Background: an optimization exercise with open tools, aiming at small area and a short achievable clock period. Do not read the settings as production practice. In this exercise RTL edits were held to simulation tests only and were not proved equivalent to the original. The series may have gaps, and a smaller design here may also do less where the tests do not look. Power is estimated from default activity; no workload was simulated.

Fig. 1: run 1, clock wires, drivers and flops
Drawn at 1 px/micron.
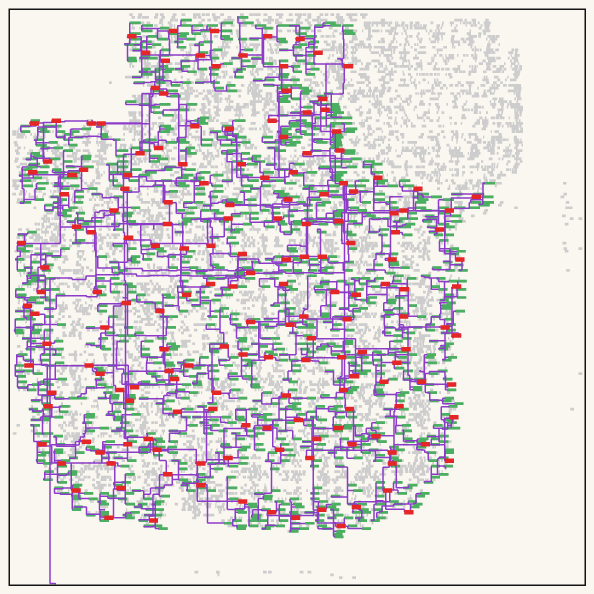
Fig. 2: run 1, placed standard cells
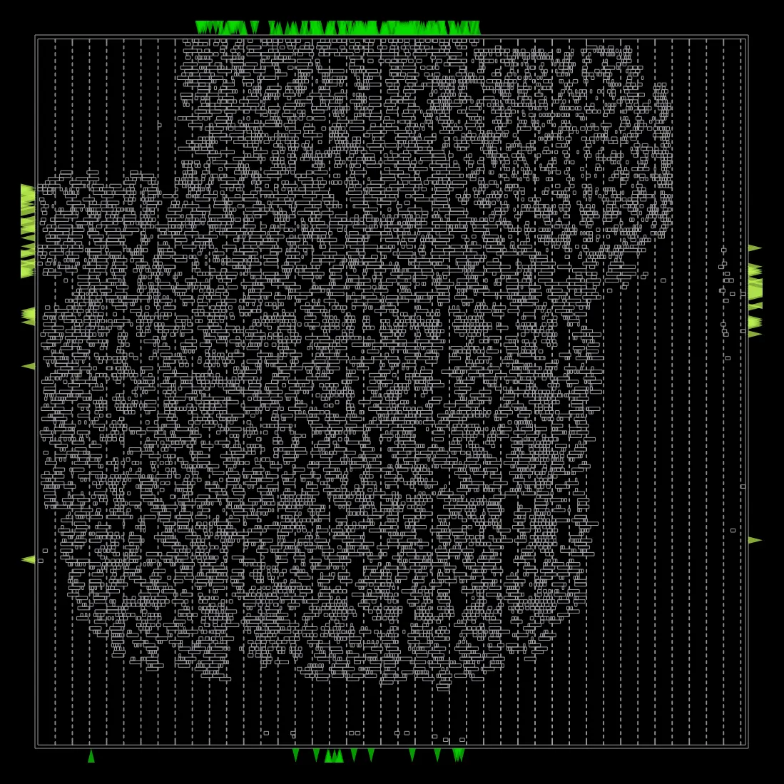
Fig. 3: run 1, wiring heat map
Drawn at 0.5 px/micron. The die is cut into 29 by 29 equal tiles; black is low, pale yellow is high, scaled to the fullest tile. Values are wire area over tile area, all layers added.
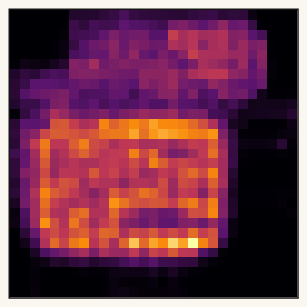
`design.v`:
```
`timescale 1ns / 1ps
module MUX2T1_32(input[31:0]I0,
				 input[31:0]I1,
				 input s,
				 output[31:0]o
    );
    assign o = s ? I1 : I0;
endmodule
`timescale 1ns / 1ps
module MUX4T1_32(
    input [1:0]s,
    input [31:0]I0, I1, I2, I3,
    output [31:0]o
    );
    wire s0 = s == 2'b00;
    wire s1 = s == 2'b01;
    wire s2 = s == 2'b10;
    wire s3 = s == 2'b11;
    assign o =  {32{s0}} & I0 |
                {32{s1}} & I1 |
                {32{s2}} & I2 |
                {32{s3}} & I3 ;
endmodule
`timescale 1ns / 1ps
module REG32(
                    input clk,
					input rst,
					input CE,
					input [31:0]D,
					output reg[31:0]Q
					);
	always @(posedge clk or posedge rst)
		if (rst)  Q <= 32'h00000000;
		else if (CE) Q <= D;
endmodule
`timescale 1ns / 1ps
module add_32(    input [31:0] a,
				  input [31:0] b,
				  output [31:0]c
    );
    assign c=a+b;
endmodule
`timescale 1ns / 1ps
module cmp_32(  input [31:0] a,
                input [31:0] b,
                input [2:0] ctrl,
                output c
    );
    parameter cmp_EQ  = 3'b001;
    parameter cmp_NE  = 3'b010;
    parameter cmp_LT  = 3'b011;
    parameter cmp_LTU = 3'b100;
    parameter cmp_GE  = 3'b101;
    parameter cmp_GEU = 3'b110;
    wire res_EQ  = a == b;
    wire res_NE  = ~res_EQ;
    wire res_LT  = (a[31] & ~b[31]) || (~(a[31] ^ b[31]) && a < b);
    wire res_LTU = a < b;
    wire res_GE  = ~res_LT;
    wire res_GEU = ~res_LTU;
    wire EQ  = ctrl == cmp_EQ ;
    wire NE  = ctrl == cmp_NE ;
    wire LT  = ctrl == cmp_LT ;
    wire LTU = ctrl == cmp_LTU;
    wire GE  = ctrl == cmp_GE ;
    wire GEU = ctrl == cmp_GEU;
    assign c = (EQ & res_EQ) |
                (NE & res_NE) |
                (LT & res_LT) |
                (LTU & res_LTU)|
                (GE & res_GE) |
                (GEU & res_GEU);
endmodule
`timescale 1ns / 1ps
module ALU(
    input[31:0] A, B,
    input[3:0] Control,
    output[31:0] res,
    output zero, overflow
);
    parameter ALU_ADD  = 4'b0001;
    parameter ALU_SUB  = 4'b0010;
    parameter ALU_AND  = 4'b0011;
    parameter ALU_OR   = 4'b0100;
    parameter ALU_XOR  = 4'b0101;
    parameter ALU_SLL  = 4'b0110;
    parameter ALU_SRL  = 4'b0111;
    parameter ALU_SLT  = 4'b1000;
    parameter ALU_SLTU = 4'b1001;
    parameter ALU_SRA  = 4'b1010;
    parameter ALU_Ap4  = 4'b1011;
    parameter ALU_Bout = 4'b1100;
    wire[4:0] shamt = B[4:0];
    wire[32:0] res_subu = {1'b0,A} - {1'b0,B};
    wire[31:0] res_ADD  = A + B;
    wire[31:0] res_SUB  = A - B;
    wire[31:0] res_AND  = A & B;
    wire[31:0] res_OR   = A | B;
    wire[31:0] res_XOR  = A ^ B;
    wire[31:0] res_SLL  = A << shamt;
    wire[31:0] res_SRL  = A >> shamt;
    wire add_of = A[31] & B[31] & ~res_ADD[31] |  
                  ~A[31] & ~B[31] & res_ADD[31];  
    wire sub_of = ~A[31] & B[31] & res_SUB[31] |  
                  A[31] & ~B[31] & ~res_SUB[31];  
    wire[31:0] res_SLT  = {31'b0, res_SUB[31] ^ sub_of};
    wire[31:0] res_SLTU = {31'b0, res_subu[32]};
    wire[31:0] res_SRA  = {{32{A[31]}}, A} >> shamt;
    wire[31:0] res_Ap4  = A + 4;
    wire[31:0] res_Bout = B;
    wire ADD  = Control == ALU_ADD ;
    wire SUB  = Control == ALU_SUB ;
    wire AND  = Control == ALU_AND ;
    wire OR   = Control == ALU_OR  ;
    wire XOR  = Control == ALU_XOR ;
    wire SLL  = Control == ALU_SLL ;
    wire SRL  = Control == ALU_SRL ;
    wire SLT  = Control == ALU_SLT ;
    wire SLTU = Control == ALU_SLTU;
    wire SRA  = Control == ALU_SRA ;
    wire Ap4  = Control == ALU_Ap4 ;
    wire Bout = Control == ALU_Bout;
    assign zero = ~|res;
    assign overflow = (Control == ALU_ADD && add_of) |
                    (Control == ALU_SUB && sub_of);
    assign res = {32{ADD }} & res_ADD  |
                 {32{SUB }} & res_SUB  |
                 {32{AND }} & res_AND  |
                 {32{OR  }} & res_OR   |
                 {32{XOR }} & res_XOR  |
                 {32{SLL }} & res_SLL  |
                 {32{SRL }} & res_SRL  |
                 {32{SLT }} & res_SLT  |
                 {32{SLTU}} & res_SLTU |
                 {32{SRA }} & res_SRA  |
                 {32{Ap4 }} & res_Ap4  |
                 {32{Bout}} & res_Bout ;
endmodule
`timescale 1ns / 1ps
module CtrlUnit(
    input[31:0] inst,
    input cmp_res,
    output Branch, ALUSrc_A, ALUSrc_B, DatatoReg, RegWrite, mem_w,
        MIO, rs1use, rs2use,
    output [1:0] hazard_optype,
    output [2:0] ImmSel, cmp_ctrl,
    output [3:0] ALUControl,
    output JALR
);
    wire[6:0] funct7   = inst[31:25];
    wire[2:0] funct3   = inst[14:12];
    wire[6:0] opcode   = inst[6:0];
    wire Rop = opcode == 7'b0110011;
    wire Iop = opcode == 7'b0010011;   
    wire Bop = opcode == 7'b1100011;   
    wire Lop = opcode == 7'b0000011;   
    wire Sop = opcode == 7'b0100011;   
    wire funct7_0  = funct7 == 7'h0;
    wire funct7_32 = funct7 == 7'h20;
    wire funct3_0 = funct3 == 3'h0;
    wire funct3_1 = funct3 == 3'h1;
    wire funct3_2 = funct3 == 3'h2;
    wire funct3_3 = funct3 == 3'h3;
    wire funct3_4 = funct3 == 3'h4;
    wire funct3_5 = funct3 == 3'h5;
    wire funct3_6 = funct3 == 3'h6;
    wire funct3_7 = funct3 == 3'h7;
    wire ADD  = Rop & funct3_0 & funct7_0;
    wire SUB  = Rop & funct3_0 & funct7_32;
    wire SLL  = Rop & funct3_1 & funct7_0;
    wire SLT  = Rop & funct3_2 & funct7_0;
    wire SLTU = Rop & funct3_3 & funct7_0;
    wire XOR  = Rop & funct3_4 & funct7_0;
    wire SRL  = Rop & funct3_5 & funct7_0;
    wire SRA  = Rop & funct3_5 & funct7_32;
    wire OR   = Rop & funct3_6 & funct7_0; 
    wire AND  = Rop & funct3_7 & funct7_0;
    wire ADDI  = Iop & funct3_0;
    wire SLTI  = Iop & funct3_2;
    wire SLTIU = Iop & funct3_3;
    wire XORI  = Iop & funct3_4;
    wire ORI   = Iop & funct3_6;
    wire ANDI  = Iop & funct3_7;
    wire SLLI  = Iop & funct3_1 & funct7_0;
    wire SRLI  = Iop & funct3_5 & funct7_0;
    wire SRAI  = Iop & funct3_5 & funct7_32;
    wire BEQ = Bop & funct3_0;
    wire BNE = Bop & funct3_1;
    wire BLT = Bop & funct3_4;
    wire BGE = Bop & funct3_5;
    wire BLTU = Bop & funct3_6;
    wire BGEU = Bop & funct3_7;
    wire LB =  Lop & funct3_0;
    wire LH =  Lop & funct3_1;
    wire LW =  Lop & funct3_2;
    wire LBU = Lop & funct3_4;
    wire LHU = Lop & funct3_5;
    wire SB = Sop & funct3_0;
    wire SH = Sop & funct3_1;
    wire SW = Sop & funct3_2;
    wire LUI   = opcode == 7'b0110111;
    wire AUIPC = opcode == 7'b0010111;
    wire JAL  = opcode == 7'b1101111;
    assign JALR = opcode == 7'b1100111 & funct3_0;
    wire R_valid = AND | OR | ADD | XOR | SLL | SRL | SRA | SUB | SLT | SLTU;
    wire I_valid = ANDI | ORI | ADDI | XORI | SLLI | SRLI | SRAI | SLTI | SLTIU;
    wire B_valid = BEQ | BNE | BLT | BGE | BLTU | BGEU;
    wire L_valid = LW | LH | LB | LHU | LBU;
    wire S_valid = SW | SH | SB;
    assign Branch = (B_valid & cmp_res) | JAL | JALR;
    parameter Imm_type_I = 3'b001;
    parameter Imm_type_B = 3'b010;
    parameter Imm_type_J = 3'b011;  
    parameter Imm_type_S = 3'b100;
    parameter Imm_type_U = 3'b101;
    assign ImmSel = {3{I_valid | JALR | L_valid}} & Imm_type_I |
                    {3{B_valid}}                  & Imm_type_B |
                    {3{JAL}}                      & Imm_type_J |
                    {3{S_valid}}                  & Imm_type_S |
                    {3{LUI | AUIPC}}              & Imm_type_U ;
    parameter cmp_EQ  = 3'b001;
    parameter cmp_NE  = 3'b010;
    parameter cmp_LT  = 3'b011;
    parameter cmp_LTU = 3'b100;
    parameter cmp_GE  = 3'b101;
    parameter cmp_GEU = 3'b110;
    assign cmp_ctrl = {3{BEQ}} & cmp_EQ  |
                     {3{BNE}} & cmp_NE  |
                     {3{BLT}} & cmp_LT  |
                     {3{BLTU}} & cmp_LTU |
                     {3{BGE}} & cmp_GE  |
                     {3{BGEU}} & cmp_GEU ;
    assign ALUSrc_A = JALR | JAL | AUIPC;   
    assign ALUSrc_B = I_valid | L_valid | S_valid | LUI | AUIPC;  
    parameter ALU_ADD  = 4'b0001;
    parameter ALU_SUB  = 4'b0010;
    parameter ALU_AND  = 4'b0011;
    parameter ALU_OR   = 4'b0100;
    parameter ALU_XOR  = 4'b0101;
    parameter ALU_SLL  = 4'b0110;
    parameter ALU_SRL  = 4'b0111;
    parameter ALU_SLT  = 4'b1000;
    parameter ALU_SLTU = 4'b1001;
    parameter ALU_SRA  = 4'b1010;
    parameter ALU_Ap4  = 4'b1011;
    parameter ALU_Bout = 4'b1100;
    assign ALUControl = {4{ADD | ADDI | L_valid | S_valid | AUIPC}} & ALU_ADD  |
                        {4{SUB}}                                    & ALU_SUB  |
                        {4{AND | ANDI}}                             & ALU_AND  |
                        {4{OR | ORI}}                               & ALU_OR   |
                        {4{XOR | XORI}}                             & ALU_XOR  |
                        {4{SLL | SLLI}}                             & ALU_SLL  |
                        {4{SRL | SRLI}}                             & ALU_SRL  |
                        {4{SLT | SLTI}}                             & ALU_SLT  |
                        {4{SLTU | SLTIU}}                           & ALU_SLTU |
                        {4{SRA | SRAI}}                             & ALU_SRA  |
                        {4{JAL | JALR}}                             & ALU_Ap4  |  
                        {4{LUI}}                                    & ALU_Bout ;
    assign DatatoReg = L_valid;
    assign RegWrite = R_valid | I_valid | JAL | JALR | L_valid | LUI | AUIPC;
    assign mem_w = S_valid;
    assign MIO = L_valid | S_valid;
    assign rs1use =  R_valid | I_valid | B_valid | L_valid | S_valid | JALR;  
    assign rs2use = R_valid | S_valid | B_valid;
    parameter HAZARD_NO  = 2'b00 ;
    parameter HAZARD_EX  = 2'b01 ;
    parameter HAZARD_MEM = 2'b10 ;
    parameter HAZARD_ST  = 2'b11 ;
    assign hazard_optype = {2{R_valid | I_valid | JAL | JALR | LUI | AUIPC}}& HAZARD_EX  |
                           {2{L_valid}}                                     & HAZARD_MEM |
                           {2{S_valid}}                                     & HAZARD_ST  ;
endmodule
`timescale 1ps/1ps
module HazardDetectionUnit(
    input clk,
    input Branch_ID, rs1use_ID, rs2use_ID,
    input[1:0] hazard_optype_ID,
    input[4:0] rd_EXE, rd_MEM, rs1_ID, rs2_ID, rs2_EXE,
    output PC_EN_IF, reg_FD_EN, reg_FD_stall, reg_FD_flush,
        reg_DE_EN, reg_DE_flush, reg_EM_EN, reg_EM_flush, reg_MW_EN,
    output forward_ctrl_ls,
    output[1:0] forward_ctrl_A, forward_ctrl_B
);
    parameter HAZARD_NO  = 2'b00 ;
    parameter HAZARD_EX  = 2'b01 ;
    parameter HAZARD_MEM = 2'b10 ;
    parameter HAZARD_ST  = 2'b11 ;
    reg [1:0] hazard_optype_EX, hazard_optype_MEM;
    always @(posedge clk) begin
        hazard_optype_MEM <= hazard_optype_EX;
        hazard_optype_EX <= hazard_optype_ID & {2{~reg_DE_flush}};
    end
    wire A_EX_Forward,B_EX_Forward;
    wire A_MEM_Forward,B_MEM_Forward;
    assign A_EX_Forward = rs1use_ID &   
                        (rs1_ID == rd_EXE) &   
                        (|rs1_ID) &   
                        (hazard_optype_EX == HAZARD_EX);  
    assign B_EX_Forward = rs2use_ID &
                        (rs2_ID == rd_EXE) &
                        (|rs2_ID) &
                        (hazard_optype_EX == HAZARD_EX);
    assign A_MEM_Forward = ~(A_EX_Forward) &  
                        rs1use_ID &   
                        (rs1_ID == rd_MEM) &   
                        (|rs1_ID) &  
                        (hazard_optype_MEM == HAZARD_EX | hazard_optype_MEM == HAZARD_MEM);  
    assign B_MEM_Forward = ~(B_EX_Forward) &
                        rs2use_ID &
                        (rs2_ID == rd_MEM) &
                        (|rs2_ID) &
                        (hazard_optype_MEM == HAZARD_EX | hazard_optype_MEM == HAZARD_MEM);
    assign forward_ctrl_A   = {2{A_EX_Forward}} & 2'b01|
                              {2{A_MEM_Forward&(hazard_optype_MEM==HAZARD_EX)}} & 2'b10 |
                              {2{A_MEM_Forward&(hazard_optype_MEM==HAZARD_MEM)}}& 2'b11 ;  
    assign forward_ctrl_B   = {2{B_EX_Forward}} & 2'b01|
                              {2{B_MEM_Forward&(hazard_optype_MEM==HAZARD_EX)}} & 2'b10 |
                              {2{B_MEM_Forward&(hazard_optype_MEM==HAZARD_MEM)}}& 2'b11 ;
    wire ST_Forward;   
    assign ST_Forward = (hazard_optype_EX==HAZARD_ST) &
                        (hazard_optype_MEM==HAZARD_MEM)&
                        (rs2_EXE == rd_MEM) &
                        (|rs2_EXE);  
    assign forward_ctrl_ls = ST_Forward;
    assign reg_FD_EN = 1'b1;
    assign reg_DE_EN = 1'b1;
    assign reg_EM_EN = 1'b1;
    assign reg_EM_flush = 1'b0;
    assign reg_MW_EN = 1'b1;
    wire reg_FD_stall_rs1 = rs1use_ID & (rs1_ID == rd_EXE) & (|rs1_ID) & (hazard_optype_EX == HAZARD_MEM);
    wire reg_FD_stall_rs2 = rs2use_ID & (rs2_ID == rd_EXE) & (|rs2_ID) & (hazard_optype_EX == HAZARD_MEM) & (hazard_optype_ID != HAZARD_ST);
    assign reg_FD_stall = reg_FD_stall_rs1 | reg_FD_stall_rs2;
    assign reg_DE_flush = reg_FD_stall;
    assign PC_EN_IF = ~reg_FD_stall;  
    assign reg_FD_flush = Branch_ID;
endmodule
`timescale 1ns / 1ps
module ImmGen(
            input  wire [2:0] ImmSel,
            input  wire [31:0] inst_field,
            output[31:0] Imm_out
    );
    parameter Imm_type_I = 3'b001;
    parameter Imm_type_B = 3'b010;
    parameter Imm_type_J = 3'b011;
    parameter Imm_type_S = 3'b100;
    parameter Imm_type_U = 3'b101;
    wire I = ImmSel == Imm_type_I;
    wire B = ImmSel == Imm_type_B;
    wire J = ImmSel == Imm_type_J;
    wire S = ImmSel == Imm_type_S;
    wire U = ImmSel == Imm_type_U;
    wire[31:0] Imm_I = {{20{inst_field[31]}}, inst_field[31:20]};
    wire[31:0] Imm_B = {{20{inst_field[31]}}, inst_field[7], inst_field[30:25], inst_field[11:8], 1'b0};
    wire[31:0] Imm_J = {{12{inst_field[31]}}, inst_field[19:12], inst_field[20], inst_field[30:21],1'b0};
    wire[31:0] Imm_S = {{20{inst_field[31]}}, inst_field[31:25], inst_field[11:7]};
    wire[31:0] Imm_U = {inst_field[31:12], 12'b0};
    assign Imm_out = {32{I}} & Imm_I |
                     {32{B}} & Imm_B |
                     {32{J}} & Imm_J |
                     {32{S}} & Imm_S |
                     {32{U}} & Imm_U ;
endmodule
`timescale 1ns / 1ps
module    REG_IF_ID(input clk,                                       
                    input rst,
                    input EN,
                    input Data_stall,
                    input flush,
                    input [31:0] PCOUT,
                    input [31:0] IR,
                    output reg[31:0] IR_ID,
                    output reg[31:0] PCurrent_ID
                );
    always @(posedge clk or posedge rst) begin
        if(rst) begin            
            IR_ID                  <= 32'h00000000;
            PCurrent_ID            <= 32'h00000000;
        end
        else if(EN)begin
            if(Data_stall)begin  
                IR_ID               <= IR_ID;
                PCurrent_ID         <= PCurrent_ID;
            end
            else if(flush)begin  
                IR_ID               <= 32'h00000033;  
                PCurrent_ID         <= PCurrent_ID;
            end
            else begin           
                IR_ID               <= IR;
                PCurrent_ID         <= PCOUT;
            end
        end
        else begin
            IR_ID                   <= IR_ID;
            PCurrent_ID             <= PCurrent_ID;
        end
    end
endmodule
`timescale 1ns / 1ps
module    REG_ID_EX(input clk,
                    input rst,
                    input EN,
                    input flush,
                    input [31:0] IR_ID,
                    input [31:0] PCurrent_ID,
                    input [4:0] rs1_addr,
                    input [4:0] rs2_addr,
                    input [31:0] rs1_data,
                    input [31:0] rs2_data,
                    input [31:0] Imm32,
                    input [4:0]  rd_addr,
                    input ALUSrc_A,
                    input ALUSrc_B,
                    input [3:0]  ALUC,
                    input DatatoReg,
                    input RegWrite,
                    input WR,
                    input [2:0] u_b_h_w,
                    input MIO,
                    output reg[31:0] PCurrent_EX,
                    output reg[31:0] IR_EX,
                    output reg[4:0]  rs1_EX,
                    output reg[4:0]  rs2_EX,
                    output reg[31:0] A_EX,
                    output reg[31:0] B_EX,
                    output reg[31:0] Imm32_EX,
                    output reg[4:0]  rd_EX,
                    output reg       ALUSrc_A_EX,
                    output reg       ALUSrc_B_EX,
                    output reg[3:0]  ALUC_EX,
                    output reg       DatatoReg_EX,
                    output reg       RegWrite_EX,
                    output reg       WR_EX,
                    output reg[2:0]  u_b_h_w_EX,
                    output reg       MIO_EX
                );
    always @(posedge clk or posedge rst) begin
    if(rst) begin
        rd_EX        <= 0;
        RegWrite_EX  <= 0;
        WR_EX        <= 0;
        IR_EX        <= 32'h00000000;
        PCurrent_EX  <= 32'h00000000 ;
        rs1_EX       <= 0;
        rs2_EX       <= 0;
        MIO_EX       <= 0;
    end
    else if(EN)begin
            if(flush)begin
                PCurrent_EX <= PCurrent_ID;
                IR_EX <= 32'h00000000;
                rd_EX <= 0;
                RegWrite_EX <= 0;
                WR_EX <= 0;
                MIO_EX <= 0;
            end
            else begin
                PCurrent_EX <= PCurrent_ID;
                IR_EX       <= IR_ID;
                A_EX        <= rs1_data;
                B_EX        <= rs2_data;
                Imm32_EX    <= Imm32;
                rd_EX       <= rd_addr;
                rs1_EX      <= rs1_addr;
                rs2_EX      <= rs2_addr;
                ALUSrc_A_EX <= ALUSrc_A;
                ALUSrc_B_EX <= ALUSrc_B;
                ALUC_EX     <= ALUC;
                DatatoReg_EX<= DatatoReg;
                RegWrite_EX <= RegWrite;
                WR_EX       <= WR;
                u_b_h_w_EX  <= u_b_h_w;
                MIO_EX      <= MIO;
                end
        end
    end
endmodule
`timescale 1ns / 1ps
module   REG_EX_MEM(input clk,
                    input rst,
                    input EN,
                    input flush,
                    input [31:0] IR_EX,
                    input [31:0] PCurrent_EX,
                    input [31:0] ALUO_EX,
                    input [31:0] B_EX,
                    input [4:0]  rd_EX,
                    input DatatoReg_EX,
                    input RegWrite_EX,
                    input WR_EX,
                    input[2:0] u_b_h_w_EX,
                    input MIO_EX,
                    output reg[31:0] PCurrent_MEM,
                    output reg[31:0] IR_MEM,
                    output reg[31:0] ALUO_MEM,
                    output reg[31:0] Datao_MEM,
                    output reg[4:0]  rd_MEM,
                    output reg       DatatoReg_MEM,
                    output reg       RegWrite_MEM,
                    output reg       WR_MEM,
                    output reg[2:0]  u_b_h_w_MEM,
                    output reg       MIO_MEM
                );
    always @(posedge clk or posedge rst) begin
        if(rst) begin
            IR_MEM       <= 0;
            PCurrent_MEM <= 0;
            rd_MEM       <= 0;
            RegWrite_MEM <= 0;
            WR_MEM       <= 0;
            MIO_MEM      <= 0;
        end
        else if(EN) begin
                IR_MEM       <= IR_EX;
                PCurrent_MEM <= PCurrent_EX;
                ALUO_MEM     <= ALUO_EX;
                Datao_MEM    <= B_EX;
                DatatoReg_MEM <= DatatoReg_EX;
                RegWrite_MEM  <= RegWrite_EX;
                WR_MEM        <= WR_EX;
                rd_MEM        <= rd_EX;
                u_b_h_w_MEM   <= u_b_h_w_EX;
                MIO_MEM       <= MIO_EX;
        end
    end
endmodule
`timescale 1ns / 1ps
module   REG_MEM_WB(input clk,
                    input rst,
                    input EN,
                    input [31:0] IR_MEM,
                    input [31:0] PCurrent_MEM,
                    input [31:0] ALUO_MEM,
                    input [31:0] Datai,
                    input [4:0]  rd_MEM,
                    input DatatoReg_MEM,
                    input RegWrite_MEM,
                    output reg[31:0] PCurrent_WB,
                    output reg[31:0] IR_WB,
                    output reg[31:0] ALUO_WB,
                    output reg[31:0] MDR_WB,
                    output reg[4:0]  rd_WB,
                    output reg       DatatoReg_WB,
                    output reg       RegWrite_WB
                );
    always @(posedge clk or posedge rst) begin
        if(rst) begin
            rd_WB       <= 0;
            RegWrite_WB <= 0;
            IR_WB       <= 0;
            PCurrent_WB <= 0;
        end
        else if(EN)begin
                IR_WB       <= IR_MEM;
                PCurrent_WB <= PCurrent_MEM;
                ALUO_WB     <= ALUO_MEM;
                MDR_WB      <= Datai;
                rd_WB       <= rd_MEM;
                RegWrite_WB <= RegWrite_MEM;
                DatatoReg_WB <= DatatoReg_MEM;
            end
    end
endmodule
`timescale 1ns / 1ps
module     Regs(input clk,
				input rst,
				input [4:0] R_addr_A,
				input [4:0] R_addr_B,
				input [4:0] Wt_addr,
				input [31:0]Wt_data,
				input L_S,
				output [31:0] rdata_A,
				output [31:0] rdata_B,
				input [4:0] Debug_addr,
				output[31:0] Debug_regs
			  );
reg [31:0] register [0:31]; 				 
integer i;
	assign rdata_A = (R_addr_A == 0)? 0 : register[R_addr_A]; 	  
	assign rdata_B = (R_addr_B == 0)? 0 : register[R_addr_B];     
	always @(negedge clk or posedge rst)
      begin
		if (rst) 	 begin 			 
		    for (i=0; i<32; i=i+1)
		    register[i] <= 0;	 
		end
		else begin
		     if ((Wt_addr != 0) && (L_S == 1)) 	 
		     register[Wt_addr] <= Wt_data;
		end
	end
    assign Debug_regs = (Debug_addr == 0) ? 0 : register[Debug_addr];                
endmodule
`timescale 1ns / 1ps
module  RV32core(
        input clk,   
        input rst,   
        input [4:0] debug_addr,   
        output[31:0] debug_data,   
        output[31:0] imem_addr,   
        input [31:0] imem_data,   
        output[31:0] dmem_addr,   
        output[31:0] dmem_wdata,   
        output dmem_we,   
        output dmem_re,   
        output[2:0] dmem_width,   
        input [31:0] dmem_rdata   
    );
    wire debug_clk;
    assign debug_clk = clk;
    wire Branch_ctrl, JALR, RegWrite_ctrl, mem_w_ctrl, MIO_ctrl,
        ALUSrc_A_ctrl, ALUSrc_B_ctrl, DatatoReg_ctrl, rs1use_ctrl, rs2use_ctrl;
    wire[1:0] hazard_optype_ctrl;
    wire[2:0] ImmSel_ctrl, cmp_ctrl;
    wire[3:0] ALUControl_ctrl;
    wire forward_ctrl_ls;
    wire[1:0] forward_ctrl_A, forward_ctrl_B;
    wire PC_EN_IF;
    wire [31:0] PC_IF, next_PC_IF, PC_4_IF, inst_IF;
    wire reg_FD_EN,reg_FD_stall,reg_FD_flush, cmp_res_ID;
    wire [31:0] jump_PC_ID, PC_ID, inst_ID, Debug_regs, rs1_data_reg, rs2_data_reg,
        Imm_out_ID, rs1_data_ID, rs2_data_ID, addA_ID;
    wire reg_DE_EN, reg_DE_flush, RegWrite_EXE, mem_w_EXE, MIO_EXE,
        ALUSrc_A_EXE, ALUSrc_B_EXE, ALUzero_EXE, ALUoverflow_EXE, DatatoReg_EXE;
    wire[2:0] u_b_h_w_EXE;
    wire[3:0] ALUControl_EXE;
    wire[4:0] rs1_EXE, rs2_EXE, rd_EXE;
    wire[31:0] ALUout_EXE, PC_EXE, inst_EXE, rs1_data_EXE, rs2_data_EXE, Imm_EXE,
        ALUA_EXE, ALUB_EXE, Dataout_EXE;
    wire reg_EM_EN, reg_EM_flush, RegWrite_MEM, DatatoReg_MEM, mem_w_MEM, MIO_MEM;
    wire[2:0] u_b_h_w_MEM;
    wire[4:0] rd_MEM;
    wire[31:0] ALUout_MEM, PC_MEM, inst_MEM, Dataout_MEM, Datain_MEM;
    wire reg_MW_EN, RegWrite_WB, DatatoReg_WB;
    wire[4:0] rd_WB;
    wire [31:0] wt_data_WB, PC_WB, inst_WB, ALUout_WB, Datain_WB;
    REG32 REG_PC(.clk(debug_clk),.rst(rst),.CE(PC_EN_IF),.D(next_PC_IF),.Q(PC_IF));
    add_32 add_IF(.a(PC_IF),.b(32'd4),.c(PC_4_IF));
    MUX2T1_32 mux_IF(.I0(PC_4_IF),.I1(jump_PC_ID),.s(Branch_ctrl),.o(next_PC_IF));
    assign imem_addr = PC_IF;
    assign inst_IF = imem_data;
    REG_IF_ID reg_IF_ID(.clk(debug_clk),.rst(rst),.EN(reg_FD_EN),.Data_stall(reg_FD_stall),
        .flush(reg_FD_flush),.PCOUT(PC_IF),.IR(inst_IF),
        .IR_ID(inst_ID),.PCurrent_ID(PC_ID));
    CtrlUnit ctrl(.inst(inst_ID),.cmp_res(cmp_res_ID),.Branch(Branch_ctrl),.ALUSrc_A(ALUSrc_A_ctrl),
        .ALUSrc_B(ALUSrc_B_ctrl),.DatatoReg(DatatoReg_ctrl),.RegWrite(RegWrite_ctrl),
        .mem_w(mem_w_ctrl),.MIO(MIO_ctrl),.rs1use(rs1use_ctrl),.rs2use(rs2use_ctrl),
        .hazard_optype(hazard_optype_ctrl),.ImmSel(ImmSel_ctrl),.cmp_ctrl(cmp_ctrl),
        .ALUControl(ALUControl_ctrl),.JALR(JALR));
    Regs register(.clk(debug_clk),.rst(rst),.L_S(RegWrite_WB),.R_addr_A(inst_ID[19:15]),
        .R_addr_B(inst_ID[24:20]),.rdata_A(rs1_data_reg),.rdata_B(rs2_data_reg),
        .Wt_addr(rd_WB),.Wt_data(wt_data_WB),
        .Debug_addr(debug_addr[4:0]),.Debug_regs(Debug_regs));
    ImmGen imm_gen(.ImmSel(ImmSel_ctrl),.inst_field(inst_ID),.Imm_out(Imm_out_ID));
    MUX4T1_32 mux_forward_A(.I0(rs1_data_reg),.I1(ALUout_EXE),.I2(ALUout_MEM),.I3(Datain_MEM),
        .s(forward_ctrl_A),.o(rs1_data_ID));
    MUX4T1_32 mux_forward_B(.I0(rs2_data_reg),.I1(ALUout_EXE),.I2(ALUout_MEM),.I3(Datain_MEM),
        .s(forward_ctrl_B),.o(rs2_data_ID));
    MUX2T1_32 mux_branch_ID(.I0(PC_ID),.I1(rs1_data_ID),.s(JALR),.o(addA_ID));
    add_32 add_branch_ID(.a(addA_ID),.b(Imm_out_ID),.c(jump_PC_ID));
    cmp_32 cmp_ID(.a(rs1_data_ID),.b(rs2_data_ID),.ctrl(cmp_ctrl),.c(cmp_res_ID));
    HazardDetectionUnit hazard_unit(.clk(debug_clk),.Branch_ID(Branch_ctrl),.rs1use_ID(rs1use_ctrl),
        .rs2use_ID(rs2use_ctrl),.hazard_optype_ID(hazard_optype_ctrl),.rd_EXE(rd_EXE),
        .rd_MEM(rd_MEM),.rs1_ID(inst_ID[19:15]),.rs2_ID(inst_ID[24:20]),.rs2_EXE(rs2_EXE),
        .PC_EN_IF(PC_EN_IF),.reg_FD_EN(reg_FD_EN),.reg_FD_stall(reg_FD_stall),
        .reg_FD_flush(reg_FD_flush),.reg_DE_EN(reg_DE_EN),.reg_DE_flush(reg_DE_flush),
       .reg_EM_EN(reg_EM_EN),.reg_EM_flush(reg_EM_flush),.reg_MW_EN(reg_MW_EN),
        .forward_ctrl_ls(forward_ctrl_ls),.forward_ctrl_A(forward_ctrl_A),
        .forward_ctrl_B(forward_ctrl_B));
    REG_ID_EX reg_ID_EX(.clk(debug_clk),.rst(rst),.EN(reg_DE_EN),.flush(reg_DE_flush),.IR_ID(inst_ID),
        .PCurrent_ID(PC_ID),.rs1_addr(inst_ID[19:15]),.rs2_addr(inst_ID[24:20]),.rs1_data(rs1_data_ID),
        .rs2_data(rs2_data_ID),.Imm32(Imm_out_ID),.rd_addr(inst_ID[11:7]),.ALUSrc_A(ALUSrc_A_ctrl),
        .ALUSrc_B(ALUSrc_B_ctrl),.ALUC(ALUControl_ctrl),.DatatoReg(DatatoReg_ctrl),
        .RegWrite(RegWrite_ctrl),.WR(mem_w_ctrl),.u_b_h_w(inst_ID[14:12]),.MIO(MIO_ctrl),
        .PCurrent_EX(PC_EXE),.IR_EX(inst_EXE),.rs1_EX(rs1_EXE),.rs2_EX(rs2_EXE),
        .A_EX(rs1_data_EXE),.B_EX(rs2_data_EXE),.Imm32_EX(Imm_EXE),.rd_EX(rd_EXE),
        .ALUSrc_A_EX(ALUSrc_A_EXE),.ALUSrc_B_EX(ALUSrc_B_EXE),.ALUC_EX(ALUControl_EXE),
        .DatatoReg_EX(DatatoReg_EXE),.RegWrite_EX(RegWrite_EXE),.WR_EX(mem_w_EXE),
        .u_b_h_w_EX(u_b_h_w_EXE),.MIO_EX(MIO_EXE));
    MUX2T1_32 mux_A_EXE(.I0(rs1_data_EXE),.I1(PC_EXE),.s(ALUSrc_A_EXE),.o(ALUA_EXE));
    MUX2T1_32 mux_B_EXE(.I0(rs2_data_EXE),.I1(Imm_EXE),.s(ALUSrc_B_EXE),.o(ALUB_EXE));
    ALU alu(.A(ALUA_EXE),.B(ALUB_EXE),.Control(ALUControl_EXE),
        .res(ALUout_EXE),.zero(ALUzero_EXE),.overflow(ALUoverflow_EXE));
    MUX2T1_32 mux_forward_EXE(.I0(rs2_data_EXE),.I1(Datain_MEM),.s(forward_ctrl_ls),.o(Dataout_EXE));
    REG_EX_MEM reg_EXE_MEM(.clk(debug_clk),.rst(rst),.EN(reg_EM_EN),.flush(reg_EM_flush),
        .IR_EX(inst_EXE),.PCurrent_EX(PC_EXE),.ALUO_EX(ALUout_EXE),.B_EX(Dataout_EXE),
        .rd_EX(rd_EXE),.DatatoReg_EX(DatatoReg_EXE),.RegWrite_EX(RegWrite_EXE),
        .WR_EX(mem_w_EXE),.u_b_h_w_EX(u_b_h_w_EXE),.MIO_EX(MIO_EXE),
        .PCurrent_MEM(PC_MEM),.IR_MEM(inst_MEM),.ALUO_MEM(ALUout_MEM),.Datao_MEM(Dataout_MEM),
        .rd_MEM(rd_MEM),.DatatoReg_MEM(DatatoReg_MEM),.RegWrite_MEM(RegWrite_MEM),
        .WR_MEM(mem_w_MEM),.u_b_h_w_MEM(u_b_h_w_MEM),.MIO_MEM(MIO_MEM));
    assign dmem_addr = ALUout_MEM;
    assign dmem_wdata = Dataout_MEM;
    assign dmem_we = mem_w_MEM;
    assign dmem_re = MIO_MEM & ~mem_w_MEM;
    assign dmem_width = u_b_h_w_MEM;
    assign Datain_MEM = dmem_rdata;
    REG_MEM_WB reg_MEM_WB(.clk(debug_clk),.rst(rst),.EN(reg_MW_EN),.IR_MEM(inst_MEM),
        .PCurrent_MEM(PC_MEM),.ALUO_MEM(ALUout_MEM),.Datai(Datain_MEM),.rd_MEM(rd_MEM),
        .DatatoReg_MEM(DatatoReg_MEM),.RegWrite_MEM(RegWrite_MEM),
        .PCurrent_WB(PC_WB),.IR_WB(inst_WB),.ALUO_WB(ALUout_WB),.MDR_WB(Datain_WB),
        .rd_WB(rd_WB),.DatatoReg_WB(DatatoReg_WB),.RegWrite_WB(RegWrite_WB));
    MUX2T1_32 mux_WB(.I0(ALUout_WB),.I1(Datain_WB),.s(DatatoReg_WB),.o(wt_data_WB));
    assign debug_data = Debug_regs;
endmodule
```
`config.mk`:
```
export PLATFORM = sky130hd
export DESIGN_NAME = RV32core
export DESIGN_NICKNAME = RV32core
export VERILOG_FILES = /design/flow/design.v
export SDC_FILE = /design/flow/constraint.sdc
export NUM_CORES = 8
export LEC_CHECK = 0
export CAP_MARGIN = 20
export CORE_MARGIN = 2
export CORE_UTILIZATION = 25
export PLACE_DENSITY = 0.45
export SLEW_MARGIN = 20
```
`constraint.sdc`:
```
create_clock -name core_clock -period 13.0 [get_ports {clk}]
set_input_delay 2.6000 -clock core_clock [delete_from_list [all_inputs] [get_ports {clk}]]
set_output_delay 2.6000 -clock core_clock [all_outputs]
set_load 0.01 [all_outputs]
```
`run.sh`:
```
#!/bin/bash
# synth_recipe.tcl (not shown) runs the flow's synth.tcl, then flattens the netlist and writes it again
# the make line also repeats each setting of config.mk as NAME=value (left out here)
make -C /OpenROAD-flow-scripts/flow DESIGN_CONFIG=/design/flow/config.mk WORK_HOME=/design/flow/orfs CLKGATE_MAP_FILE= SYNTH_SCRIPT=/design/flow/synth_recipe.tcl finish
```
==> flow_metrics.env, run 1 <==
export IMPL_setup_viol=0
export IMPL_syn_area_sq_um=81400
export IMPL_met2_usage=0.445
export IMPL_hold_class="reg2reg"
export IMPL_slew_viol_final=0
export IMPL_crit_type="reg2out"
export IMPL_max_slew_margin=0.0934
export IMPL_wirelength_mm=566
export IMPL_clkPwrFrac=0.399
export IMPL_final_cell_area_sq_um=96400
export IMPL_rrSetupSlack_ns=0.40
export IMPL_synth_compound_area_frac=0.289
export IMPL_grt_overflow=0
export IMPL_cts_setup_buffers=0
export IMPL_die_height_microns=574
export IMPL_cp_startpoint="register.register[2][10]"
export IMPL_yosysMostFrequentCell="a21oi_1"
export IMPL_worst_slack_ns=0.276
export IMPL_holdBufCountCts=0
export IMPL_finalHoldViolCount=0
export IMPL_reg2reg_to="REG_PC.Q[7]"
export IMPL_gp_congestion=1.00
export IMPL_synthMuxAreaShare=0.0434
export IMPL_grt_max_degree=112
export IMPL_comb_power_uw=2270
export IMPL_crit_family="compound AO/OA/AOI/OAI gates"
export IMPL_synthAdderAreaFrac=0.0261
export IMPL_post_synth_num_cell_types=95
export IMPL_grt_antenna_before_repair=53
export IMPL_yosysTopAreaCell="dfrtn_1"
export IMPL_clockBufferDepth=4
export IMPL_critPathSlowestCell="nor3_1"
export IMPL_syn_area_per_cell_sq_um=8.98
export IMPL_largest_class="multi-input combinational cells"
export IMPL_grt_pass1_wl_mm=750
export IMPL_synth_common_cells="a21oi_1, dfrtn_1, nor2_1"
export IMPL_whs_endpoint="reg_EXE_MEM.RegWrite_MEM"
export IMPL_n_antenna_cell=88
export IMPL_cp_max_fo=4
export IMPL_drt_initial_drc_count=19600
export IMPL_hold_slack_ns=0.361
export IMPL_layout_common_cells="a21oi_1, dfrtn_1, nor2_1, nand2_1, a22oi_1"
export IMPL_nClkBuffers=248
export IMPL_dieArea_sq_um=330000
export IMPL_cts_tree="yes"
export IMPL_clk_pin_slew_worst_paths_ns=0.06
export IMPL_pg_seq_uw=5230
export IMPL_seqCellArea_sq_um=36000
export IMPL_status="timing/DRC/antenna clean"
export IMPL_end_kind="primary output"
export IMPL_dp_slack_ns=0.742
export IMPL_htreeDepth=4
export IMPL_grt_use_met3=0.145
export IMPL_regMostFlops="register.register"
export IMPL_min_path_cells=0
export IMPL_async_flop_share=0.825
export IMPL_cpPeakStageDelay_ns=0.65
export IMPL_use_met1=0.414
export IMPL_yosys_warnings=8
export IMPL_crit_arrival_ns=10.12
export IMPL_ioPinCount=204
export IMPL_buffers=609
export IMPL_synthToLayoutAreaGrowth_pct=18.4
export IMPL_wl_met3_mm=80.7
export IMPL_clk_share=0.0581
export IMPL_clock_sinks=1390
export IMPL_wl_per_cell_microns=41.7
export IMPL_syn_instance_count=9061
export IMPL_portBuffers=203
export IMPL_synthSimpleGateAreaFrac=0.146
export IMPL_drc=0
export IMPL_start_util=0.251
export IMPL_drt_vias_per_instance=6.73
export IMPL_synth_edff_count=239
export IMPL_dp_cells=13200
export IMPL_p_switching_uw=4120
export IMPL_total_power_uw=12500
export IMPL_drt_met1_wl_mm=215
export IMPL_path_buf_inv=1
export IMPL_top_layer="met5"
export IMPL_ant_nets=0
export IMPL_dpl_cell_area_sq_um=90400
export IMPL_intPower_uw=8370
export IMPL_required_ns=10.40
export IMPL_multi_input_area_sq_um=43000
export IMPL_p_per_area_nw_per_um2=130
export IMPL_rsz0062_at_grt="no"
export IMPL_multi_input_gates=6708
export IMPL_first_pass_iters=22
export IMPL_swShare=0.330
export IMPL_finalNonFillerCells=13600
export IMPL_min_delay_start="reg_ID_EX.RegWrite_EX"
export IMPL_power_frac_comb=0.182
export IMPL_multi_input_area_share=0.447
export IMPL_dp_hpwl_mm=357
export IMPL_yosysTopAreaCellShare=0.305
export IMPL_vdd_ir_drop_worst_uv=101
export IMPL_worst_path_stages=6
export IMPL_cts_resized=0
export IMPL_synthTopCellsByArea="dfrtn_1, edfxtp_1, a21oi_1"
export IMPL_cts_root_buf="clkbuf_16"
export IMPL_ys_ff_latch=1390
export IMPL_ys_seq_area_frac=0.442
export IMPL_drive_gt1_frac=0.114
export IMPL_core_area_sq_um=324000
export IMPL_reg2reg_from="register.register[21][13]"
export IMPL_reg2regPathDepth=19
Back to the opening pictures, Fig. 1:
Green marks flip-flops, count 1390. Purple marks clock wires, length 22.3 mm. Red marks clock drivers, count 174.
There are 175 routed clock nets.
worst skew pair latency: 0.89 ns
Clk. pwr: 4990 uW
Clock Skew: 0.0767 ns

Back to the opening pictures, Fig. 2:
sequential cell area share: 0.373
FFs & Latches: 1390
final core occ: 0.297
row count: 209
Tap Cells: 4325

Back to the opening pictures, Fig. 3:
The emptiest ninth of the die: lower right. The mean over all tiles is 0.31. The densest ninth of the die: centre. 18% of the tiles are over half the peak. The fullest tile reaches 1.2.
gr usage total: 0.328
via count: 91300

## Run 2: files that changed since run 1, shown whole
removed: run.sh
==> design.v <==
`timescale 1ns / 1ps
module inc30(input [29:0] a, output [29:0] y);
    wire [4:0] blk;                  
    wire [4:0] cin;                  
    genvar k, j;
    generate
        for (k = 0; k < 5; k = k + 1) begin : b
            assign blk[k] = &a[6*k +: 6];
        end
    endgenerate
    assign cin[0] = 1'b1;
    assign cin[1] = blk[0];
    assign cin[2] = blk[0] & blk[1];
    assign cin[3] = blk[0] & blk[1] & blk[2];
    assign cin[4] = blk[0] & blk[1] & blk[2] & blk[3];
    generate
        for (k = 0; k < 5; k = k + 1) begin : r
            wire [6:0] c;
            assign c[0] = cin[k];
            for (j = 0; j < 6; j = j + 1) begin : h
                ha u(.a(a[6*k+j]), .b(c[j]), .s(y[6*k+j]), .co(c[j+1]));
            end
        end
    endgenerate
endmodule
module dec30(input [29:0] a, output [29:0] y);
    assign y = a - 30'd1;
endmodule
module ha(input a, input b, output s, output co);
    assign s = a ^ b;
    assign co = a & b;
endmodule
`timescale 1ns / 1ps
module bk32(input [31:0] a, input [31:0] b, input ci, output [31:0] s, output co,
    output [31:0] p0, output [31:0] g0);
    assign p0 = a ^ b;
    assign g0 = a & b;
    wire G0; gc u0g(.gh(g0[0]), .ph(p0[0]), .gl(ci), .g(G0));
    wire G1; gc u1g(.gh(g0[2]), .ph(p0[2]), .gl(g0[1]), .g(G1));
    wire P1 = p0[2] & p0[1];
    wire G2; gc u2g(.gh(g0[4]), .ph(p0[4]), .gl(g0[3]), .g(G2));
    wire P2 = p0[4] & p0[3];
    wire G3; gc u3g(.gh(g0[6]), .ph(p0[6]), .gl(g0[5]), .g(G3));
    wire P3 = p0[6] & p0[5];
    wire G4; gc u4g(.gh(g0[8]), .ph(p0[8]), .gl(g0[7]), .g(G4));
    wire P4 = p0[8] & p0[7];
    wire G5; gc u5g(.gh(g0[10]), .ph(p0[10]), .gl(g0[9]), .g(G5));
    wire P5 = p0[10] & p0[9];
    wire G6; gc u6g(.gh(g0[12]), .ph(p0[12]), .gl(g0[11]), .g(G6));
    wire P6 = p0[12] & p0[11];
    wire G7; gc u7g(.gh(g0[14]), .ph(p0[14]), .gl(g0[13]), .g(G7));
    wire P7 = p0[14] & p0[13];
    wire G8; gc u8g(.gh(g0[16]), .ph(p0[16]), .gl(g0[15]), .g(G8));
    wire P8 = p0[16] & p0[15];
    wire G9; gc u9g(.gh(g0[18]), .ph(p0[18]), .gl(g0[17]), .g(G9));
    wire P9 = p0[18] & p0[17];
    wire G10; gc u10g(.gh(g0[20]), .ph(p0[20]), .gl(g0[19]), .g(G10));
    wire P10 = p0[20] & p0[19];
    wire G11; gc u11g(.gh(g0[22]), .ph(p0[22]), .gl(g0[21]), .g(G11));
    wire P11 = p0[22] & p0[21];
    wire G12; gc u12g(.gh(g0[24]), .ph(p0[24]), .gl(g0[23]), .g(G12));
    wire P12 = p0[24] & p0[23];
    wire G13; gc u13g(.gh(g0[26]), .ph(p0[26]), .gl(g0[25]), .g(G13));
    wire P13 = p0[26] & p0[25];
    wire G14; gc u14g(.gh(g0[28]), .ph(p0[28]), .gl(g0[27]), .g(G14));
    wire P14 = p0[28] & p0[27];
    wire G15; gc u15g(.gh(g0[30]), .ph(p0[30]), .gl(g0[29]), .g(G15));
    wire P15 = p0[30] & p0[29];
    wire G16; gc u16g(.gh(G1), .ph(P1), .gl(G0), .g(G16));
    wire G17; gc u17g(.gh(G3), .ph(P3), .gl(G2), .g(G17));
    wire P17 = P3 & P2;
    wire G18; gc u18g(.gh(G5), .ph(P5), .gl(G4), .g(G18));
    wire P18 = P5 & P4;
    wire G19; gc u19g(.gh(G7), .ph(P7), .gl(G6), .g(G19));
    wire P19 = P7 & P6;
    wire G20; gc u20g(.gh(G9), .ph(P9), .gl(G8), .g(G20));
    wire P20 = P9 & P8;
    wire G21; gc u21g(.gh(G11), .ph(P11), .gl(G10), .g(G21));
    wire P21 = P11 & P10;
    wire G22; gc u22g(.gh(G13), .ph(P13), .gl(G12), .g(G22));
    wire P22 = P13 & P12;
    wire G23; gc u23g(.gh(G15), .ph(P15), .gl(G14), .g(G23));
    wire P23 = P15 & P14;
    wire G24; gc u24g(.gh(G17), .ph(P17), .gl(G16), .g(G24));
    wire G25; gc u25g(.gh(G19), .ph(P19), .gl(G18), .g(G25));
    wire P25 = P19 & P18;
    wire G26; gc u26g(.gh(G21), .ph(P21), .gl(G20), .g(G26));
    wire P26 = P21 & P20;
    wire G27; gc u27g(.gh(G23), .ph(P23), .gl(G22), .g(G27));
    wire P27 = P23 & P22;
    wire G28; gc u28g(.gh(G25), .ph(P25), .gl(G24), .g(G28));
    wire G29; gc u29g(.gh(G27), .ph(P27), .gl(G26), .g(G29));
    wire P29 = P27 & P26;
    wire G30; gc u30g(.gh(G29), .ph(P29), .gl(G28), .g(G30));
    wire G31; gc u31g(.gh(G26), .ph(P26), .gl(G28), .g(G31));
    wire G32; gc u32g(.gh(G18), .ph(P18), .gl(G24), .g(G32));
    wire G33; gc u33g(.gh(G20), .ph(P20), .gl(G28), .g(G33));
    wire G34; gc u34g(.gh(G22), .ph(P22), .gl(G31), .g(G34));
    wire G35; gc u35g(.gh(G2), .ph(P2), .gl(G16), .g(G35));
    wire G36; gc u36g(.gh(G4), .ph(P4), .gl(G24), .g(G36));
    wire G37; gc u37g(.gh(G6), .ph(P6), .gl(G32), .g(G37));
    wire G38; gc u38g(.gh(G8), .ph(P8), .gl(G28), .g(G38));
    wire G39; gc u39g(.gh(G10), .ph(P10), .gl(G33), .g(G39));
    wire G40; gc u40g(.gh(G12), .ph(P12), .gl(G31), .g(G40));
    wire G41; gc u41g(.gh(G14), .ph(P14), .gl(G34), .g(G41));
    wire G42; gc u42g(.gh(g0[1]), .ph(p0[1]), .gl(G0), .g(G42));
    wire G43; gc u43g(.gh(g0[3]), .ph(p0[3]), .gl(G16), .g(G43));
    wire G44; gc u44g(.gh(g0[5]), .ph(p0[5]), .gl(G35), .g(G44));
    wire G45; gc u45g(.gh(g0[7]), .ph(p0[7]), .gl(G24), .g(G45));
    wire G46; gc u46g(.gh(g0[9]), .ph(p0[9]), .gl(G36), .g(G46));
    wire G47; gc u47g(.gh(g0[11]), .ph(p0[11]), .gl(G32), .g(G47));
    wire G48; gc u48g(.gh(g0[13]), .ph(p0[13]), .gl(G37), .g(G48));
    wire G49; gc u49g(.gh(g0[15]), .ph(p0[15]), .gl(G28), .g(G49));
    wire G50; gc u50g(.gh(g0[17]), .ph(p0[17]), .gl(G38), .g(G50));
    wire G51; gc u51g(.gh(g0[19]), .ph(p0[19]), .gl(G33), .g(G51));
    wire G52; gc u52g(.gh(g0[21]), .ph(p0[21]), .gl(G39), .g(G52));
    wire G53; gc u53g(.gh(g0[23]), .ph(p0[23]), .gl(G31), .g(G53));
    wire G54; gc u54g(.gh(g0[25]), .ph(p0[25]), .gl(G40), .g(G54));
    wire G55; gc u55g(.gh(g0[27]), .ph(p0[27]), .gl(G34), .g(G55));
    wire G56; gc u56g(.gh(g0[29]), .ph(p0[29]), .gl(G41), .g(G56));
    wire G57; gc u57g(.gh(g0[31]), .ph(p0[31]), .gl(G30), .g(G57));
    wire [32:0] c;
    assign c[0] = ci;
    assign c[1] = G0;
    assign c[2] = G42;
    assign c[3] = G16;
    assign c[4] = G43;
    assign c[5] = G35;
    assign c[6] = G44;
    assign c[7] = G24;
    assign c[8] = G45;
    assign c[9] = G36;
    assign c[10] = G46;
    assign c[11] = G32;
    assign c[12] = G47;
    assign c[13] = G37;
    assign c[14] = G48;
    assign c[15] = G28;
    assign c[16] = G49;
    assign c[17] = G38;
    assign c[18] = G50;
    assign c[19] = G33;
    assign c[20] = G51;
    assign c[21] = G39;
    assign c[22] = G52;
    assign c[23] = G31;
    assign c[24] = G53;
    assign c[25] = G40;
    assign c[26] = G54;
    assign c[27] = G34;
    assign c[28] = G55;
    assign c[29] = G41;
    assign c[30] = G56;
    assign c[31] = G30;
    assign c[32] = G57;
    assign s = p0 ^ c[31:0];
    assign co = c[32];
endmodule
module gc(input gh, input ph, input gl, output g);
    assign g = gh | ph & gl;
endmodule
`timescale 1ns / 1ps
module cmp_32(input [31:0] a, input [31:0] b, input [2:0] f3, output c);
    wire eq  = a == b;
    wire ltu = a < b;
    wire lt  = (a[31] ^ b[31]) ? a[31] : ltu;
    assign c = (f3[2] ? (f3[1] ? ltu : lt) : eq) ^ f3[0];
endmodule
`timescale 1ns / 1ps
module ALU(
    input  [31:0] A,
    input  [31:0] B,
    input  sub,               
    input  sa,                
    input  o_add, o_slt, o_sltu, o_xor, o_or, o_and, o_sll, o_srl,
    output [31:0] res
);
    wire [31:0] sum, p, g;
    wire co;
    bk32 add(.a(A), .b(B), .ci(sub), .s(sum), .co(co), .p0(p), .g0(g));
    wire s_ltu = ~co;
    wire s_lt  = (A[31] ^ B[31]) ? sum[31] : A[31];
    wire slt   = o_slt & s_lt | o_sltu & s_ltu;
    wire [31:0] shn;          
    shr32n sh(.a(A), .s(B[4:0]), .fill(sa & A[31]), .yn(shn));
    wire s_p = o_xor | o_or;
    wire s_g = o_and | o_or;
    wire n_srl = ~o_srl;
    wire n_sll = ~o_sll;
    wire [31:0] r;
    genvar k;
    generate for (k = 0; k < 32; k = k + 1) begin : rb
        alu_bit m(.o_add(o_add), .sum(sum[k]), .s_p(s_p), .p(p[k]), .s_g(s_g), .g(g[k]),
                  .n_srl(n_srl), .shr_n(shn[k]), .n_sll(n_sll), .shl_n(shn[31-k]), .y(r[k]));
    end endgenerate
    assign res = {r[31:1], r[0] | slt};
endmodule
module alu_bit(
    input o_add, sum, s_p, p, s_g, g, n_srl, shr_n, n_sll, shl_n,
    output y
);
    wire n1, n2;
    aoi222 a(.a1(o_add), .a2(sum), .b1(s_p), .b2(p), .c1(s_g), .c2(g), .y(n1));
    assign n2 = (shr_n | n_srl) & (shl_n | n_sll);
    assign y = ~(n1 & n2);
endmodule
module shr32n(
    input  [31:0] a,
    input  [4:0] s,
    input  fill,
    output [31:0] yn
);
    wire [31:0] l1n, l2, l3n, l4, l5n;
    genvar i;
    generate for (i = 0; i < 32; i = i + 1) begin : lv
        mx2i m0(.a(a[i]),   .b(i + 1  < 32 ? a[(i+1)   % 32] : fill),  .s(s[0]), .y(l1n[i]));
        mx2i m1(.a(l1n[i]), .b(i + 2  < 32 ? l1n[(i+2) % 32] : ~fill), .s(s[1]), .y(l2[i]));
        mx2i m2(.a(l2[i]),  .b(i + 4  < 32 ? l2[(i+4)  % 32] : fill),  .s(s[2]), .y(l3n[i]));
        mx2i m3(.a(l3n[i]), .b(i + 8  < 32 ? l3n[(i+8) % 32] : ~fill), .s(s[3]), .y(l4[i]));
        mx2i m4(.a(l4[i]),  .b(i + 16 < 32 ? l4[(i+16) % 32] : fill),  .s(s[4]), .y(l5n[i]));
    end endgenerate
    assign yn = l5n;
endmodule
module mx2i(input a, input b, input s, output y);
    assign y = ~(s ? b : a);
endmodule
`timescale 1ns / 1ps
module Regs(
    input  [31*32-1:0] rf,        
    input  [31:1] vld,
    input  [4:0] R_addr_A,
    input  [4:0] R_addr_B,
    input  [4:0] Debug_addr,
    output [31:0] rdata_A,
    output [31:0] rdata_B,
    output [31:0] Debug_regs
);
    rf_port pa(.rf(rf), .vld(vld), .a(R_addr_A),   .d(rdata_A));
    rf_port pb(.rf(rf), .vld(vld), .a(R_addr_B),   .d(rdata_B));
    rf_port pd(.rf(rf), .vld(vld), .a(Debug_addr), .d(Debug_regs));
endmodule
module rf_port(
    input  [31*32-1:0] rf,
    input  [31:1] vld,
    input  [4:0] a,
    output [31:0] d
);
    wire [31:1] sel;
    genvar i, b;
    generate
        for (i = 1; i < 32; i = i + 1) begin : s
            assign sel[i] = vld[i] & (a == i);
        end
        for (b = 0; b < 32; b = b + 1) begin : bs
            wire [30:0] col;
            for (i = 0; i < 31; i = i + 1) begin : c
                assign col[i] = rf[32*i + b];
            end
            rf_bit m(.s(sel), .d(col), .y(d[b]));
        end
    endgenerate
endmodule
module rf_bit(
    input  [30:0] s,
    input  [30:0] d,
    output y
);
    wire [10:0] t;
    genvar i;
    generate
        for (i = 0; i < 10; i = i + 1) begin : g
            aoi222 u(.a1(s[3*i]), .a2(d[3*i]), .b1(s[3*i+1]), .b2(d[3*i+1]),
                     .c1(s[3*i+2]), .c2(d[3*i+2]), .y(t[i]));
        end
    endgenerate
    assign t[10] = ~(s[30] & d[30]);
    nand11 n(.t(t), .y(y));
endmodule
module aoi222(input a1, a2, b1, b2, c1, c2, output y);
    assign y = ~(a1 & a2 | b1 & b2 | c1 & c2);
endmodule
module nand11(input [10:0] t, output y);
    assign y = ~&t;
endmodule
`timescale 1ns / 1ps
module  RV32core(
        input clk,   
        input rst,   
        input [4:0] debug_addr,   
        output[31:0] debug_data,   
        output[31:0] imem_addr,   
        input [31:0] imem_data,   
        output[31:0] dmem_addr,   
        output[31:0] dmem_wdata,   
        output dmem_we,   
        output dmem_re,   
        output[2:0] dmem_width,   
        input [31:0] dmem_rdata   
    );
    reg  [31:0] PC;           
    reg  [31:0] IR;           
    reg         v_ID;         
    reg  [31:0] A_EX, B_EX, S_EX;    
    reg  [4:0]  rd_EX;
    reg  [2:0]  f3_EX;
    reg         wa_EX, ld_EX, st_EX;  
    reg         stf_EX;               
    reg         sub_EX, sa_EX;
    reg         o_add, o_slt, o_sltu, o_xor, o_or, o_and, o_sll, o_srl;
    reg  [31:0] Y_MEM, S_MEM;
    reg  [4:0]  rd_MEM;
    reg  [2:0]  f3_MEM;
    reg         wa_MEM, ld_MEM, st_MEM;
    wire [6:0] opcode = IR[6:0];
    wire [2:0] f3 = IR[14:12];
    wire [6:0] f7 = IR[31:25];
    wire [4:0] rs1 = IR[19:15];
    wire [4:0] rs2 = IR[24:20];
    wire [4:0] rd  = IR[11:7];
    wire f7_0  = f7 == 7'h00;
    wire f7_32 = f7 == 7'h20;
    wire Rop   = v_ID & (opcode == 7'b0110011);
    wire Iop   = v_ID & (opcode == 7'b0010011);
    wire Bop   = v_ID & (opcode == 7'b1100011);
    wire Lop   = v_ID & (opcode == 7'b0000011);
    wire Sop   = v_ID & (opcode == 7'b0100011);
    wire LUI   = v_ID & (opcode == 7'b0110111);
    wire AUIPC = v_ID & (opcode == 7'b0010111);
    wire JAL   = v_ID & (opcode == 7'b1101111);
    wire JALR  = v_ID & (opcode == 7'b1100111) & (f3 == 3'd0);
    wire R_valid = Rop & (f7_0 | f7_32 & (f3 == 3'd0 | f3 == 3'd5));
    wire I_valid = Iop & (f3 == 3'd1 ? f7_0 : f3 == 3'd5 ? (f7_0 | f7_32) : 1'b1);
    wire B_valid = Bop & (f3[2] | ~f3[1]);
    wire L_valid = Lop & (f3 == 3'd0 | f3 == 3'd1 | f3 == 3'd2 | f3 == 3'd4 | f3 == 3'd5);
    wire S_valid = Sop & (f3 == 3'd0 | f3 == 3'd1 | f3 == 3'd2);
    wire wa_ID  = R_valid | I_valid | JAL | JALR | LUI | AUIPC;    
    wire rs1use = R_valid | I_valid | B_valid | L_valid | S_valid | JALR;
    wire rs2use = R_valid | S_valid | B_valid;
    wire [31:0] Imm_I = {{20{IR[31]}}, IR[31:20]};
    wire [31:0] Imm_B = {{20{IR[31]}}, IR[7], IR[30:25], IR[11:8], 1'b0};
    wire [31:0] Imm_J = {{12{IR[31]}}, IR[19:12], IR[20], IR[30:21], 1'b0};
    wire [31:0] Imm_S = {{20{IR[31]}}, IR[31:25], IR[11:7]};
    wire [31:0] Imm_U = {IR[31:12], 12'b0};
    wire [31:0] rf_a, rf_b;
    wire        rf_we = (wa_MEM | ld_MEM);
    wire [31:0] wd_MEM = ld_MEM ? dmem_rdata : Y_MEM;
    reg [31*32-1:0] rf;
    reg [31:1] vld;
    wire [31:1] rf_wen;
    genvar g;
    generate
        for (g = 1; g < 32; g = g + 1) begin : w
            assign rf_wen[g] = rf_we & (rd_MEM == g);
            always @(posedge clk)
                if (rf_wen[g]) rf[32*(g-1) +: 32] <= wd_MEM;
        end
    endgenerate
    always @(posedge clk or posedge rst)
        if (rst) vld <= 31'b0;
        else     vld <= vld | rf_wen;
    Regs register(.rf(rf), .vld(vld), .R_addr_A(rs1), .R_addr_B(rs2),
        .Debug_addr(debug_addr), .rdata_A(rf_a), .rdata_B(rf_b), .Debug_regs(debug_data));
    wire [31:0] Y_EX;
    wire fa_ex  = wa_EX & (rs1 == rd_EX) & (|rs1);
    wire fb_ex  = wa_EX & (rs2 == rd_EX) & (|rs2);
    wire fa_mem = (wa_MEM | ld_MEM) & (rs1 == rd_MEM) & (|rs1);
    wire fb_mem = (wa_MEM | ld_MEM) & (rs2 == rd_MEM) & (|rs2);
    wire [31:0] a_ID = fa_ex ? Y_EX : fa_mem ? wd_MEM : rf_a;
    wire [31:0] b_ID = fb_ex ? Y_EX : fb_mem ? wd_MEM : rf_b;
    wire stall = ld_EX & ((rs1use & (rs1 == rd_EX) & (|rs1)) |
                          ((R_valid | B_valid) & (rs2 == rd_EX) & (|rs2)));
    wire cmp;
    cmp_32 cmp_ID(.a(a_ID), .b(b_ID), .f3(f3), .c(cmp));
    wire taken = (B_valid & cmp) | JAL | JALR;
    wire [29:0] PC_ID_hi, PC_4_hi;
    dec30 dec_pc(.a(PC[31:2]), .y(PC_ID_hi));
    inc30 inc_pc(.a(PC[31:2]), .y(PC_4_hi));
    wire [31:0] PC_ID = {PC_ID_hi, PC[1:0]};
    wire [31:0] PC_4 = {PC_4_hi, PC[1:0]};
    wire [31:0] t_imm = JALR ? Imm_I : JAL ? Imm_J : Imm_B;
    wire [31:0] target;
    wire t_co;
    wire [31:0] t_p, t_g;
    bk32 add_target(.a(JALR ? a_ID : PC_ID), .b(t_imm), .ci(1'b0), .s(target), .co(t_co),
                    .p0(t_p), .g0(t_g));
    always @(posedge clk or posedge rst)
        if (rst) PC <= 32'b0;
        else if (!stall) PC <= taken ? target : PC_4;
    always @(posedge clk or posedge rst)
        if (rst) v_ID <= 1'b0;
        else if (!stall) v_ID <= ~taken;
    always @(posedge clk)
        if (!stall) IR <= imem_data;
    assign imem_addr = PC;
    wire sll_ID = (R_valid | I_valid) & (f3 == 3'd1);
    wire [31:0] a_rev;
    genvar k;
    generate for (k = 0; k < 32; k = k + 1) begin : rev
        assign a_rev[k] = a_ID[31-k];
    end endgenerate
    wire isR = R_valid, isI = I_valid;
    wire alu_ri = isR | isI;
    wire useImm = I_valid | L_valid | S_valid | LUI | AUIPC;
    wire [31:0] A_ID = (JAL | JALR) ? PC : AUIPC ? PC_ID : LUI ? 32'b0 : sll_ID ? a_rev : a_ID;
    wire sub_ID = alu_ri & (f3 == 3'd2 | f3 == 3'd3) | isR & (f3 == 3'd0) & f7[5];
    wire [31:0] B_ID = {32{sub_ID}} ^ (useImm ? (S_valid ? Imm_S : (LUI | AUIPC) ? Imm_U : Imm_I) :
                       (JAL | JALR) ? 32'b0 : b_ID);
    always @(posedge clk) begin
        A_EX   <= A_ID;
        B_EX   <= B_ID;
        S_EX   <= b_ID;
        rd_EX  <= rd;
        f3_EX  <= f3;
        stf_EX <= ld_EX & (rs2 == rd_EX) & (|rs2);
        sub_EX <= sub_ID;
        sa_EX  <= f7[5];
        o_add  <= ~alu_ri | (f3 == 3'd0);
        o_slt  <= alu_ri & (f3 == 3'd2);
        o_sltu <= alu_ri & (f3 == 3'd3);
        o_xor  <= alu_ri & (f3 == 3'd4);
        o_or   <= alu_ri & (f3 == 3'd6);
        o_and  <= alu_ri & (f3 == 3'd7);
        o_sll  <= alu_ri & (f3 == 3'd1);
        o_srl  <= alu_ri & (f3 == 3'd5);
    end
    always @(posedge clk or posedge rst)
        if (rst) begin
            wa_EX <= 1'b0; ld_EX <= 1'b0; st_EX <= 1'b0;
        end else begin
            wa_EX <= wa_ID & ~stall;
            ld_EX <= L_valid & ~stall;
            st_EX <= S_valid & ~stall;
        end
    ALU alu(.A(A_EX), .B(B_EX), .sub(sub_EX), .sa(sa_EX), .o_add(o_add), .o_slt(o_slt),
        .o_sltu(o_sltu), .o_xor(o_xor), .o_or(o_or), .o_and(o_and), .o_sll(o_sll), .o_srl(o_srl),
        .res(Y_EX));
    always @(posedge clk) begin
        Y_MEM  <= Y_EX;
        S_MEM  <= stf_EX ? dmem_rdata : S_EX;
        rd_MEM <= rd_EX;
        f3_MEM <= f3_EX;
    end
    always @(posedge clk or posedge rst)
        if (rst) begin
            wa_MEM <= 1'b0; ld_MEM <= 1'b0; st_MEM <= 1'b0;
        end else begin
            wa_MEM <= wa_EX;
            ld_MEM <= ld_EX;
            st_MEM <= st_EX;
        end
    assign dmem_addr  = Y_MEM;
    assign dmem_wdata = S_MEM;
    assign dmem_we    = st_MEM;
    assign dmem_re    = ld_MEM;
    assign dmem_width = f3_MEM;
endmodule
==> flow/run.sh <==
#!/bin/bash
set -euo pipefail
W=$(pwd)
{ echo "include $W/config.mk"; cat "$W/flow/extra.mk"; } > "$W/own_config.mk"
sed "s#DESIGN_CONFIG=[^ ]*#DESIGN_CONFIG=$W/own_config.mk#" "$W/standard.sh" > "$W/own_standard.sh"
bash "$W/own_standard.sh" > "$W/own_flow.log" 2>&1
==> flow/extra.mk <==
export BUFFER_PORTS_ARGS = -buffer_cell sky130_fd_sc_hd__buf_2
export CTS_ARGS = -sink_clustering_enable -repair_clock_nets -dont_use_dummy_load -buf_list "sky130_fd_sc_hd__clkbuf_8" -sink_clustering_size 24 -sink_clustering_max_diameter 60
export SETUP_SLACK_MARGIN = 6.5
==> standard.sh <==
#!/bin/bash
# synth_recipe.tcl (not shown) runs the flow's synth.tcl, then flattens the netlist and writes it again
# the make line also repeats each setting of config.mk as NAME=value (left out here)
make -C /OpenROAD-flow-scripts/flow DESIGN_CONFIG=/design/flow/config.mk WORK_HOME=/design/flow/orfs CLKGATE_MAP_FILE= SYNTH_SCRIPT=/design/flow/synth_recipe.tcl "${@:-finish}"
==> config.mk <==
export PLATFORM = sky130hd
export DESIGN_NAME = RV32core
export DESIGN_NICKNAME = RV32core
export VERILOG_FILES = /design/flow/design.v
export SDC_FILE = /design/flow/constraint.sdc
export NUM_CORES = 8
export LEC_CHECK = 0
export CAP_MARGIN = 20
export CORE_MARGIN = 2
export CORE_UTILIZATION = 35
export MIN_ROUTING_LAYER = met2
export PLACE_DENSITY = 0.5
export SLEW_MARGIN = 20
export SYNTH_HIERARCHICAL = 1
==> flow_metrics.env, run 2 <==
export IMPL_ioPinCount=204
export IMPL_clockBufferDepth=3
export IMPL_use_met1=0
export IMPL_error_line="[ERROR GRT-0232] Routing congestion too high. Check the congestion heatmap in the GUI."
export IMPL_grt_use_met3=0.686
export IMPL_dpl_cell_area_sq_um=68200
export IMPL_syn_instance_count=4593
export IMPL_haltStage="global routing (5_1_grt)"
export IMPL_htreeDepth=4
export IMPL_cts_resized=186
export IMPL_dp_slack_ns=5.36
export IMPL_syn_area_per_cell_sq_um=13.7
export IMPL_dp_hpwl_mm=205
export IMPL_met2_usage=0.654
export IMPL_gp_congestion=1.19
export IMPL_grt_busiest_layer="met3"
export IMPL_grt_use_total=0.621
export IMPL_yosys_warnings=7
export IMPL_cts_root_buf="clkbuf_8"
export IMPL_syn_area_sq_um=62800
export IMPL_die_width_microns=428
export IMPL_holdBufCountCts=0
export IMPL_start_util=0.352
export IMPL_portBuffers=203
export IMPL_dp_cells=7219
export IMPL_status="did not finish"
export IMPL_grt_max_degree=69
export IMPL_cts_setup_buffers=79
export IMPL_row_count=155
export IMPL_numCtsBuffers=135
export IMPL_die_height_microns=428
export IMPL_grt_overflow=2
export IMPL_clock_sinks=1281
==> run 3: changes to the inputs <==
==> run.sh (new file) <==
#!/bin/bash
# synth_recipe.tcl (not shown) runs the flow's synth.tcl, then flattens the netlist and writes it again
# the make line also repeats each setting of config.mk as NAME=value (left out here)
make -C /OpenROAD-flow-scripts/flow DESIGN_CONFIG=/design/flow/config.mk WORK_HOME=/design/flow/orfs CLKGATE_MAP_FILE= SYNTH_SCRIPT=/design/flow/synth_recipe.tcl finish
--- a/config.mk
+++ b/config.mk
@@ -9,6 +9,6 @@
 export CORE_MARGIN = 2
 export CORE_UTILIZATION = 35
-export MIN_ROUTING_LAYER = met2
 export PLACE_DENSITY = 0.5
+export SETUP_SLACK_MARGIN = 5
 export SLEW_MARGIN = 20
 export SYNTH_HIERARCHICAL = 1
removed: flow/run.sh
removed: flow/extra.mk
removed: standard.sh
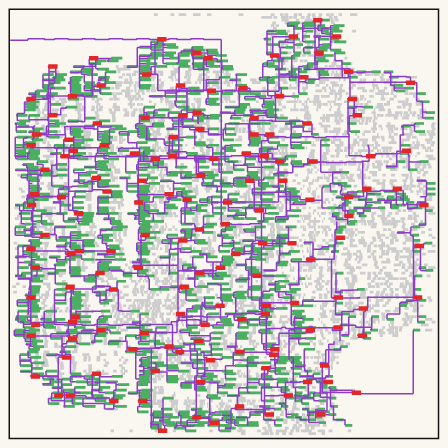
Fig. 4. Clock wires, drivers and flops (run 3).
Drawn at 1 px/micron.
Green marks flip-flops, count 1281. Purple marks clock wires, length 17400 microns. Red marks clock drivers, count 146.
There are 147 routed clock nets.

==> flow_metrics.env, run 3 <==
export IMPL_swShare=0.276
export IMPL_nWellTaps=2355
export IMPL_nFlopsAndLatches=1281
export IMPL_finalHoldViolCount=0
export IMPL_powerClk_uw=4260
export IMPL_largest_reg_flops=992
export IMPL_reg2reg_from="B_EX[0]"
export IMPL_maxPowerGroup="registers"
export IMPL_portBuffers=203
export IMPL_dr_total_vias=55100
export IMPL_core_area_sq_um=178000
export IMPL_die_width_microns=428
export IMPL_syn_area_sq_um=62800
export IMPL_synthToLayoutAreaGrowth_pct=18.4
export IMPL_cp_max_fo=32
export IMPL_start_util=0.352
export IMPL_clk_share=0.0659
export IMPL_dp_hpwl_mm=196
export IMPL_first_pass_iters=17
export IMPL_cts_setup_buffers=0
export IMPL_fin_skew_ns=0.0602
export IMPL_grt_pass1_vias=51200
export IMPL_yosys_warnings=7
export IMPL_p_per_area_nw_per_um2=141
export IMPL_clkPwrFrac=0.408
export IMPL_critPathSlowestCell="or3_4"
export IMPL_drt_met1_wl_mm=109
export IMPL_clock_latency_ns=0.82
export IMPL_pg_seq_uw=4790
export IMPL_drt_vias_per_instance=7.33
export IMPL_cts_resized=84
export IMPL_fin_crit_ns=8.13
export IMPL_nClkBuffers=184
export IMPL_cp_cell_sequence="clkdlybuf4s15_2 > and3_2 > and3_2 > buf_8 > a222oi_1 > nand4_1 > or3_4 > clkdlybuf4s50_1"
export IMPL_tightest_slew_ns=1.15
export IMPL_grt_max_degree=52
export IMPL_path_common_cell="and3_2"
export IMPL_slew_viol_final=0
export IMPL_wl_per_cell_microns=41.8
export IMPL_reg2reg_to="PC[0]"
export IMPL_grt_use_total=0.329
export IMPL_dieArea_sq_um=183000
export IMPL_utilization=0.417
export IMPL_setup_viol=0
export IMPL_crit_path_end="debug_data[21]"
export IMPL_drive_gt1_frac=0.158
export IMPL_use_met1=0.403
export IMPL_p_leak_uw=0.0267
export IMPL_syn_instance_count=4593
export IMPL_cts_tree="yes"
export IMPL_final_cell_area_sq_um=74400
export IMPL_row_count=155
export IMPL_holdBufCountCts=0
export IMPL_end_kind="primary output"
export IMPL_path_buf_inv=3
export IMPL_syn_area_per_cell_sq_um=13.7
export IMPL_p_switching_uw=2890
export IMPL_clock_sinks=1281
export IMPL_cts_root_buf="clkbuf_16"
export IMPL_cpPeakStageDelay_ns=0.54
export IMPL_drc=0
export IMPL_dr_wl_met2_mm=136
export IMPL_worst_slack_ns=4.87
export IMPL_hold_slack_ns=0.325
export IMPL_cp_startpoint="debug_addr[2]"
export IMPL_rrSetupSlack_ns=5.38
export IMPL_multi_input_gates=3129
export IMPL_drt_initial_drc_count=15600
export IMPL_num_nets_final=5221
export IMPL_reg2regPathDepth=25
export IMPL_finalCritPeriodShare=0.625
export IMPL_dpl_cell_area_sq_um=69000
export IMPL_grt_busiest_layer="met2"
export IMPL_whs_endpoint="f3_MEM[0]"
export IMPL_status="timing/DRC/antenna clean"
export IMPL_area_share_nonclk_buffers=0.0497
export IMPL_grt_overflow=0
export IMPL_die_height_microns=428
export IMPL_grt_use_met3=0.130
export IMPL_comb_power_uw=1410
export IMPL_ant_nets=0
export IMPL_met2_usage=0.497
export IMPL_top_layer="met5"
export IMPL_numCtsBuffers=146
export IMPL_dp_slack_ns=4.25
export IMPL_clockBufferDepth=3
export IMPL_crit_family="simple AND/OR/NAND/NOR gates"
export IMPL_worst_path_stages=8
export IMPL_dp_cells=7227
export IMPL_sh_seq_area=0.488
export IMPL_hold_class="reg2reg"
export IMPL_rsz0062_at_grt="yes"
export IMPL_intPower_uw=7570
export IMPL_grt_antenna_before_repair=33
export IMPL_multi_input_area_share=0.353
export IMPL_wl_met3_mm=47.5
export IMPL_min_path_cells=0
export IMPL_min_delay_start="f3_EX[0]"
export IMPL_crit_type="in2out"
export IMPL_n_antenna_cell=15
export IMPL_gp_congestion=0.957
export IMPL_htreeDepth=4
export IMPL_ioPinCount=204
export IMPL_max_slew_margin=0.211
export IMPL_power_frac_comb=0.135
export IMPL_crit_arrival_ns=5.53
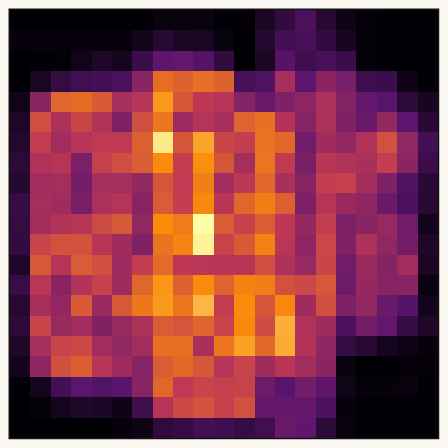
Fig. 5. Wiring heat map (run 3).
Drawn at 1 px/micron. The die is cut into 21 by 21 equal tiles; black is low, pale yellow is high, scaled to the fullest tile. Values are wire area over tile area, all layers added.
The fullest tile reaches 0.89. The mean over all tiles is 0.31. The densest ninth of the die: centre. The emptiest ninth of the die: lower right. 14% of the tiles are nearly empty.

Fig. 6: run 3, placed standard cells
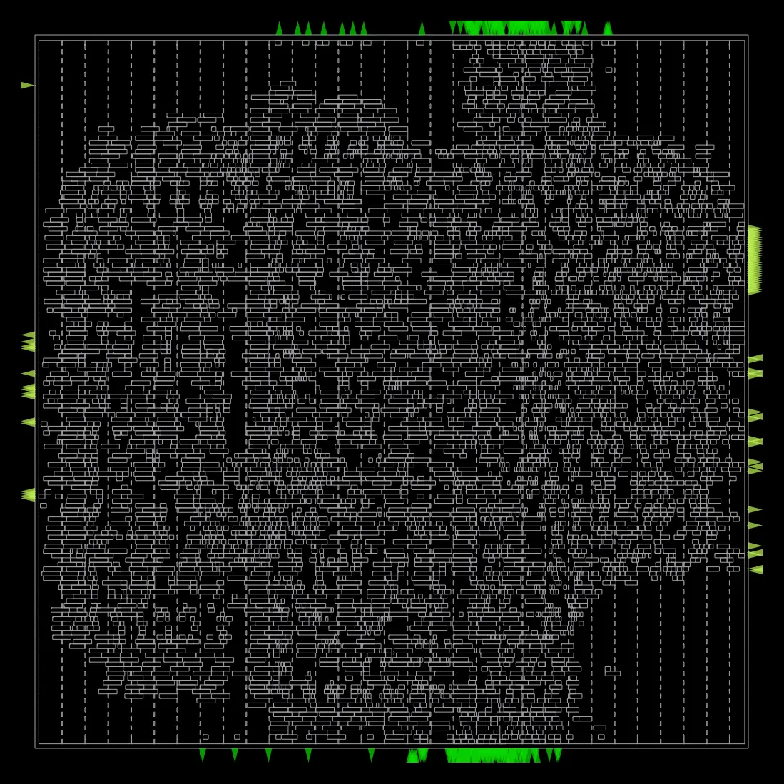

==> run 4: changes to the inputs <==
--- a/design.v
+++ b/design.v
@@ -238,5 +238,5 @@
     rf_port pa(.rf(rf), .vld(vld), .a(R_addr_A),   .d(rdata_A));
     rf_port pb(.rf(rf), .vld(vld), .a(R_addr_B),   .d(rdata_B));
-    rf_port pd(.rf(rf), .vld(vld), .a(Debug_addr), .d(Debug_regs));
+    dbg_port pd(.rf(rf), .vld(vld), .a(Debug_addr), .d(Debug_regs));
 endmodule
 module rf_port(
@@ -283,4 +283,65 @@
     assign y = ~&t;
 endmodule
+module dbg_port(
+    input  [31*32-1:0] rf,
+    input  [31:1] vld,
+    input  [4:0] a,
+    output [31:0] d
+);
+    wire [3:0] lo;
+    wire [7:0] hi;
+    pre2 p2(.a(a[1:0]), .y(lo));
+    pre3 p3(.a(a[4:2]), .y(hi));
+    wire [31:1] sel;
+    genvar i, b;
+    generate
+        for (i = 1; i < 32; i = i + 1) begin : s
+            an3 u(.a(lo[i % 4]), .b(hi[i / 4]), .c(vld[i]), .y(sel[i]));
+        end
+        for (b = 0; b < 32; b = b + 1) begin : bs
+            wire [30:0] col;
+            for (i = 0; i < 31; i = i + 1) begin : c
+                assign col[i] = rf[32*i + b];
+            end
+            dbg_bit m(.s(sel), .d(col), .y(d[b]));
+        end
+    endgenerate
+endmodule
+module pre2(input [1:0] a, output [3:0] y);
+    assign y = 4'b1 << a;
+endmodule
+module pre3(input [2:0] a, output [7:0] y);
+    assign y = 8'b1 << a;
+endmodule
+module an3(input a, b, c, output y);
+    assign y = a & b & c;
+endmodule
+module dbg_bit(
+    input  [30:0] s,
+    input  [30:0] d,
+    output y
+);
+    wire [10:0] t;
+    genvar i;
+    generate
+        for (i = 0; i < 10; i = i + 1) begin : g
+            aoi222 u(.a1(s[3*i]), .a2(d[3*i]), .b1(s[3*i+1]), .b2(d[3*i+1]),
+                     .c1(s[3*i+2]), .c2(d[3*i+2]), .y(t[i]));
+        end
+    endgenerate
+    nd2 u10(.a(s[30]), .b(d[30]), .y(t[10]));
+    wire [2:0] u;
+    nd4 n0(.a(t[0]), .b(t[1]), .c(t[2]),  .d(t[3]), .y(u[0]));
+    nd4 n1(.a(t[4]), .b(t[5]), .c(t[6]),  .d(t[7]), .y(u[1]));
+    nd3 n2(.a(t[8]), .b(t[9]), .c(t[10]),           .y(u[2]));
+    wire yn;
+    nr3 o(.a(u[0]), .b(u[1]), .c(u[2]), .y(yn));
+    iv  v(.a(yn), .y(y));
+endmodule
+module nd2(input a, b, output y); assign y = ~(a & b); endmodule
+module nd3(input a, b, c, output y); assign y = ~(a & b & c); endmodule
+module nd4(input a, b, c, d, output y); assign y = ~(a & b & c & d); endmodule
+module nr3(input a, b, c, output y); assign y = ~(a | b | c); endmodule
+module iv(input a, output y); assign y = ~a; endmodule
 `timescale 1ns / 1ps
 module  RV32core(
==> flow/run.sh (new file) <==
#!/bin/bash
set -euo pipefail
W=$(pwd)
{ echo "include $W/config.mk"; cat "$W/flow/extra.mk"; } > "$W/own_config.mk"
sed "s#DESIGN_CONFIG=[^ ]*#DESIGN_CONFIG=$W/own_config.mk#" "$W/standard.sh" > "$W/own_standard.sh"
bash "$W/own_standard.sh" > "$W/own_flow.log" 2>&1
==> flow/extra.mk (new file) <==
export BUFFER_PORTS_ARGS = -buffer_cell sky130_fd_sc_hd__buf_2
export CTS_ARGS = -sink_clustering_enable -repair_clock_nets -dont_use_dummy_load -buf_list "sky130_fd_sc_hd__clkbuf_16" -sink_clustering_size 24 -sink_clustering_max_diameter 50
export SETUP_SLACK_MARGIN = 6.5
export POST_GLOBAL_ROUTE_TCL = $(WORK_HOME)/../flow/grt_post.tcl
==> flow/grt_post.tcl (new file) <==
# Extra antenna margin after global routing, so that detailed routing leaves
# no antenna violation to repair (each post-route repair re-runs the router).
repair_antennas -iterations 3 -ratio_margin 25
check_placement -verbose
==> standard.sh (new file) <==
#!/bin/bash
# synth_recipe.tcl (not shown) runs the flow's synth.tcl, then flattens the netlist and writes it again
# the make line also repeats each setting of config.mk as NAME=value (left out here)
make -C /OpenROAD-flow-scripts/flow DESIGN_CONFIG=/design/flow/config.mk WORK_HOME=/design/flow/orfs CLKGATE_MAP_FILE= SYNTH_SCRIPT=/design/flow/synth_recipe.tcl "${@:-finish}"
--- a/config.mk
+++ b/config.mk
@@ -10,5 +10,4 @@
 export CORE_UTILIZATION = 35
 export PLACE_DENSITY = 0.5
-export SETUP_SLACK_MARGIN = 5
 export SLEW_MARGIN = 20
 export SYNTH_HIERARCHICAL = 1
removed: run.sh
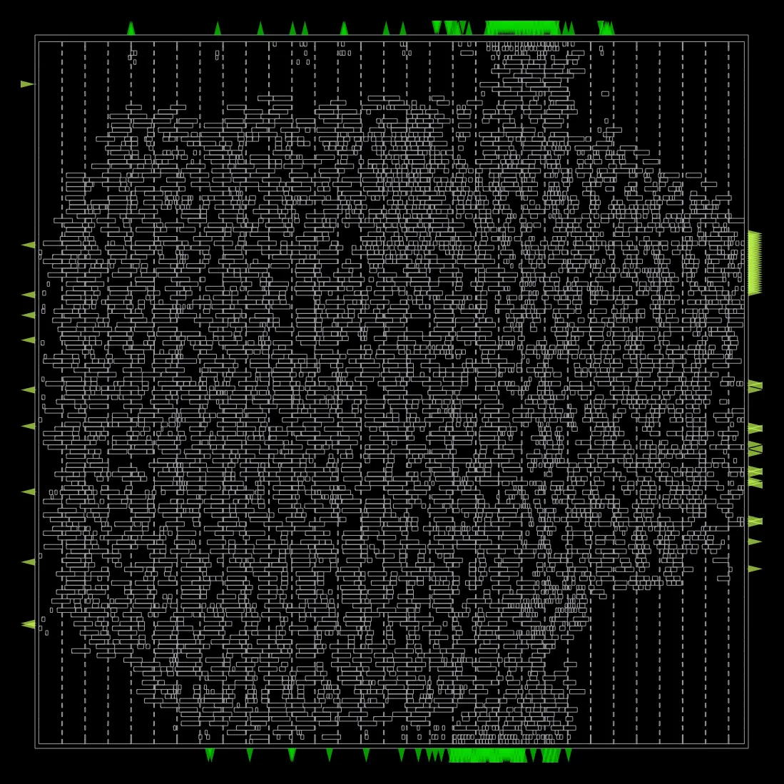
Fig. 7. Placed standard cells (run 4).
core region area: 179000 sq um
sequential cell area share: 0.487
FFs & Latches: 1281
Tap Cells: 2355

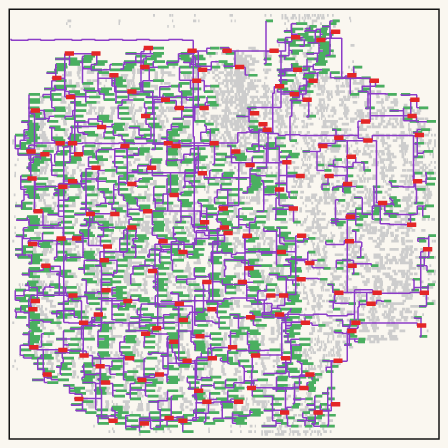
Fig. 8. Clock wires, drivers and flops (run 4).
Drawn at 1 px/micron.
Clock Skew: 0.119 ns
Clk. pwr: 3680 uW
part of the power in the clock network: 0.376
worst skew pair latency: 0.85 ns

==> flow_metrics.env, run 4 <==
export IMPL_whs_endpoint="f3_MEM[1]"
export IMPL_power_frac_comb=0.135
export IMPL_crit_family="simple AND/OR/NAND/NOR gates"
export IMPL_synthToLayoutAreaGrowth_pct=18.0
export IMPL_min_path_cells=0
export IMPL_die_height_microns=428
export IMPL_num_nets_final=5349
export IMPL_worst_slack_ns=5.57
export IMPL_met2_usage=0.534
export IMPL_comb_power_uw=1320
export IMPL_cts_setup_buffers=55
export IMPL_p_leak_uw=0.0274
export IMPL_syn_instance_count=4621
export IMPL_wl_per_cell_microns=47.2
export IMPL_min_delay_start="f3_EX[1]"
export IMPL_die_width_microns=428
export IMPL_fin_crit_ns=7.43
export IMPL_finalHoldViolCount=0
export IMPL_finalCritPeriodShare=0.572
export IMPL_grt_use_met3=0.171
export IMPL_cts_resized=175
export IMPL_swShare=0.271
export IMPL_first_pass_iters=22
export IMPL_syn_area_sq_um=63000
export IMPL_cts_root_buf="clkbuf_16"
export IMPL_dpl_cell_area_sq_um=68100
export IMPL_gp_congestion=0.948
export IMPL_area_share_nonclk_buffers=0.0582
export IMPL_crit_type="in2out"
export IMPL_top_layer="met5"
export IMPL_hold_class="reg2reg"
export IMPL_multi_input_gates=3131
export IMPL_numCtsBuffers=154
export IMPL_n_antenna_cell=19
export IMPL_grt_max_degree=71
export IMPL_crit_path_end="debug_data[30]"
export IMPL_grt_antenna_before_repair=18
export IMPL_setup_viol=0
export IMPL_status="timing/DRC/antenna clean"
export IMPL_dp_slack_ns=5.23
export IMPL_end_kind="primary output"
export IMPL_dp_hpwl_mm=197
export IMPL_utilization=0.417
export IMPL_htreeDepth=4
export IMPL_drc=0
Fig. 9: run 4, wiring heat map
The die is cut into 21 by 21 equal tiles; black is low, pale yellow is high, scaled to the fullest tile. Values are wire area over tile area, all layers added.
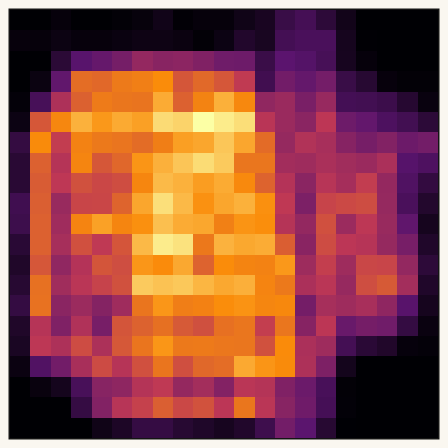

==> run 5: changes to the inputs <==
--- a/design.v
+++ b/design.v
@@ -322,21 +322,21 @@
     output y
 );
-    wire [10:0] t;
-    genvar i;
-    generate
-        for (i = 0; i < 10; i = i + 1) begin : g
-            aoi222 u(.a1(s[3*i]), .a2(d[3*i]), .b1(s[3*i+1]), .b2(d[3*i+1]),
-                     .c1(s[3*i+2]), .c2(d[3*i+2]), .y(t[i]));
-        end
-    endgenerate
-    nd2 u10(.a(s[30]), .b(d[30]), .y(t[10]));
-    wire [2:0] u;
-    nd4 n0(.a(t[0]), .b(t[1]), .c(t[2]),  .d(t[3]), .y(u[0]));
-    nd4 n1(.a(t[4]), .b(t[5]), .c(t[6]),  .d(t[7]), .y(u[1]));
-    nd3 n2(.a(t[8]), .b(t[9]), .c(t[10]),           .y(u[2]));
-    wire yn;
-    nr3 o(.a(u[0]), .b(u[1]), .c(u[2]), .y(yn));
-    iv  v(.a(yn), .y(y));
+    wire [3:0] u;                
+    ao8 g0(.s(s[7:0]),   .d(d[7:0]),   .y(u[0]));
+    ao8 g1(.s(s[15:8]),  .d(d[15:8]),  .y(u[1]));
+    ao8 g2(.s(s[23:16]), .d(d[23:16]), .y(u[2]));
+    ao7 g3(.s(s[30:24]), .d(d[30:24]), .y(u[3]));
+    wire v0, v1;
+    nr2 n0(.a(u[0]), .b(u[1]), .y(v0));
+    nr2 n1(.a(u[2]), .b(u[3]), .y(v1));
+    nd2 n2(.a(v0), .b(v1), .y(y));
 endmodule
+module ao8(input [7:0] s, input [7:0] d, output y);
+    assign y = |(s & d);
+endmodule
+module ao7(input [6:0] s, input [6:0] d, output y);
+    assign y = |(s & d);
+endmodule
+module nr2(input a, b, output y); assign y = ~(a | b); endmodule
 module nd2(input a, b, output y); assign y = ~(a & b); endmodule
 module nd3(input a, b, c, output y); assign y = ~(a & b & c); endmodule
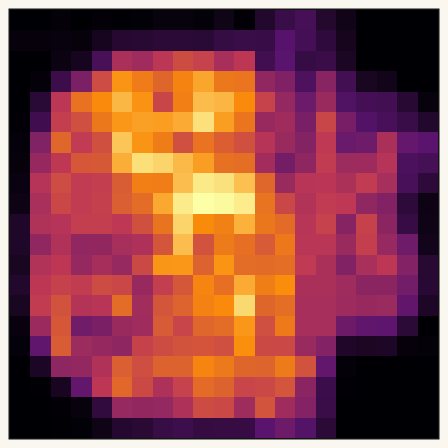
Fig. 10. Wiring heat map (run 5).
The die is cut into 21 by 21 equal tiles; black is low, pale yellow is high, scaled to the fullest tile. Values are wire area over tile area, all layers added.
16% of the tiles are nearly empty. The mean over all tiles is 0.37. 38% of the tiles are over half the peak.
via count: 59200
WL/cell: 46.5 microns

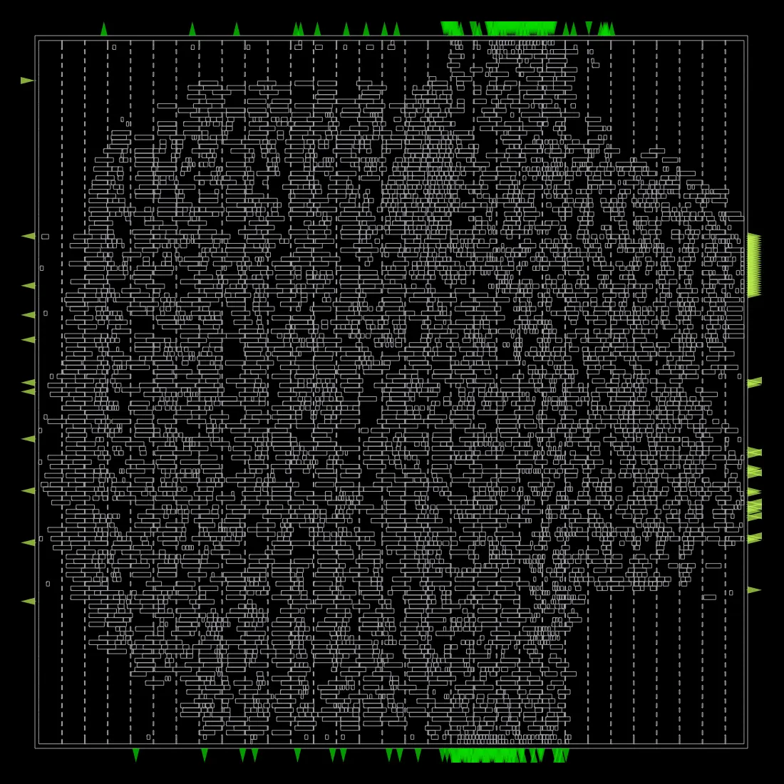
Fig. 11. Placed standard cells (run 5).
final std cells w/o fill: 7706
sequential cell area share: 0.488

==> flow_metrics.env, run 5 <==
export IMPL_status="timing/DRC/antenna clean"
export IMPL_die_width_microns=430
export IMPL_crit_type="in2out"
export IMPL_worst_path_stages=9
export IMPL_dieArea_sq_um=185000
export IMPL_first_pass_iters=23
export IMPL_cp_max_fo=32
export IMPL_portBuffers=203
export IMPL_drive_gt1_frac=0.193
export IMPL_cp_startpoint="debug_addr[3]"
export IMPL_path_buf_inv=3
export IMPL_required_ns=10.40
export IMPL_start_util=0.352
export IMPL_cts_root_buf="clkbuf_16"
export IMPL_critPathSlowestCell="a22oi_1"
export IMPL_worst_slack_ns=5.93
export IMPL_utilization=0.411
export IMPL_n_antenna_cell=29
export IMPL_drt_initial_drc_count=16200
export IMPL_synthToLayoutAreaGrowth_pct=16.9
export IMPL_swShare=0.271
export IMPL_hold_class="reg2reg"
export IMPL_cts_resized=173
export IMPL_comb_power_uw=1310
export IMPL_clk_pin_slew_worst_paths_ns=0.07
export IMPL_cts_setup_buffers=42
export IMPL_crit_path_end="debug_data[4]"
export IMPL_p_switching_uw=2620
export IMPL_reg2regPathDepth=20
export IMPL_inv_count=69
export IMPL_cp_cell_sequence="buf_6 > and3b_2 > and3_2 > buf_12 > a22oi_1 > nand4_1 > nor2_1 > nand2_4 > buf_6"
export IMPL_crit_family="simple AND/OR/NAND/NOR gates"
export IMPL_max_slew_margin=0.141
export IMPL_nWellTaps=2370
export IMPL_vdd_ir_drop_worst_uv=84.4
export IMPL_grt_pass1_vias=55300
export IMPL_numCtsBuffers=148
export IMPL_crit_arrival_ns=4.47
export IMPL_clock_latency_ns=0.84
export IMPL_whs_endpoint="f3_MEM[2]"
export IMPL_nClkBuffers=148
export IMPL_grt_use_met3=0.175
export IMPL_holdBufCountCts=0
export IMPL_final_cell_area_sq_um=74300
export IMPL_met2_usage=0.534
export IMPL_cpPeakStageDelay_ns=0.29
export IMPL_finalCritPeriodShare=0.544
export IMPL_clock_sinks=1281
export IMPL_dp_slack_ns=5.08
export IMPL_maxPowerGroup="registers"
export IMPL_grt_max_degree=71
export IMPL_drc=0
export IMPL_fin_skew_ns=0.117
export IMPL_setup_viol=0
export IMPL_layout_common_cells="edfxtp_1, a222oi_1, a22oi_1, nand2_1, nand4_1"
export IMPL_syn_area_per_cell_sq_um=13.2
export IMPL_min_delay_start="f3_EX[2]"
export IMPL_yosys_warnings=7
export IMPL_clkPwrFrac=0.370
export IMPL_power_frac_comb=0.135
export IMPL_total_power_uw=9670
export IMPL_syn_area_sq_um=63500
export IMPL_powerClk_uw=3580
export IMPL_pwr_share_seq=0.494
export IMPL_core_area_sq_um=181000
export IMPL_finalHoldViolCount=0
export IMPL_fin_crit_ns=7.07
export IMPL_min_path_cells=0
export IMPL_dp_hpwl_mm=207
export IMPL_tightest_slew_ns=1.25
export IMPL_multi_input_area_sq_um=27200
export IMPL_top_layer="met5"
export IMPL_htreeDepth=4
export IMPL_regMostFlops="rf"
export IMPL_grt_antenna_before_repair=22
export IMPL_syn_instance_count=4813
export IMPL_fillers=16700
export IMPL_drt_vias_per_instance=7.69
export IMPL_fmax_mhz=142
export IMPL_gp_congestion=0.987
export IMPL_dp_cells=7456
export IMPL_p_leak_uw=0.0269
export IMPL_p_per_area_nw_per_um2=130
export IMPL_end_kind="primary output"
export IMPL_dpl_cell_area_sq_um=68700
export IMPL_multi_input_gates=3349
export IMPL_nFlopsAndLatches=1281
export IMPL_cap_viol_max_count=0
export IMPL_layout_commonest_cell="edfxtp_1"
export IMPL_num_nets_final=5507
export IMPL_final_setup_tns_ns=0
export IMPL_largest_class="flip-flops and latches"
export IMPL_rrSetupSlack_ns=6.40
export IMPL_die_height_microns=430
export IMPL_drt_met1_wl_mm=117
export IMPL_clk_share=0.0499
export IMPL_wirelength_mm=358
export IMPL_largest_reg_flops=992
export IMPL_ant_nets=0
export IMPL_area_share_nonclk_buffers=0.0516
export IMPL_wl_met3_mm=57.6
export IMPL_hold_slack_ns=0.330
Fig. 12: run 5, clock wires, drivers and flops
Drawn at 1 px/micron.
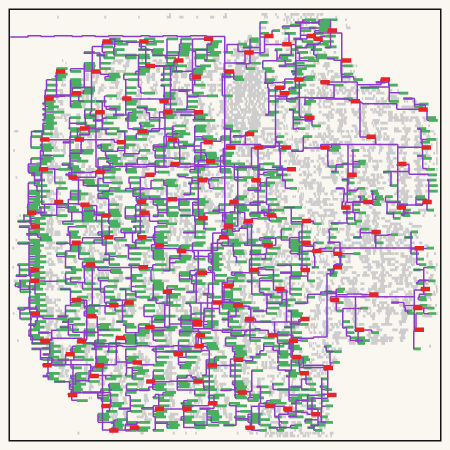

==> run 6: changes to the inputs <==
==> flow/extra.mk (replaced) <==
export BUFFER_PORTS_ARGS = -buffer_cell sky130_fd_sc_hd__buf_2
export CTS_ARGS = -sink_clustering_enable -repair_clock_nets -dont_use_dummy_load -buf_list "sky130_fd_sc_hd__clkbuf_8" -sink_clustering_size 16 -sink_clustering_max_diameter 50
export SETUP_SLACK_MARGIN = 7.0
export POST_GLOBAL_ROUTE_TCL = $(WORK_HOME)/../flow/grt_post.tcl
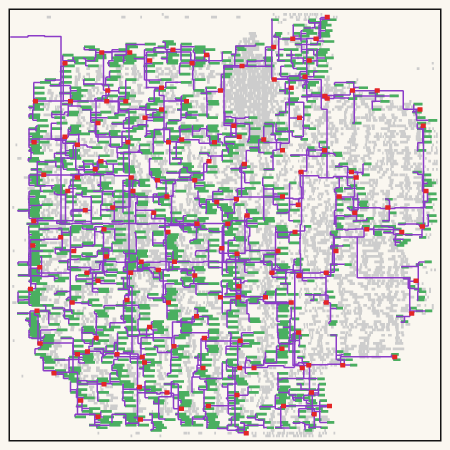
Fig. 13. Clock wires, drivers and flops (run 6).
Drawn at 1 px/micron.
Purple marks clock wires, length 16700 microns. Red marks clock drivers, count 150. Green marks flip-flops, count 1281.
Position of the flops: all over the die. There are 151 routed clock nets.
Clock Skew: 0.121 ns
worst skew pair latency: 1.02 ns
part of the power in the clock network: 0.286
Clk. pwr: 2490 uW

==> flow_metrics.env, run 6 <==
export IMPL_layout_common_cells="edfxtp_1, a222oi_1, a22oi_1, nand2_1, nand4_1"
export IMPL_clock_sinks=1281
export IMPL_drive_gt1_frac=0.259
export IMPL_largest_reg_flops=992
export IMPL_hold_class="reg2reg"
export IMPL_holdBufCountCts=0
export IMPL_core_area_sq_um=181000
export IMPL_nFlopsAndLatches=1281
export IMPL_clk_share=0.0267
export IMPL_sh_seq_area=0.470
export IMPL_first_pass_iters=19
export IMPL_p_leak_uw=0.0278
export IMPL_total_power_uw=8710
export IMPL_dp_cells=7437
export IMPL_finalHoldViolCount=0
export IMPL_largest_class="flip-flops and latches"
export IMPL_setup_viol=0
export IMPL_rrSetupSlack_ns=6.80
export IMPL_numCtsBuffers=150
export IMPL_yosys_warnings=7
export IMPL_required_ns=10.40
export IMPL_crit_family="buffers and inverters"
export IMPL_dp_hpwl_mm=204
export IMPL_start_util=0.352
export IMPL_cp_startpoint="debug_addr[2]"
export IMPL_status="timing/DRC/antenna clean"
export IMPL_vdd_ir_drop_worst_uv=78.8
export IMPL_worst_path_stages=13
export IMPL_final_setup_tns_ns=0
export IMPL_utilization=0.428
export IMPL_end_kind="primary output"
export IMPL_ant_nets=0
export IMPL_nWellTaps=2370
export IMPL_crit_type="in2out"
export IMPL_crit_path_end="debug_data[30]"
export IMPL_layout_commonest_cell="edfxtp_1"
export IMPL_power_frac_comb=0.162
export IMPL_synthToLayoutAreaGrowth_pct=21.7
export IMPL_path_buf_inv=7
export IMPL_critPathSlowestCell="and3_4"
export IMPL_num_nets_final=5742
export IMPL_crit_arrival_ns=4.52
export IMPL_tightest_slew_ns=1.27
export IMPL_cpPeakStageDelay_ns=0.19
export IMPL_gp_congestion=0.975
export IMPL_finalCritPeriodShare=0.548
export IMPL_die_height_microns=430
export IMPL_grt_use_met3=0.225
export IMPL_worst_slack_ns=5.88
export IMPL_grt_antenna_before_repair=29
export IMPL_maxPowerGroup="registers"
export IMPL_die_width_microns=430
export IMPL_htreeDepth=4
export IMPL_cts_resized=261
export IMPL_swShare=0.294
export IMPL_p_per_area_nw_per_um2=113
export IMPL_portBuffers=203
export IMPL_top_layer="met5"
export IMPL_syn_area_per_cell_sq_um=13.2
export IMPL_cp_max_fo=5
export IMPL_syn_area_sq_um=63500
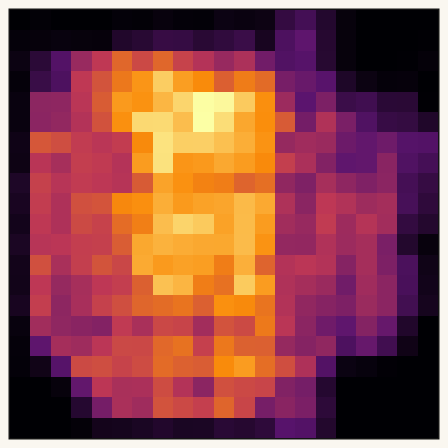
Fig. 14. Wiring heat map (run 6).
The die is cut into 21 by 21 equal tiles; black is low, pale yellow is high, scaled to the fullest tile. Values are wire area over tile area, all layers added.
The densest ninth of the die: centre. The mean over all tiles is 0.41. 15% of the tiles are nearly empty. The fullest tile reaches 1.1.
WL/cell: 48.5 microns
via count: 62200
gr usage total: 0.401
WL final: 386 mm

Fig. 15: run 6, placed standard cells
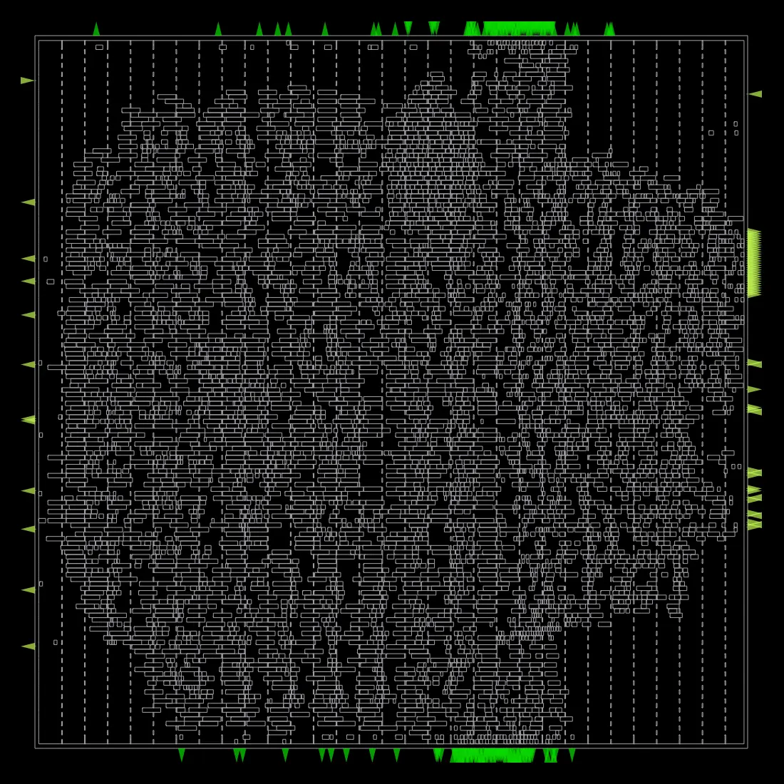

==> run 7: changes to the inputs <==
==> flow/extra.mk (replaced) <==
export BUFFER_PORTS_ARGS = -buffer_cell sky130_fd_sc_hd__buf_2
export CTS_ARGS = -sink_clustering_enable -repair_clock_nets -dont_use_dummy_load -buf_list "sky130_fd_sc_hd__clkbuf_8" -sink_clustering_size 16 -sink_clustering_max_diameter 50
export SETUP_SLACK_MARGIN = 6.5
export POST_GLOBAL_ROUTE_TCL = $(WORK_HOME)/../flow/grt_post.tcl
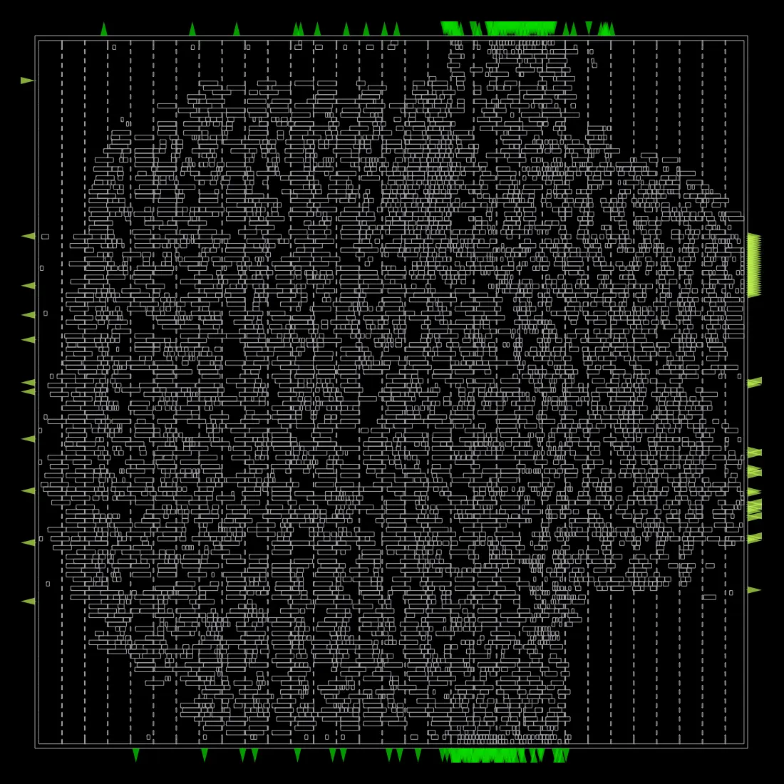
Fig. 16. Placed standard cells (run 7).
final std cells w/o fill: 7715
Tap Cells: 2370
final core occ: 0.403
core region area: 181000 sq um
row count: 156

==> flow_metrics.env, run 7 <==
export IMPL_power_frac_comb=0.153
export IMPL_drt_met1_wl_mm=118
export IMPL_final_setup_tns_ns=0
export IMPL_dieArea_sq_um=185000
export IMPL_end_kind="primary output"
export IMPL_grt_antenna_before_repair=18
export IMPL_cap_viol_max_count=0
export IMPL_status="timing/DRC/antenna clean"
export IMPL_dp_cells=7456
export IMPL_start_util=0.352
export IMPL_swShare=0.290
export IMPL_multi_input_area_share=0.374
export IMPL_p_leak_uw=0.0262
export IMPL_multi_input_gates=3349
export IMPL_final_cell_area_sq_um=72800
export IMPL_hold_class="reg2reg"
export IMPL_layout_common_cells="edfxtp_1, a222oi_1, a22oi_1, nand2_1, nand4_1"
export IMPL_tightest_slew_ns=1.24
export IMPL_n_antenna_cell=38
export IMPL_reg2reg_to="PC[30]"
export IMPL_die_height_microns=430
export IMPL_seqCellArea_sq_um=36300
export IMPL_nFlopsAndLatches=1281
export IMPL_p_switching_uw=2490
export IMPL_largest_reg_flops=992
export IMPL_clock_sinks=1281
export IMPL_maxPowerGroup="registers"
export IMPL_min_delay_start="f3_EX[2]"
export IMPL_p_per_area_nw_per_um2=118
export IMPL_setup_viol=0
export IMPL_cp_startpoint="debug_addr[0]"
export IMPL_worst_path_stages=9
export IMPL_portBuffers=203
export IMPL_yosys_warnings=7
export IMPL_grt_pass1_vias=55300
export IMPL_crit_path_end="debug_data[4]"
export IMPL_cp_cell_sequence="buf_4 > and2_4 > and3_2 > buf_8 > a22oi_1 > nand4_1 > nor2_1 > nand2_4 > buf_6"
export IMPL_finalHoldViolCount=0
export IMPL_drt_vias_per_instance=7.66
export IMPL_numCtsBuffers=150
export IMPL_regMostFlops="rf"
export IMPL_holdBufCountCts=0
export IMPL_clk_share=0.0284
export IMPL_worst_slack_ns=5.93
export IMPL_min_path_cells=0
export IMPL_cpPeakStageDelay_ns=0.27
export IMPL_reg2regPathDepth=22
export IMPL_synthToLayoutAreaGrowth_pct=14.6
export IMPL_dp_hpwl_mm=207
export IMPL_buffers=458
export IMPL_path_buf_inv=3
export IMPL_cts_resized=180
export IMPL_clock_latency_ns=1.03
export IMPL_critPathSlowestCell="a22oi_1"
export IMPL_met2_usage=0.530
export IMPL_wl_met3_mm=56.1
export IMPL_comb_power_uw=1310
export IMPL_vdd_ir_drop_worst_uv=72.3
export IMPL_drive_gt1_frac=0.195
export IMPL_nClkBuffers=150
export IMPL_finalCritPeriodShare=0.544
export IMPL_powerClk_uw=2490
export IMPL_ant_nets=0
export IMPL_fillers=16900
export IMPL_grt_max_degree=71
export IMPL_cp_max_fo=32
export IMPL_gp_congestion=0.987
export IMPL_htreeDepth=4
export IMPL_intPower_uw=6090
export IMPL_crit_type="in2out"
export IMPL_syn_instance_count=4813
export IMPL_required_ns=10.40
export IMPL_syn_area_sq_um=63500
export IMPL_num_nets_final=5507
export IMPL_rrSetupSlack_ns=6.48
export IMPL_clkPwrFrac=0.290
export IMPL_multi_input_area_sq_um=27200
export IMPL_whs_endpoint="f3_MEM[2]"
export IMPL_grt_use_met3=0.174
export IMPL_total_power_uw=8580
export IMPL_crit_path_start_kind="input port"
export IMPL_top_layer="met5"
export IMPL_clk_pin_slew_worst_paths_ns=0.10
export IMPL_layout_commonest_cell="edfxtp_1"
export IMPL_sh_seq_area=0.498
export IMPL_crit_arrival_ns=4.47
export IMPL_first_pass_iters=17
export IMPL_hold_slack_ns=0.337
export IMPL_fin_skew_ns=0.112
export IMPL_largest_class="flip-flops and latches"
export IMPL_die_width_microns=430
export IMPL_crit_family="simple AND/OR/NAND/NOR gates"
export IMPL_syn_area_per_cell_sq_um=13.2
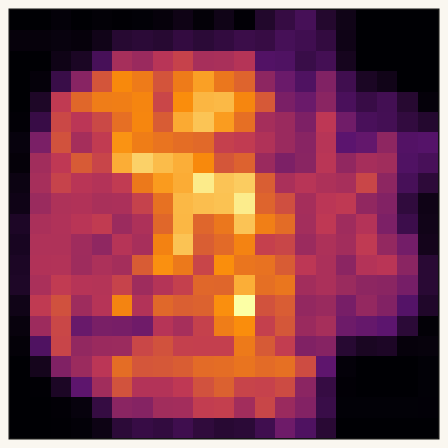
Fig. 17. Wiring heat map (run 7).
The die is cut into 21 by 21 equal tiles; black is low, pale yellow is high, scaled to the fullest tile. Values are wire area over tile area, all layers added.
16% of the tiles are nearly empty. 33% of the tiles are over half the peak. The mean over all tiles is 0.36. The fullest tile reaches 0.99. The densest ninth of the die: centre.
via count: 59100
WL/cell: 46.5 microns
WL final: 359 mm
gr usage total: 0.367

Fig. 18: run 7, clock wires, drivers and flops
Drawn at 1 px/micron.
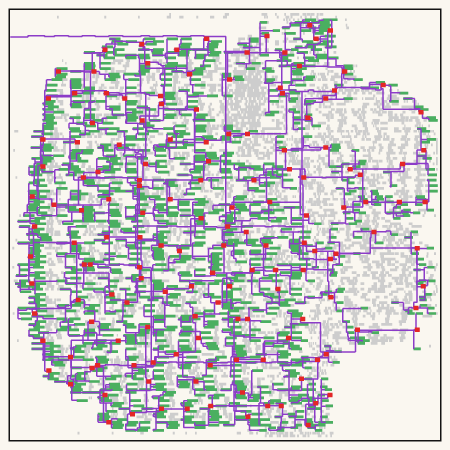

==> run 8: changes to the inputs <==
==> flow/extra.mk (replaced) <==
export BUFFER_PORTS_ARGS = -buffer_cell sky130_fd_sc_hd__buf_1
export CTS_ARGS = -sink_clustering_enable -repair_clock_nets -dont_use_dummy_load -buf_list "sky130_fd_sc_hd__clkbuf_8" -sink_clustering_size 16 -sink_clustering_max_diameter 50
export SETUP_SLACK_MARGIN = 6.5
export POST_GLOBAL_ROUTE_TCL = $(WORK_HOME)/../flow/grt_post.tcl
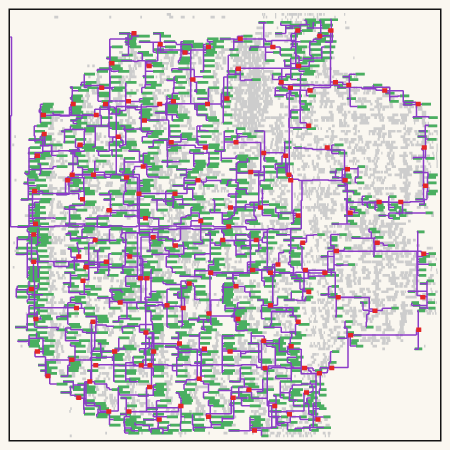
Fig. 19. Clock wires, drivers and flops (run 8).
Drawn at 1 px/micron.
Red marks clock drivers, count 148. Green marks flip-flops, count 1281. Purple marks clock wires, length 17000 microns.
There are 149 routed clock nets. Position of the flops: all over the die.

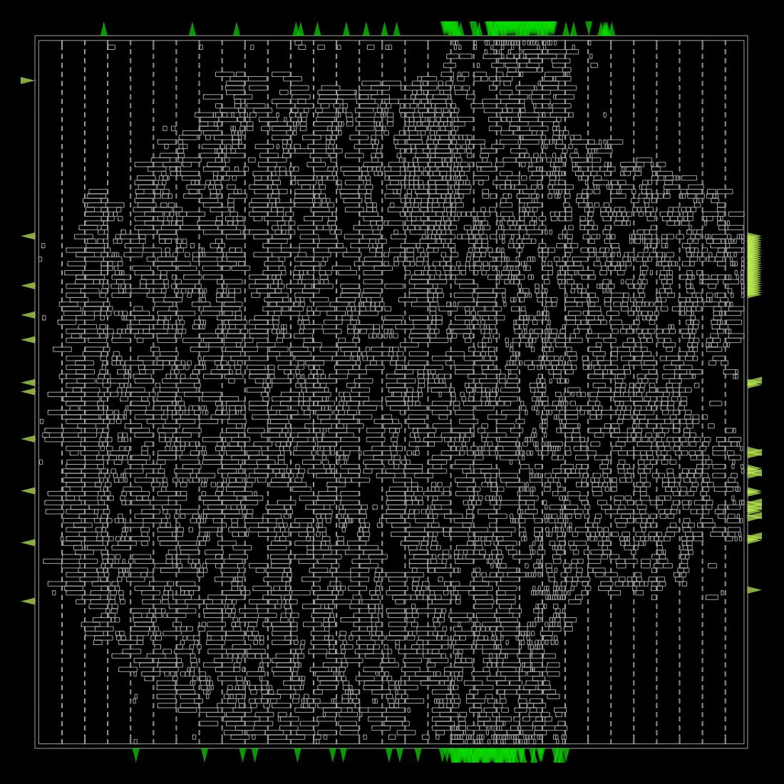
Fig. 20. Placed standard cells (run 8).
final std cells w/o fill: 7731
number of fill cells: 16700
sequential cell area share: 0.494

==> flow_metrics.env, run 8 <==
export IMPL_clkPwrFrac=0.289
export IMPL_syn_area_sq_um=63500
export IMPL_grt_use_met3=0.178
export IMPL_wl_per_cell_microns=46.5
export IMPL_seqCellArea_sq_um=36300
export IMPL_crit_path_end="debug_data[4]"
export IMPL_worst_slack_ns=5.86
export IMPL_grt_busiest_layer="met2"
export IMPL_fin_skew_ns=0.133
export IMPL_holdBufCountCts=0
export IMPL_crit_family="simple AND/OR/NAND/NOR gates"
export IMPL_num_nets_final=5538
export IMPL_dr_wl_met2_mm=148
export IMPL_wirelength_mm=359
export IMPL_whs_endpoint="f3_MEM[1]"
export IMPL_tightest_slew_ns=1.31
export IMPL_status="timing/DRC/antenna clean"
export IMPL_synthToLayoutAreaGrowth_pct=15.6
export IMPL_ant_nets=0
export IMPL_nClkBuffers=148
export IMPL_rrSetupSlack_ns=6.51
export IMPL_clock_sinks=1281
export IMPL_required_ns=10.40
export IMPL_buffers=489
export IMPL_hold_slack_ns=0.292
export IMPL_layout_commonest_cell="edfxtp_1"
export IMPL_met2_usage=0.535
export IMPL_drt_met1_wl_mm=118
export IMPL_yosys_warnings=7
export IMPL_dr_total_vias=59000
export IMPL_dp_cells=7450
export IMPL_cp_max_fo=16
export IMPL_nWellTaps=2370
export IMPL_reg2regPathDepth=19
export IMPL_layout_common_cells="edfxtp_1, a222oi_1, a22oi_1, nand2_1, nand4_1"
export IMPL_reg2reg_to="PC[1]"
export IMPL_intPower_uw=6060
export IMPL_multi_input_area_share=0.374
export IMPL_nFlopsAndLatches=1281
export IMPL_min_delay_start="f3_EX[1]"
export IMPL_p_leak_uw=0.0259
export IMPL_power_frac_comb=0.152
export IMPL_cts_resized=244
export IMPL_clockBufferDepth=3
export IMPL_n_antenna_cell=23
export IMPL_first_pass_iters=17
export IMPL_cp_startpoint="debug_addr[4]"
export IMPL_p_per_area_nw_per_um2=116
export IMPL_top_layer="met5"
export IMPL_cpPeakStageDelay_ns=0.39
export IMPL_utilization=0.407
export IMPL_dp_hpwl_mm=202
export IMPL_maxPowerGroup="registers"
export IMPL_critPathSlowestCell="and3_4"
export IMPL_portBuffers=203
export IMPL_min_path_cells=0
export IMPL_crit_arrival_ns=4.54
export IMPL_path_buf_inv=4
export IMPL_crit_path_start_kind="input port"
export IMPL_drt_vias_per_instance=7.64
export IMPL_setup_viol=0
export IMPL_finalCritPeriodShare=0.549
export IMPL_wl_met3_mm=57.4
export IMPL_ioPinCount=204
export IMPL_cp_cell_sequence="buf_12 > buf_4 > nor3b_4 > and3_4 > buf_12 > a22oi_1 > nand4_1 > nor2_1 > nand2_2 > clkbuf_2"
export IMPL_grt_max_degree=71
export IMPL_final_cell_area_sq_um=73400
export IMPL_gp_congestion=0.960
export IMPL_p_switching_uw=2480
export IMPL_finalHoldViolCount=0
export IMPL_comb_power_uw=1300
export IMPL_swShare=0.291
export IMPL_multi_input_gates=3351
export IMPL_core_area_sq_um=181000
export IMPL_drive_gt1_frac=0.176
export IMPL_grt_pass1_vias=55200
export IMPL_vdd_ir_drop_worst_uv=82.8
export IMPL_final_setup_tns_ns=0
export IMPL_largest_reg_flops=992
export IMPL_end_kind="primary output"
export IMPL_clk_share=0.0277
export IMPL_die_width_microns=430
export IMPL_grt_use_total=0.371
export IMPL_clock_latency_ns=1.02
export IMPL_largest_class="flip-flops and latches"
export IMPL_die_height_microns=430
export IMPL_start_util=0.352
export IMPL_grt_antenna_before_repair=23
export IMPL_clk_pin_slew_worst_paths_ns=0.09
export IMPL_htreeDepth=4
export IMPL_regMostFlops="rf"
export IMPL_worst_path_stages=10
export IMPL_powerClk_uw=2470
export IMPL_reg2reg_from="IR[15]"
export IMPL_multi_input_area_sq_um=27400
export IMPL_row_count=156
export IMPL_hold_class="reg2reg"
export IMPL_syn_area_per_cell_sq_um=13.2
export IMPL_cap_viol_max_count=0
Fig. 21: run 8, wiring heat map
The die is cut into 21 by 21 equal tiles; black is low, pale yellow is high, scaled to the fullest tile. Values are wire area over tile area, all layers added.
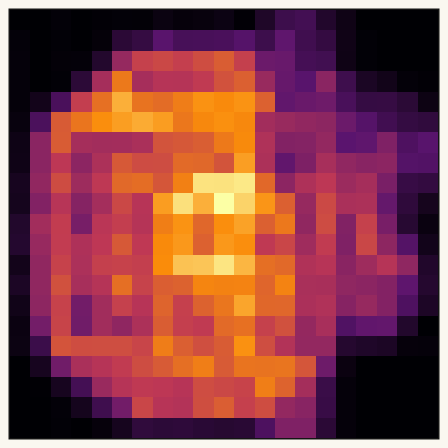

==> run 9: changes to the inputs <==
==> flow/extra.mk (replaced) <==
export BUFFER_PORTS_ARGS = -buffer_cell sky130_fd_sc_hd__buf_1
export CTS_ARGS = -sink_clustering_enable -repair_clock_nets -dont_use_dummy_load -buf_list "sky130_fd_sc_hd__clkbuf_8" -sink_clustering_size 16 -sink_clustering_max_diameter 50
export SETUP_SLACK_MARGIN = 6.2
export POST_GLOBAL_ROUTE_TCL = $(WORK_HOME)/../flow/grt_post.tcl
--- a/config.mk
+++ b/config.mk
@@ -8,6 +8,6 @@
 export CAP_MARGIN = 20
 export CORE_MARGIN = 2
-export CORE_UTILIZATION = 35
-export PLACE_DENSITY = 0.5
+export CORE_UTILIZATION = 38
+export PLACE_DENSITY = 0.52
 export SLEW_MARGIN = 20
 export SYNTH_HIERARCHICAL = 1
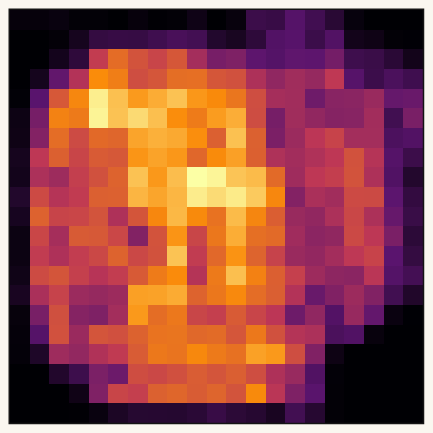
Fig. 22. Wiring heat map (run 9).
Drawn at 1 px/micron. The die is cut into 21 by 21 equal tiles; black is low, pale yellow is high, scaled to the fullest tile. Values are wire area over tile area, all layers added.
The emptiest ninth of the die: lower right. The fullest tile reaches 0.92. 44% of the tiles are over half the peak. 13% of the tiles are nearly empty. The densest ninth of the die: centre. The mean over all tiles is 0.38.
WL/cell: 46.1 microns
via count: 59100
WL final: 346 mm

==> flow_metrics.env, run 9 <==
export IMPL_dp_hpwl_mm=198
export IMPL_crit_arrival_ns=4.58
export IMPL_wl_met3_mm=56.0
export IMPL_end_kind="primary output"
export IMPL_holdBufCountCts=0
export IMPL_clkPwrFrac=0.290
export IMPL_clk_pin_slew_worst_paths_ns=0.06
export IMPL_min_delay_start="f3_EX[1]"
export IMPL_crit_path_start_kind="input port"
export IMPL_crit_family="simple AND/OR/NAND/NOR gates"
export IMPL_top_layer="met5"
export IMPL_syn_area_sq_um=63500
export IMPL_status="timing/DRC/antenna clean"
export IMPL_syn_area_per_cell_sq_um=13.2
export IMPL_ioPinCount=204
export IMPL_seqCellArea_sq_um=36300
export IMPL_worst_slack_ns=5.82
export IMPL_required_ns=10.40
export IMPL_drive_gt1_frac=0.156
export IMPL_vdd_ir_drop_worst_uv=129
export IMPL_portBuffers=203
export IMPL_met2_usage=0.563
export IMPL_largest_reg_flops=992
export IMPL_multi_input_area_share=0.376
export IMPL_dr_wl_met2_mm=143
export IMPL_finalHoldViolCount=0
export IMPL_multi_input_area_sq_um=27100
export IMPL_start_util=0.381
export IMPL_multi_input_gates=3349
export IMPL_die_height_microns=413
export IMPL_n_antenna_cell=31
export IMPL_nFlopsAndLatches=1281
export IMPL_reg2regPathDepth=22
export IMPL_yosys_warnings=7
export IMPL_comb_power_uw=1260
export IMPL_gp_congestion=0.999
export IMPL_fin_skew_ns=0.137
export IMPL_ant_nets=0
export IMPL_final_setup_tns_ns=0
export IMPL_regMostFlops="rf"
export IMPL_layout_common_cells="edfxtp_1, a222oi_1, a22oi_1, nand2_1, nand4_1"
export IMPL_p_leak_uw=0.0255
export IMPL_p_switching_uw=2460
export IMPL_clockBufferDepth=3
export IMPL_hold_class="reg2reg"
export IMPL_critPathSlowestCell="nor3b_2"
export IMPL_nWellTaps=2204
export IMPL_powerClk_uw=2470
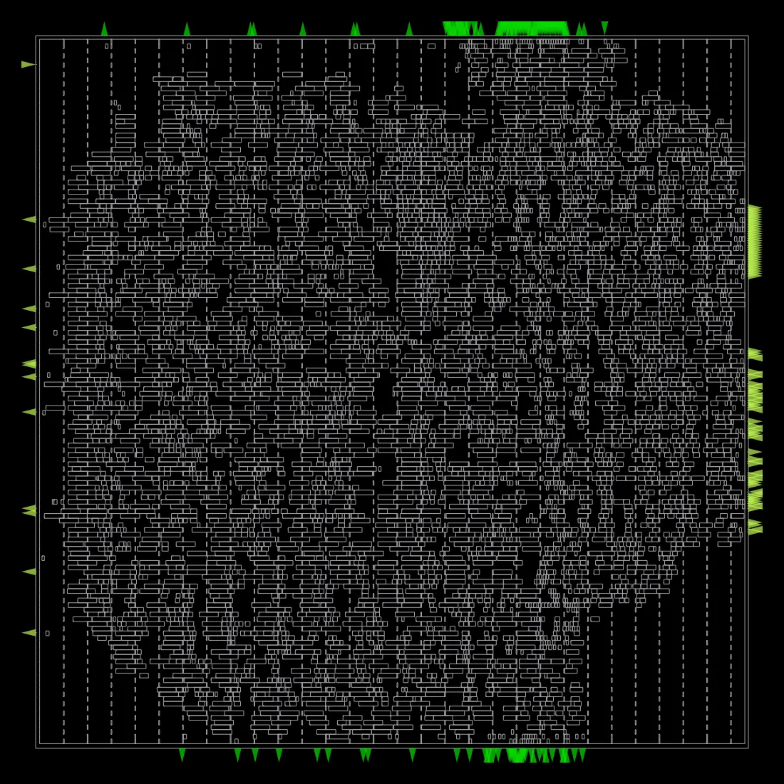
Fig. 23. Placed standard cells (run 9).
sequential cell area share: 0.504
row count: 150
core region area: 167000 sq um

-- afterwards: timing with drivers on the ports --
No port has a modelled driver above. Below, the same layouts with a new extraction and two added sets of constraints. Step 1 assumes that a clkbuf_16 drives the clock port and a buf_2 every other input. Step 2 moves the port delays by t, midway between the first and last clock arrival at a register: inputs arrive t later, outputs are due t later. That takes back most of the time a late clock gives input paths. Slacks: no drivers / after step 1 / after step 2; pairs: no drivers / after step 1.
| run | shift t [ns] | setup slack, ns | worst hold slack (ns) | latest minus earliest clock arrival (ns) |
|---|---|---|---|---|
| run 3 | 0.873 | 4.870 / 4.753 / 4.708 | 0.325 / 0.325 / 0.325 | 0.061 / 0.061 |
| run 4 | 0.877 | 5.570 / 5.490 / 5.490 | 0.296 / 0.296 / 0.296 | 0.137 / 0.137 |
| run 5 | 0.870 | 5.934 / 5.869 / 5.869 | 0.330 / 0.330 / 0.330 | 0.120 / 0.119 |
| run 6 | 1.048 | 5.876 / 5.823 / 5.823 | 0.319 / 0.319 / 0.319 | 0.129 / 0.129 |
| run 7 | 1.046 | 5.925 / 5.885 / 5.873 | 0.337 / 0.337 / 0.337 | 0.122 / 0.121 |
| run 8 | 1.026 | 5.862 / 5.806 / 5.806 | 0.292 / 0.292 / 0.292 | 0.149 / 0.149 |
| run 9 | 1.040 | 5.816 / 5.745 / 5.745 | 0.327 / 0.327 / 0.327 | 0.137 / 0.137 |
After both steps every run listed still meets setup and hold. For run 3, which loses most, drivers alone change the setup slack by -0.117 ns; drivers and shift together by -0.162 ns.
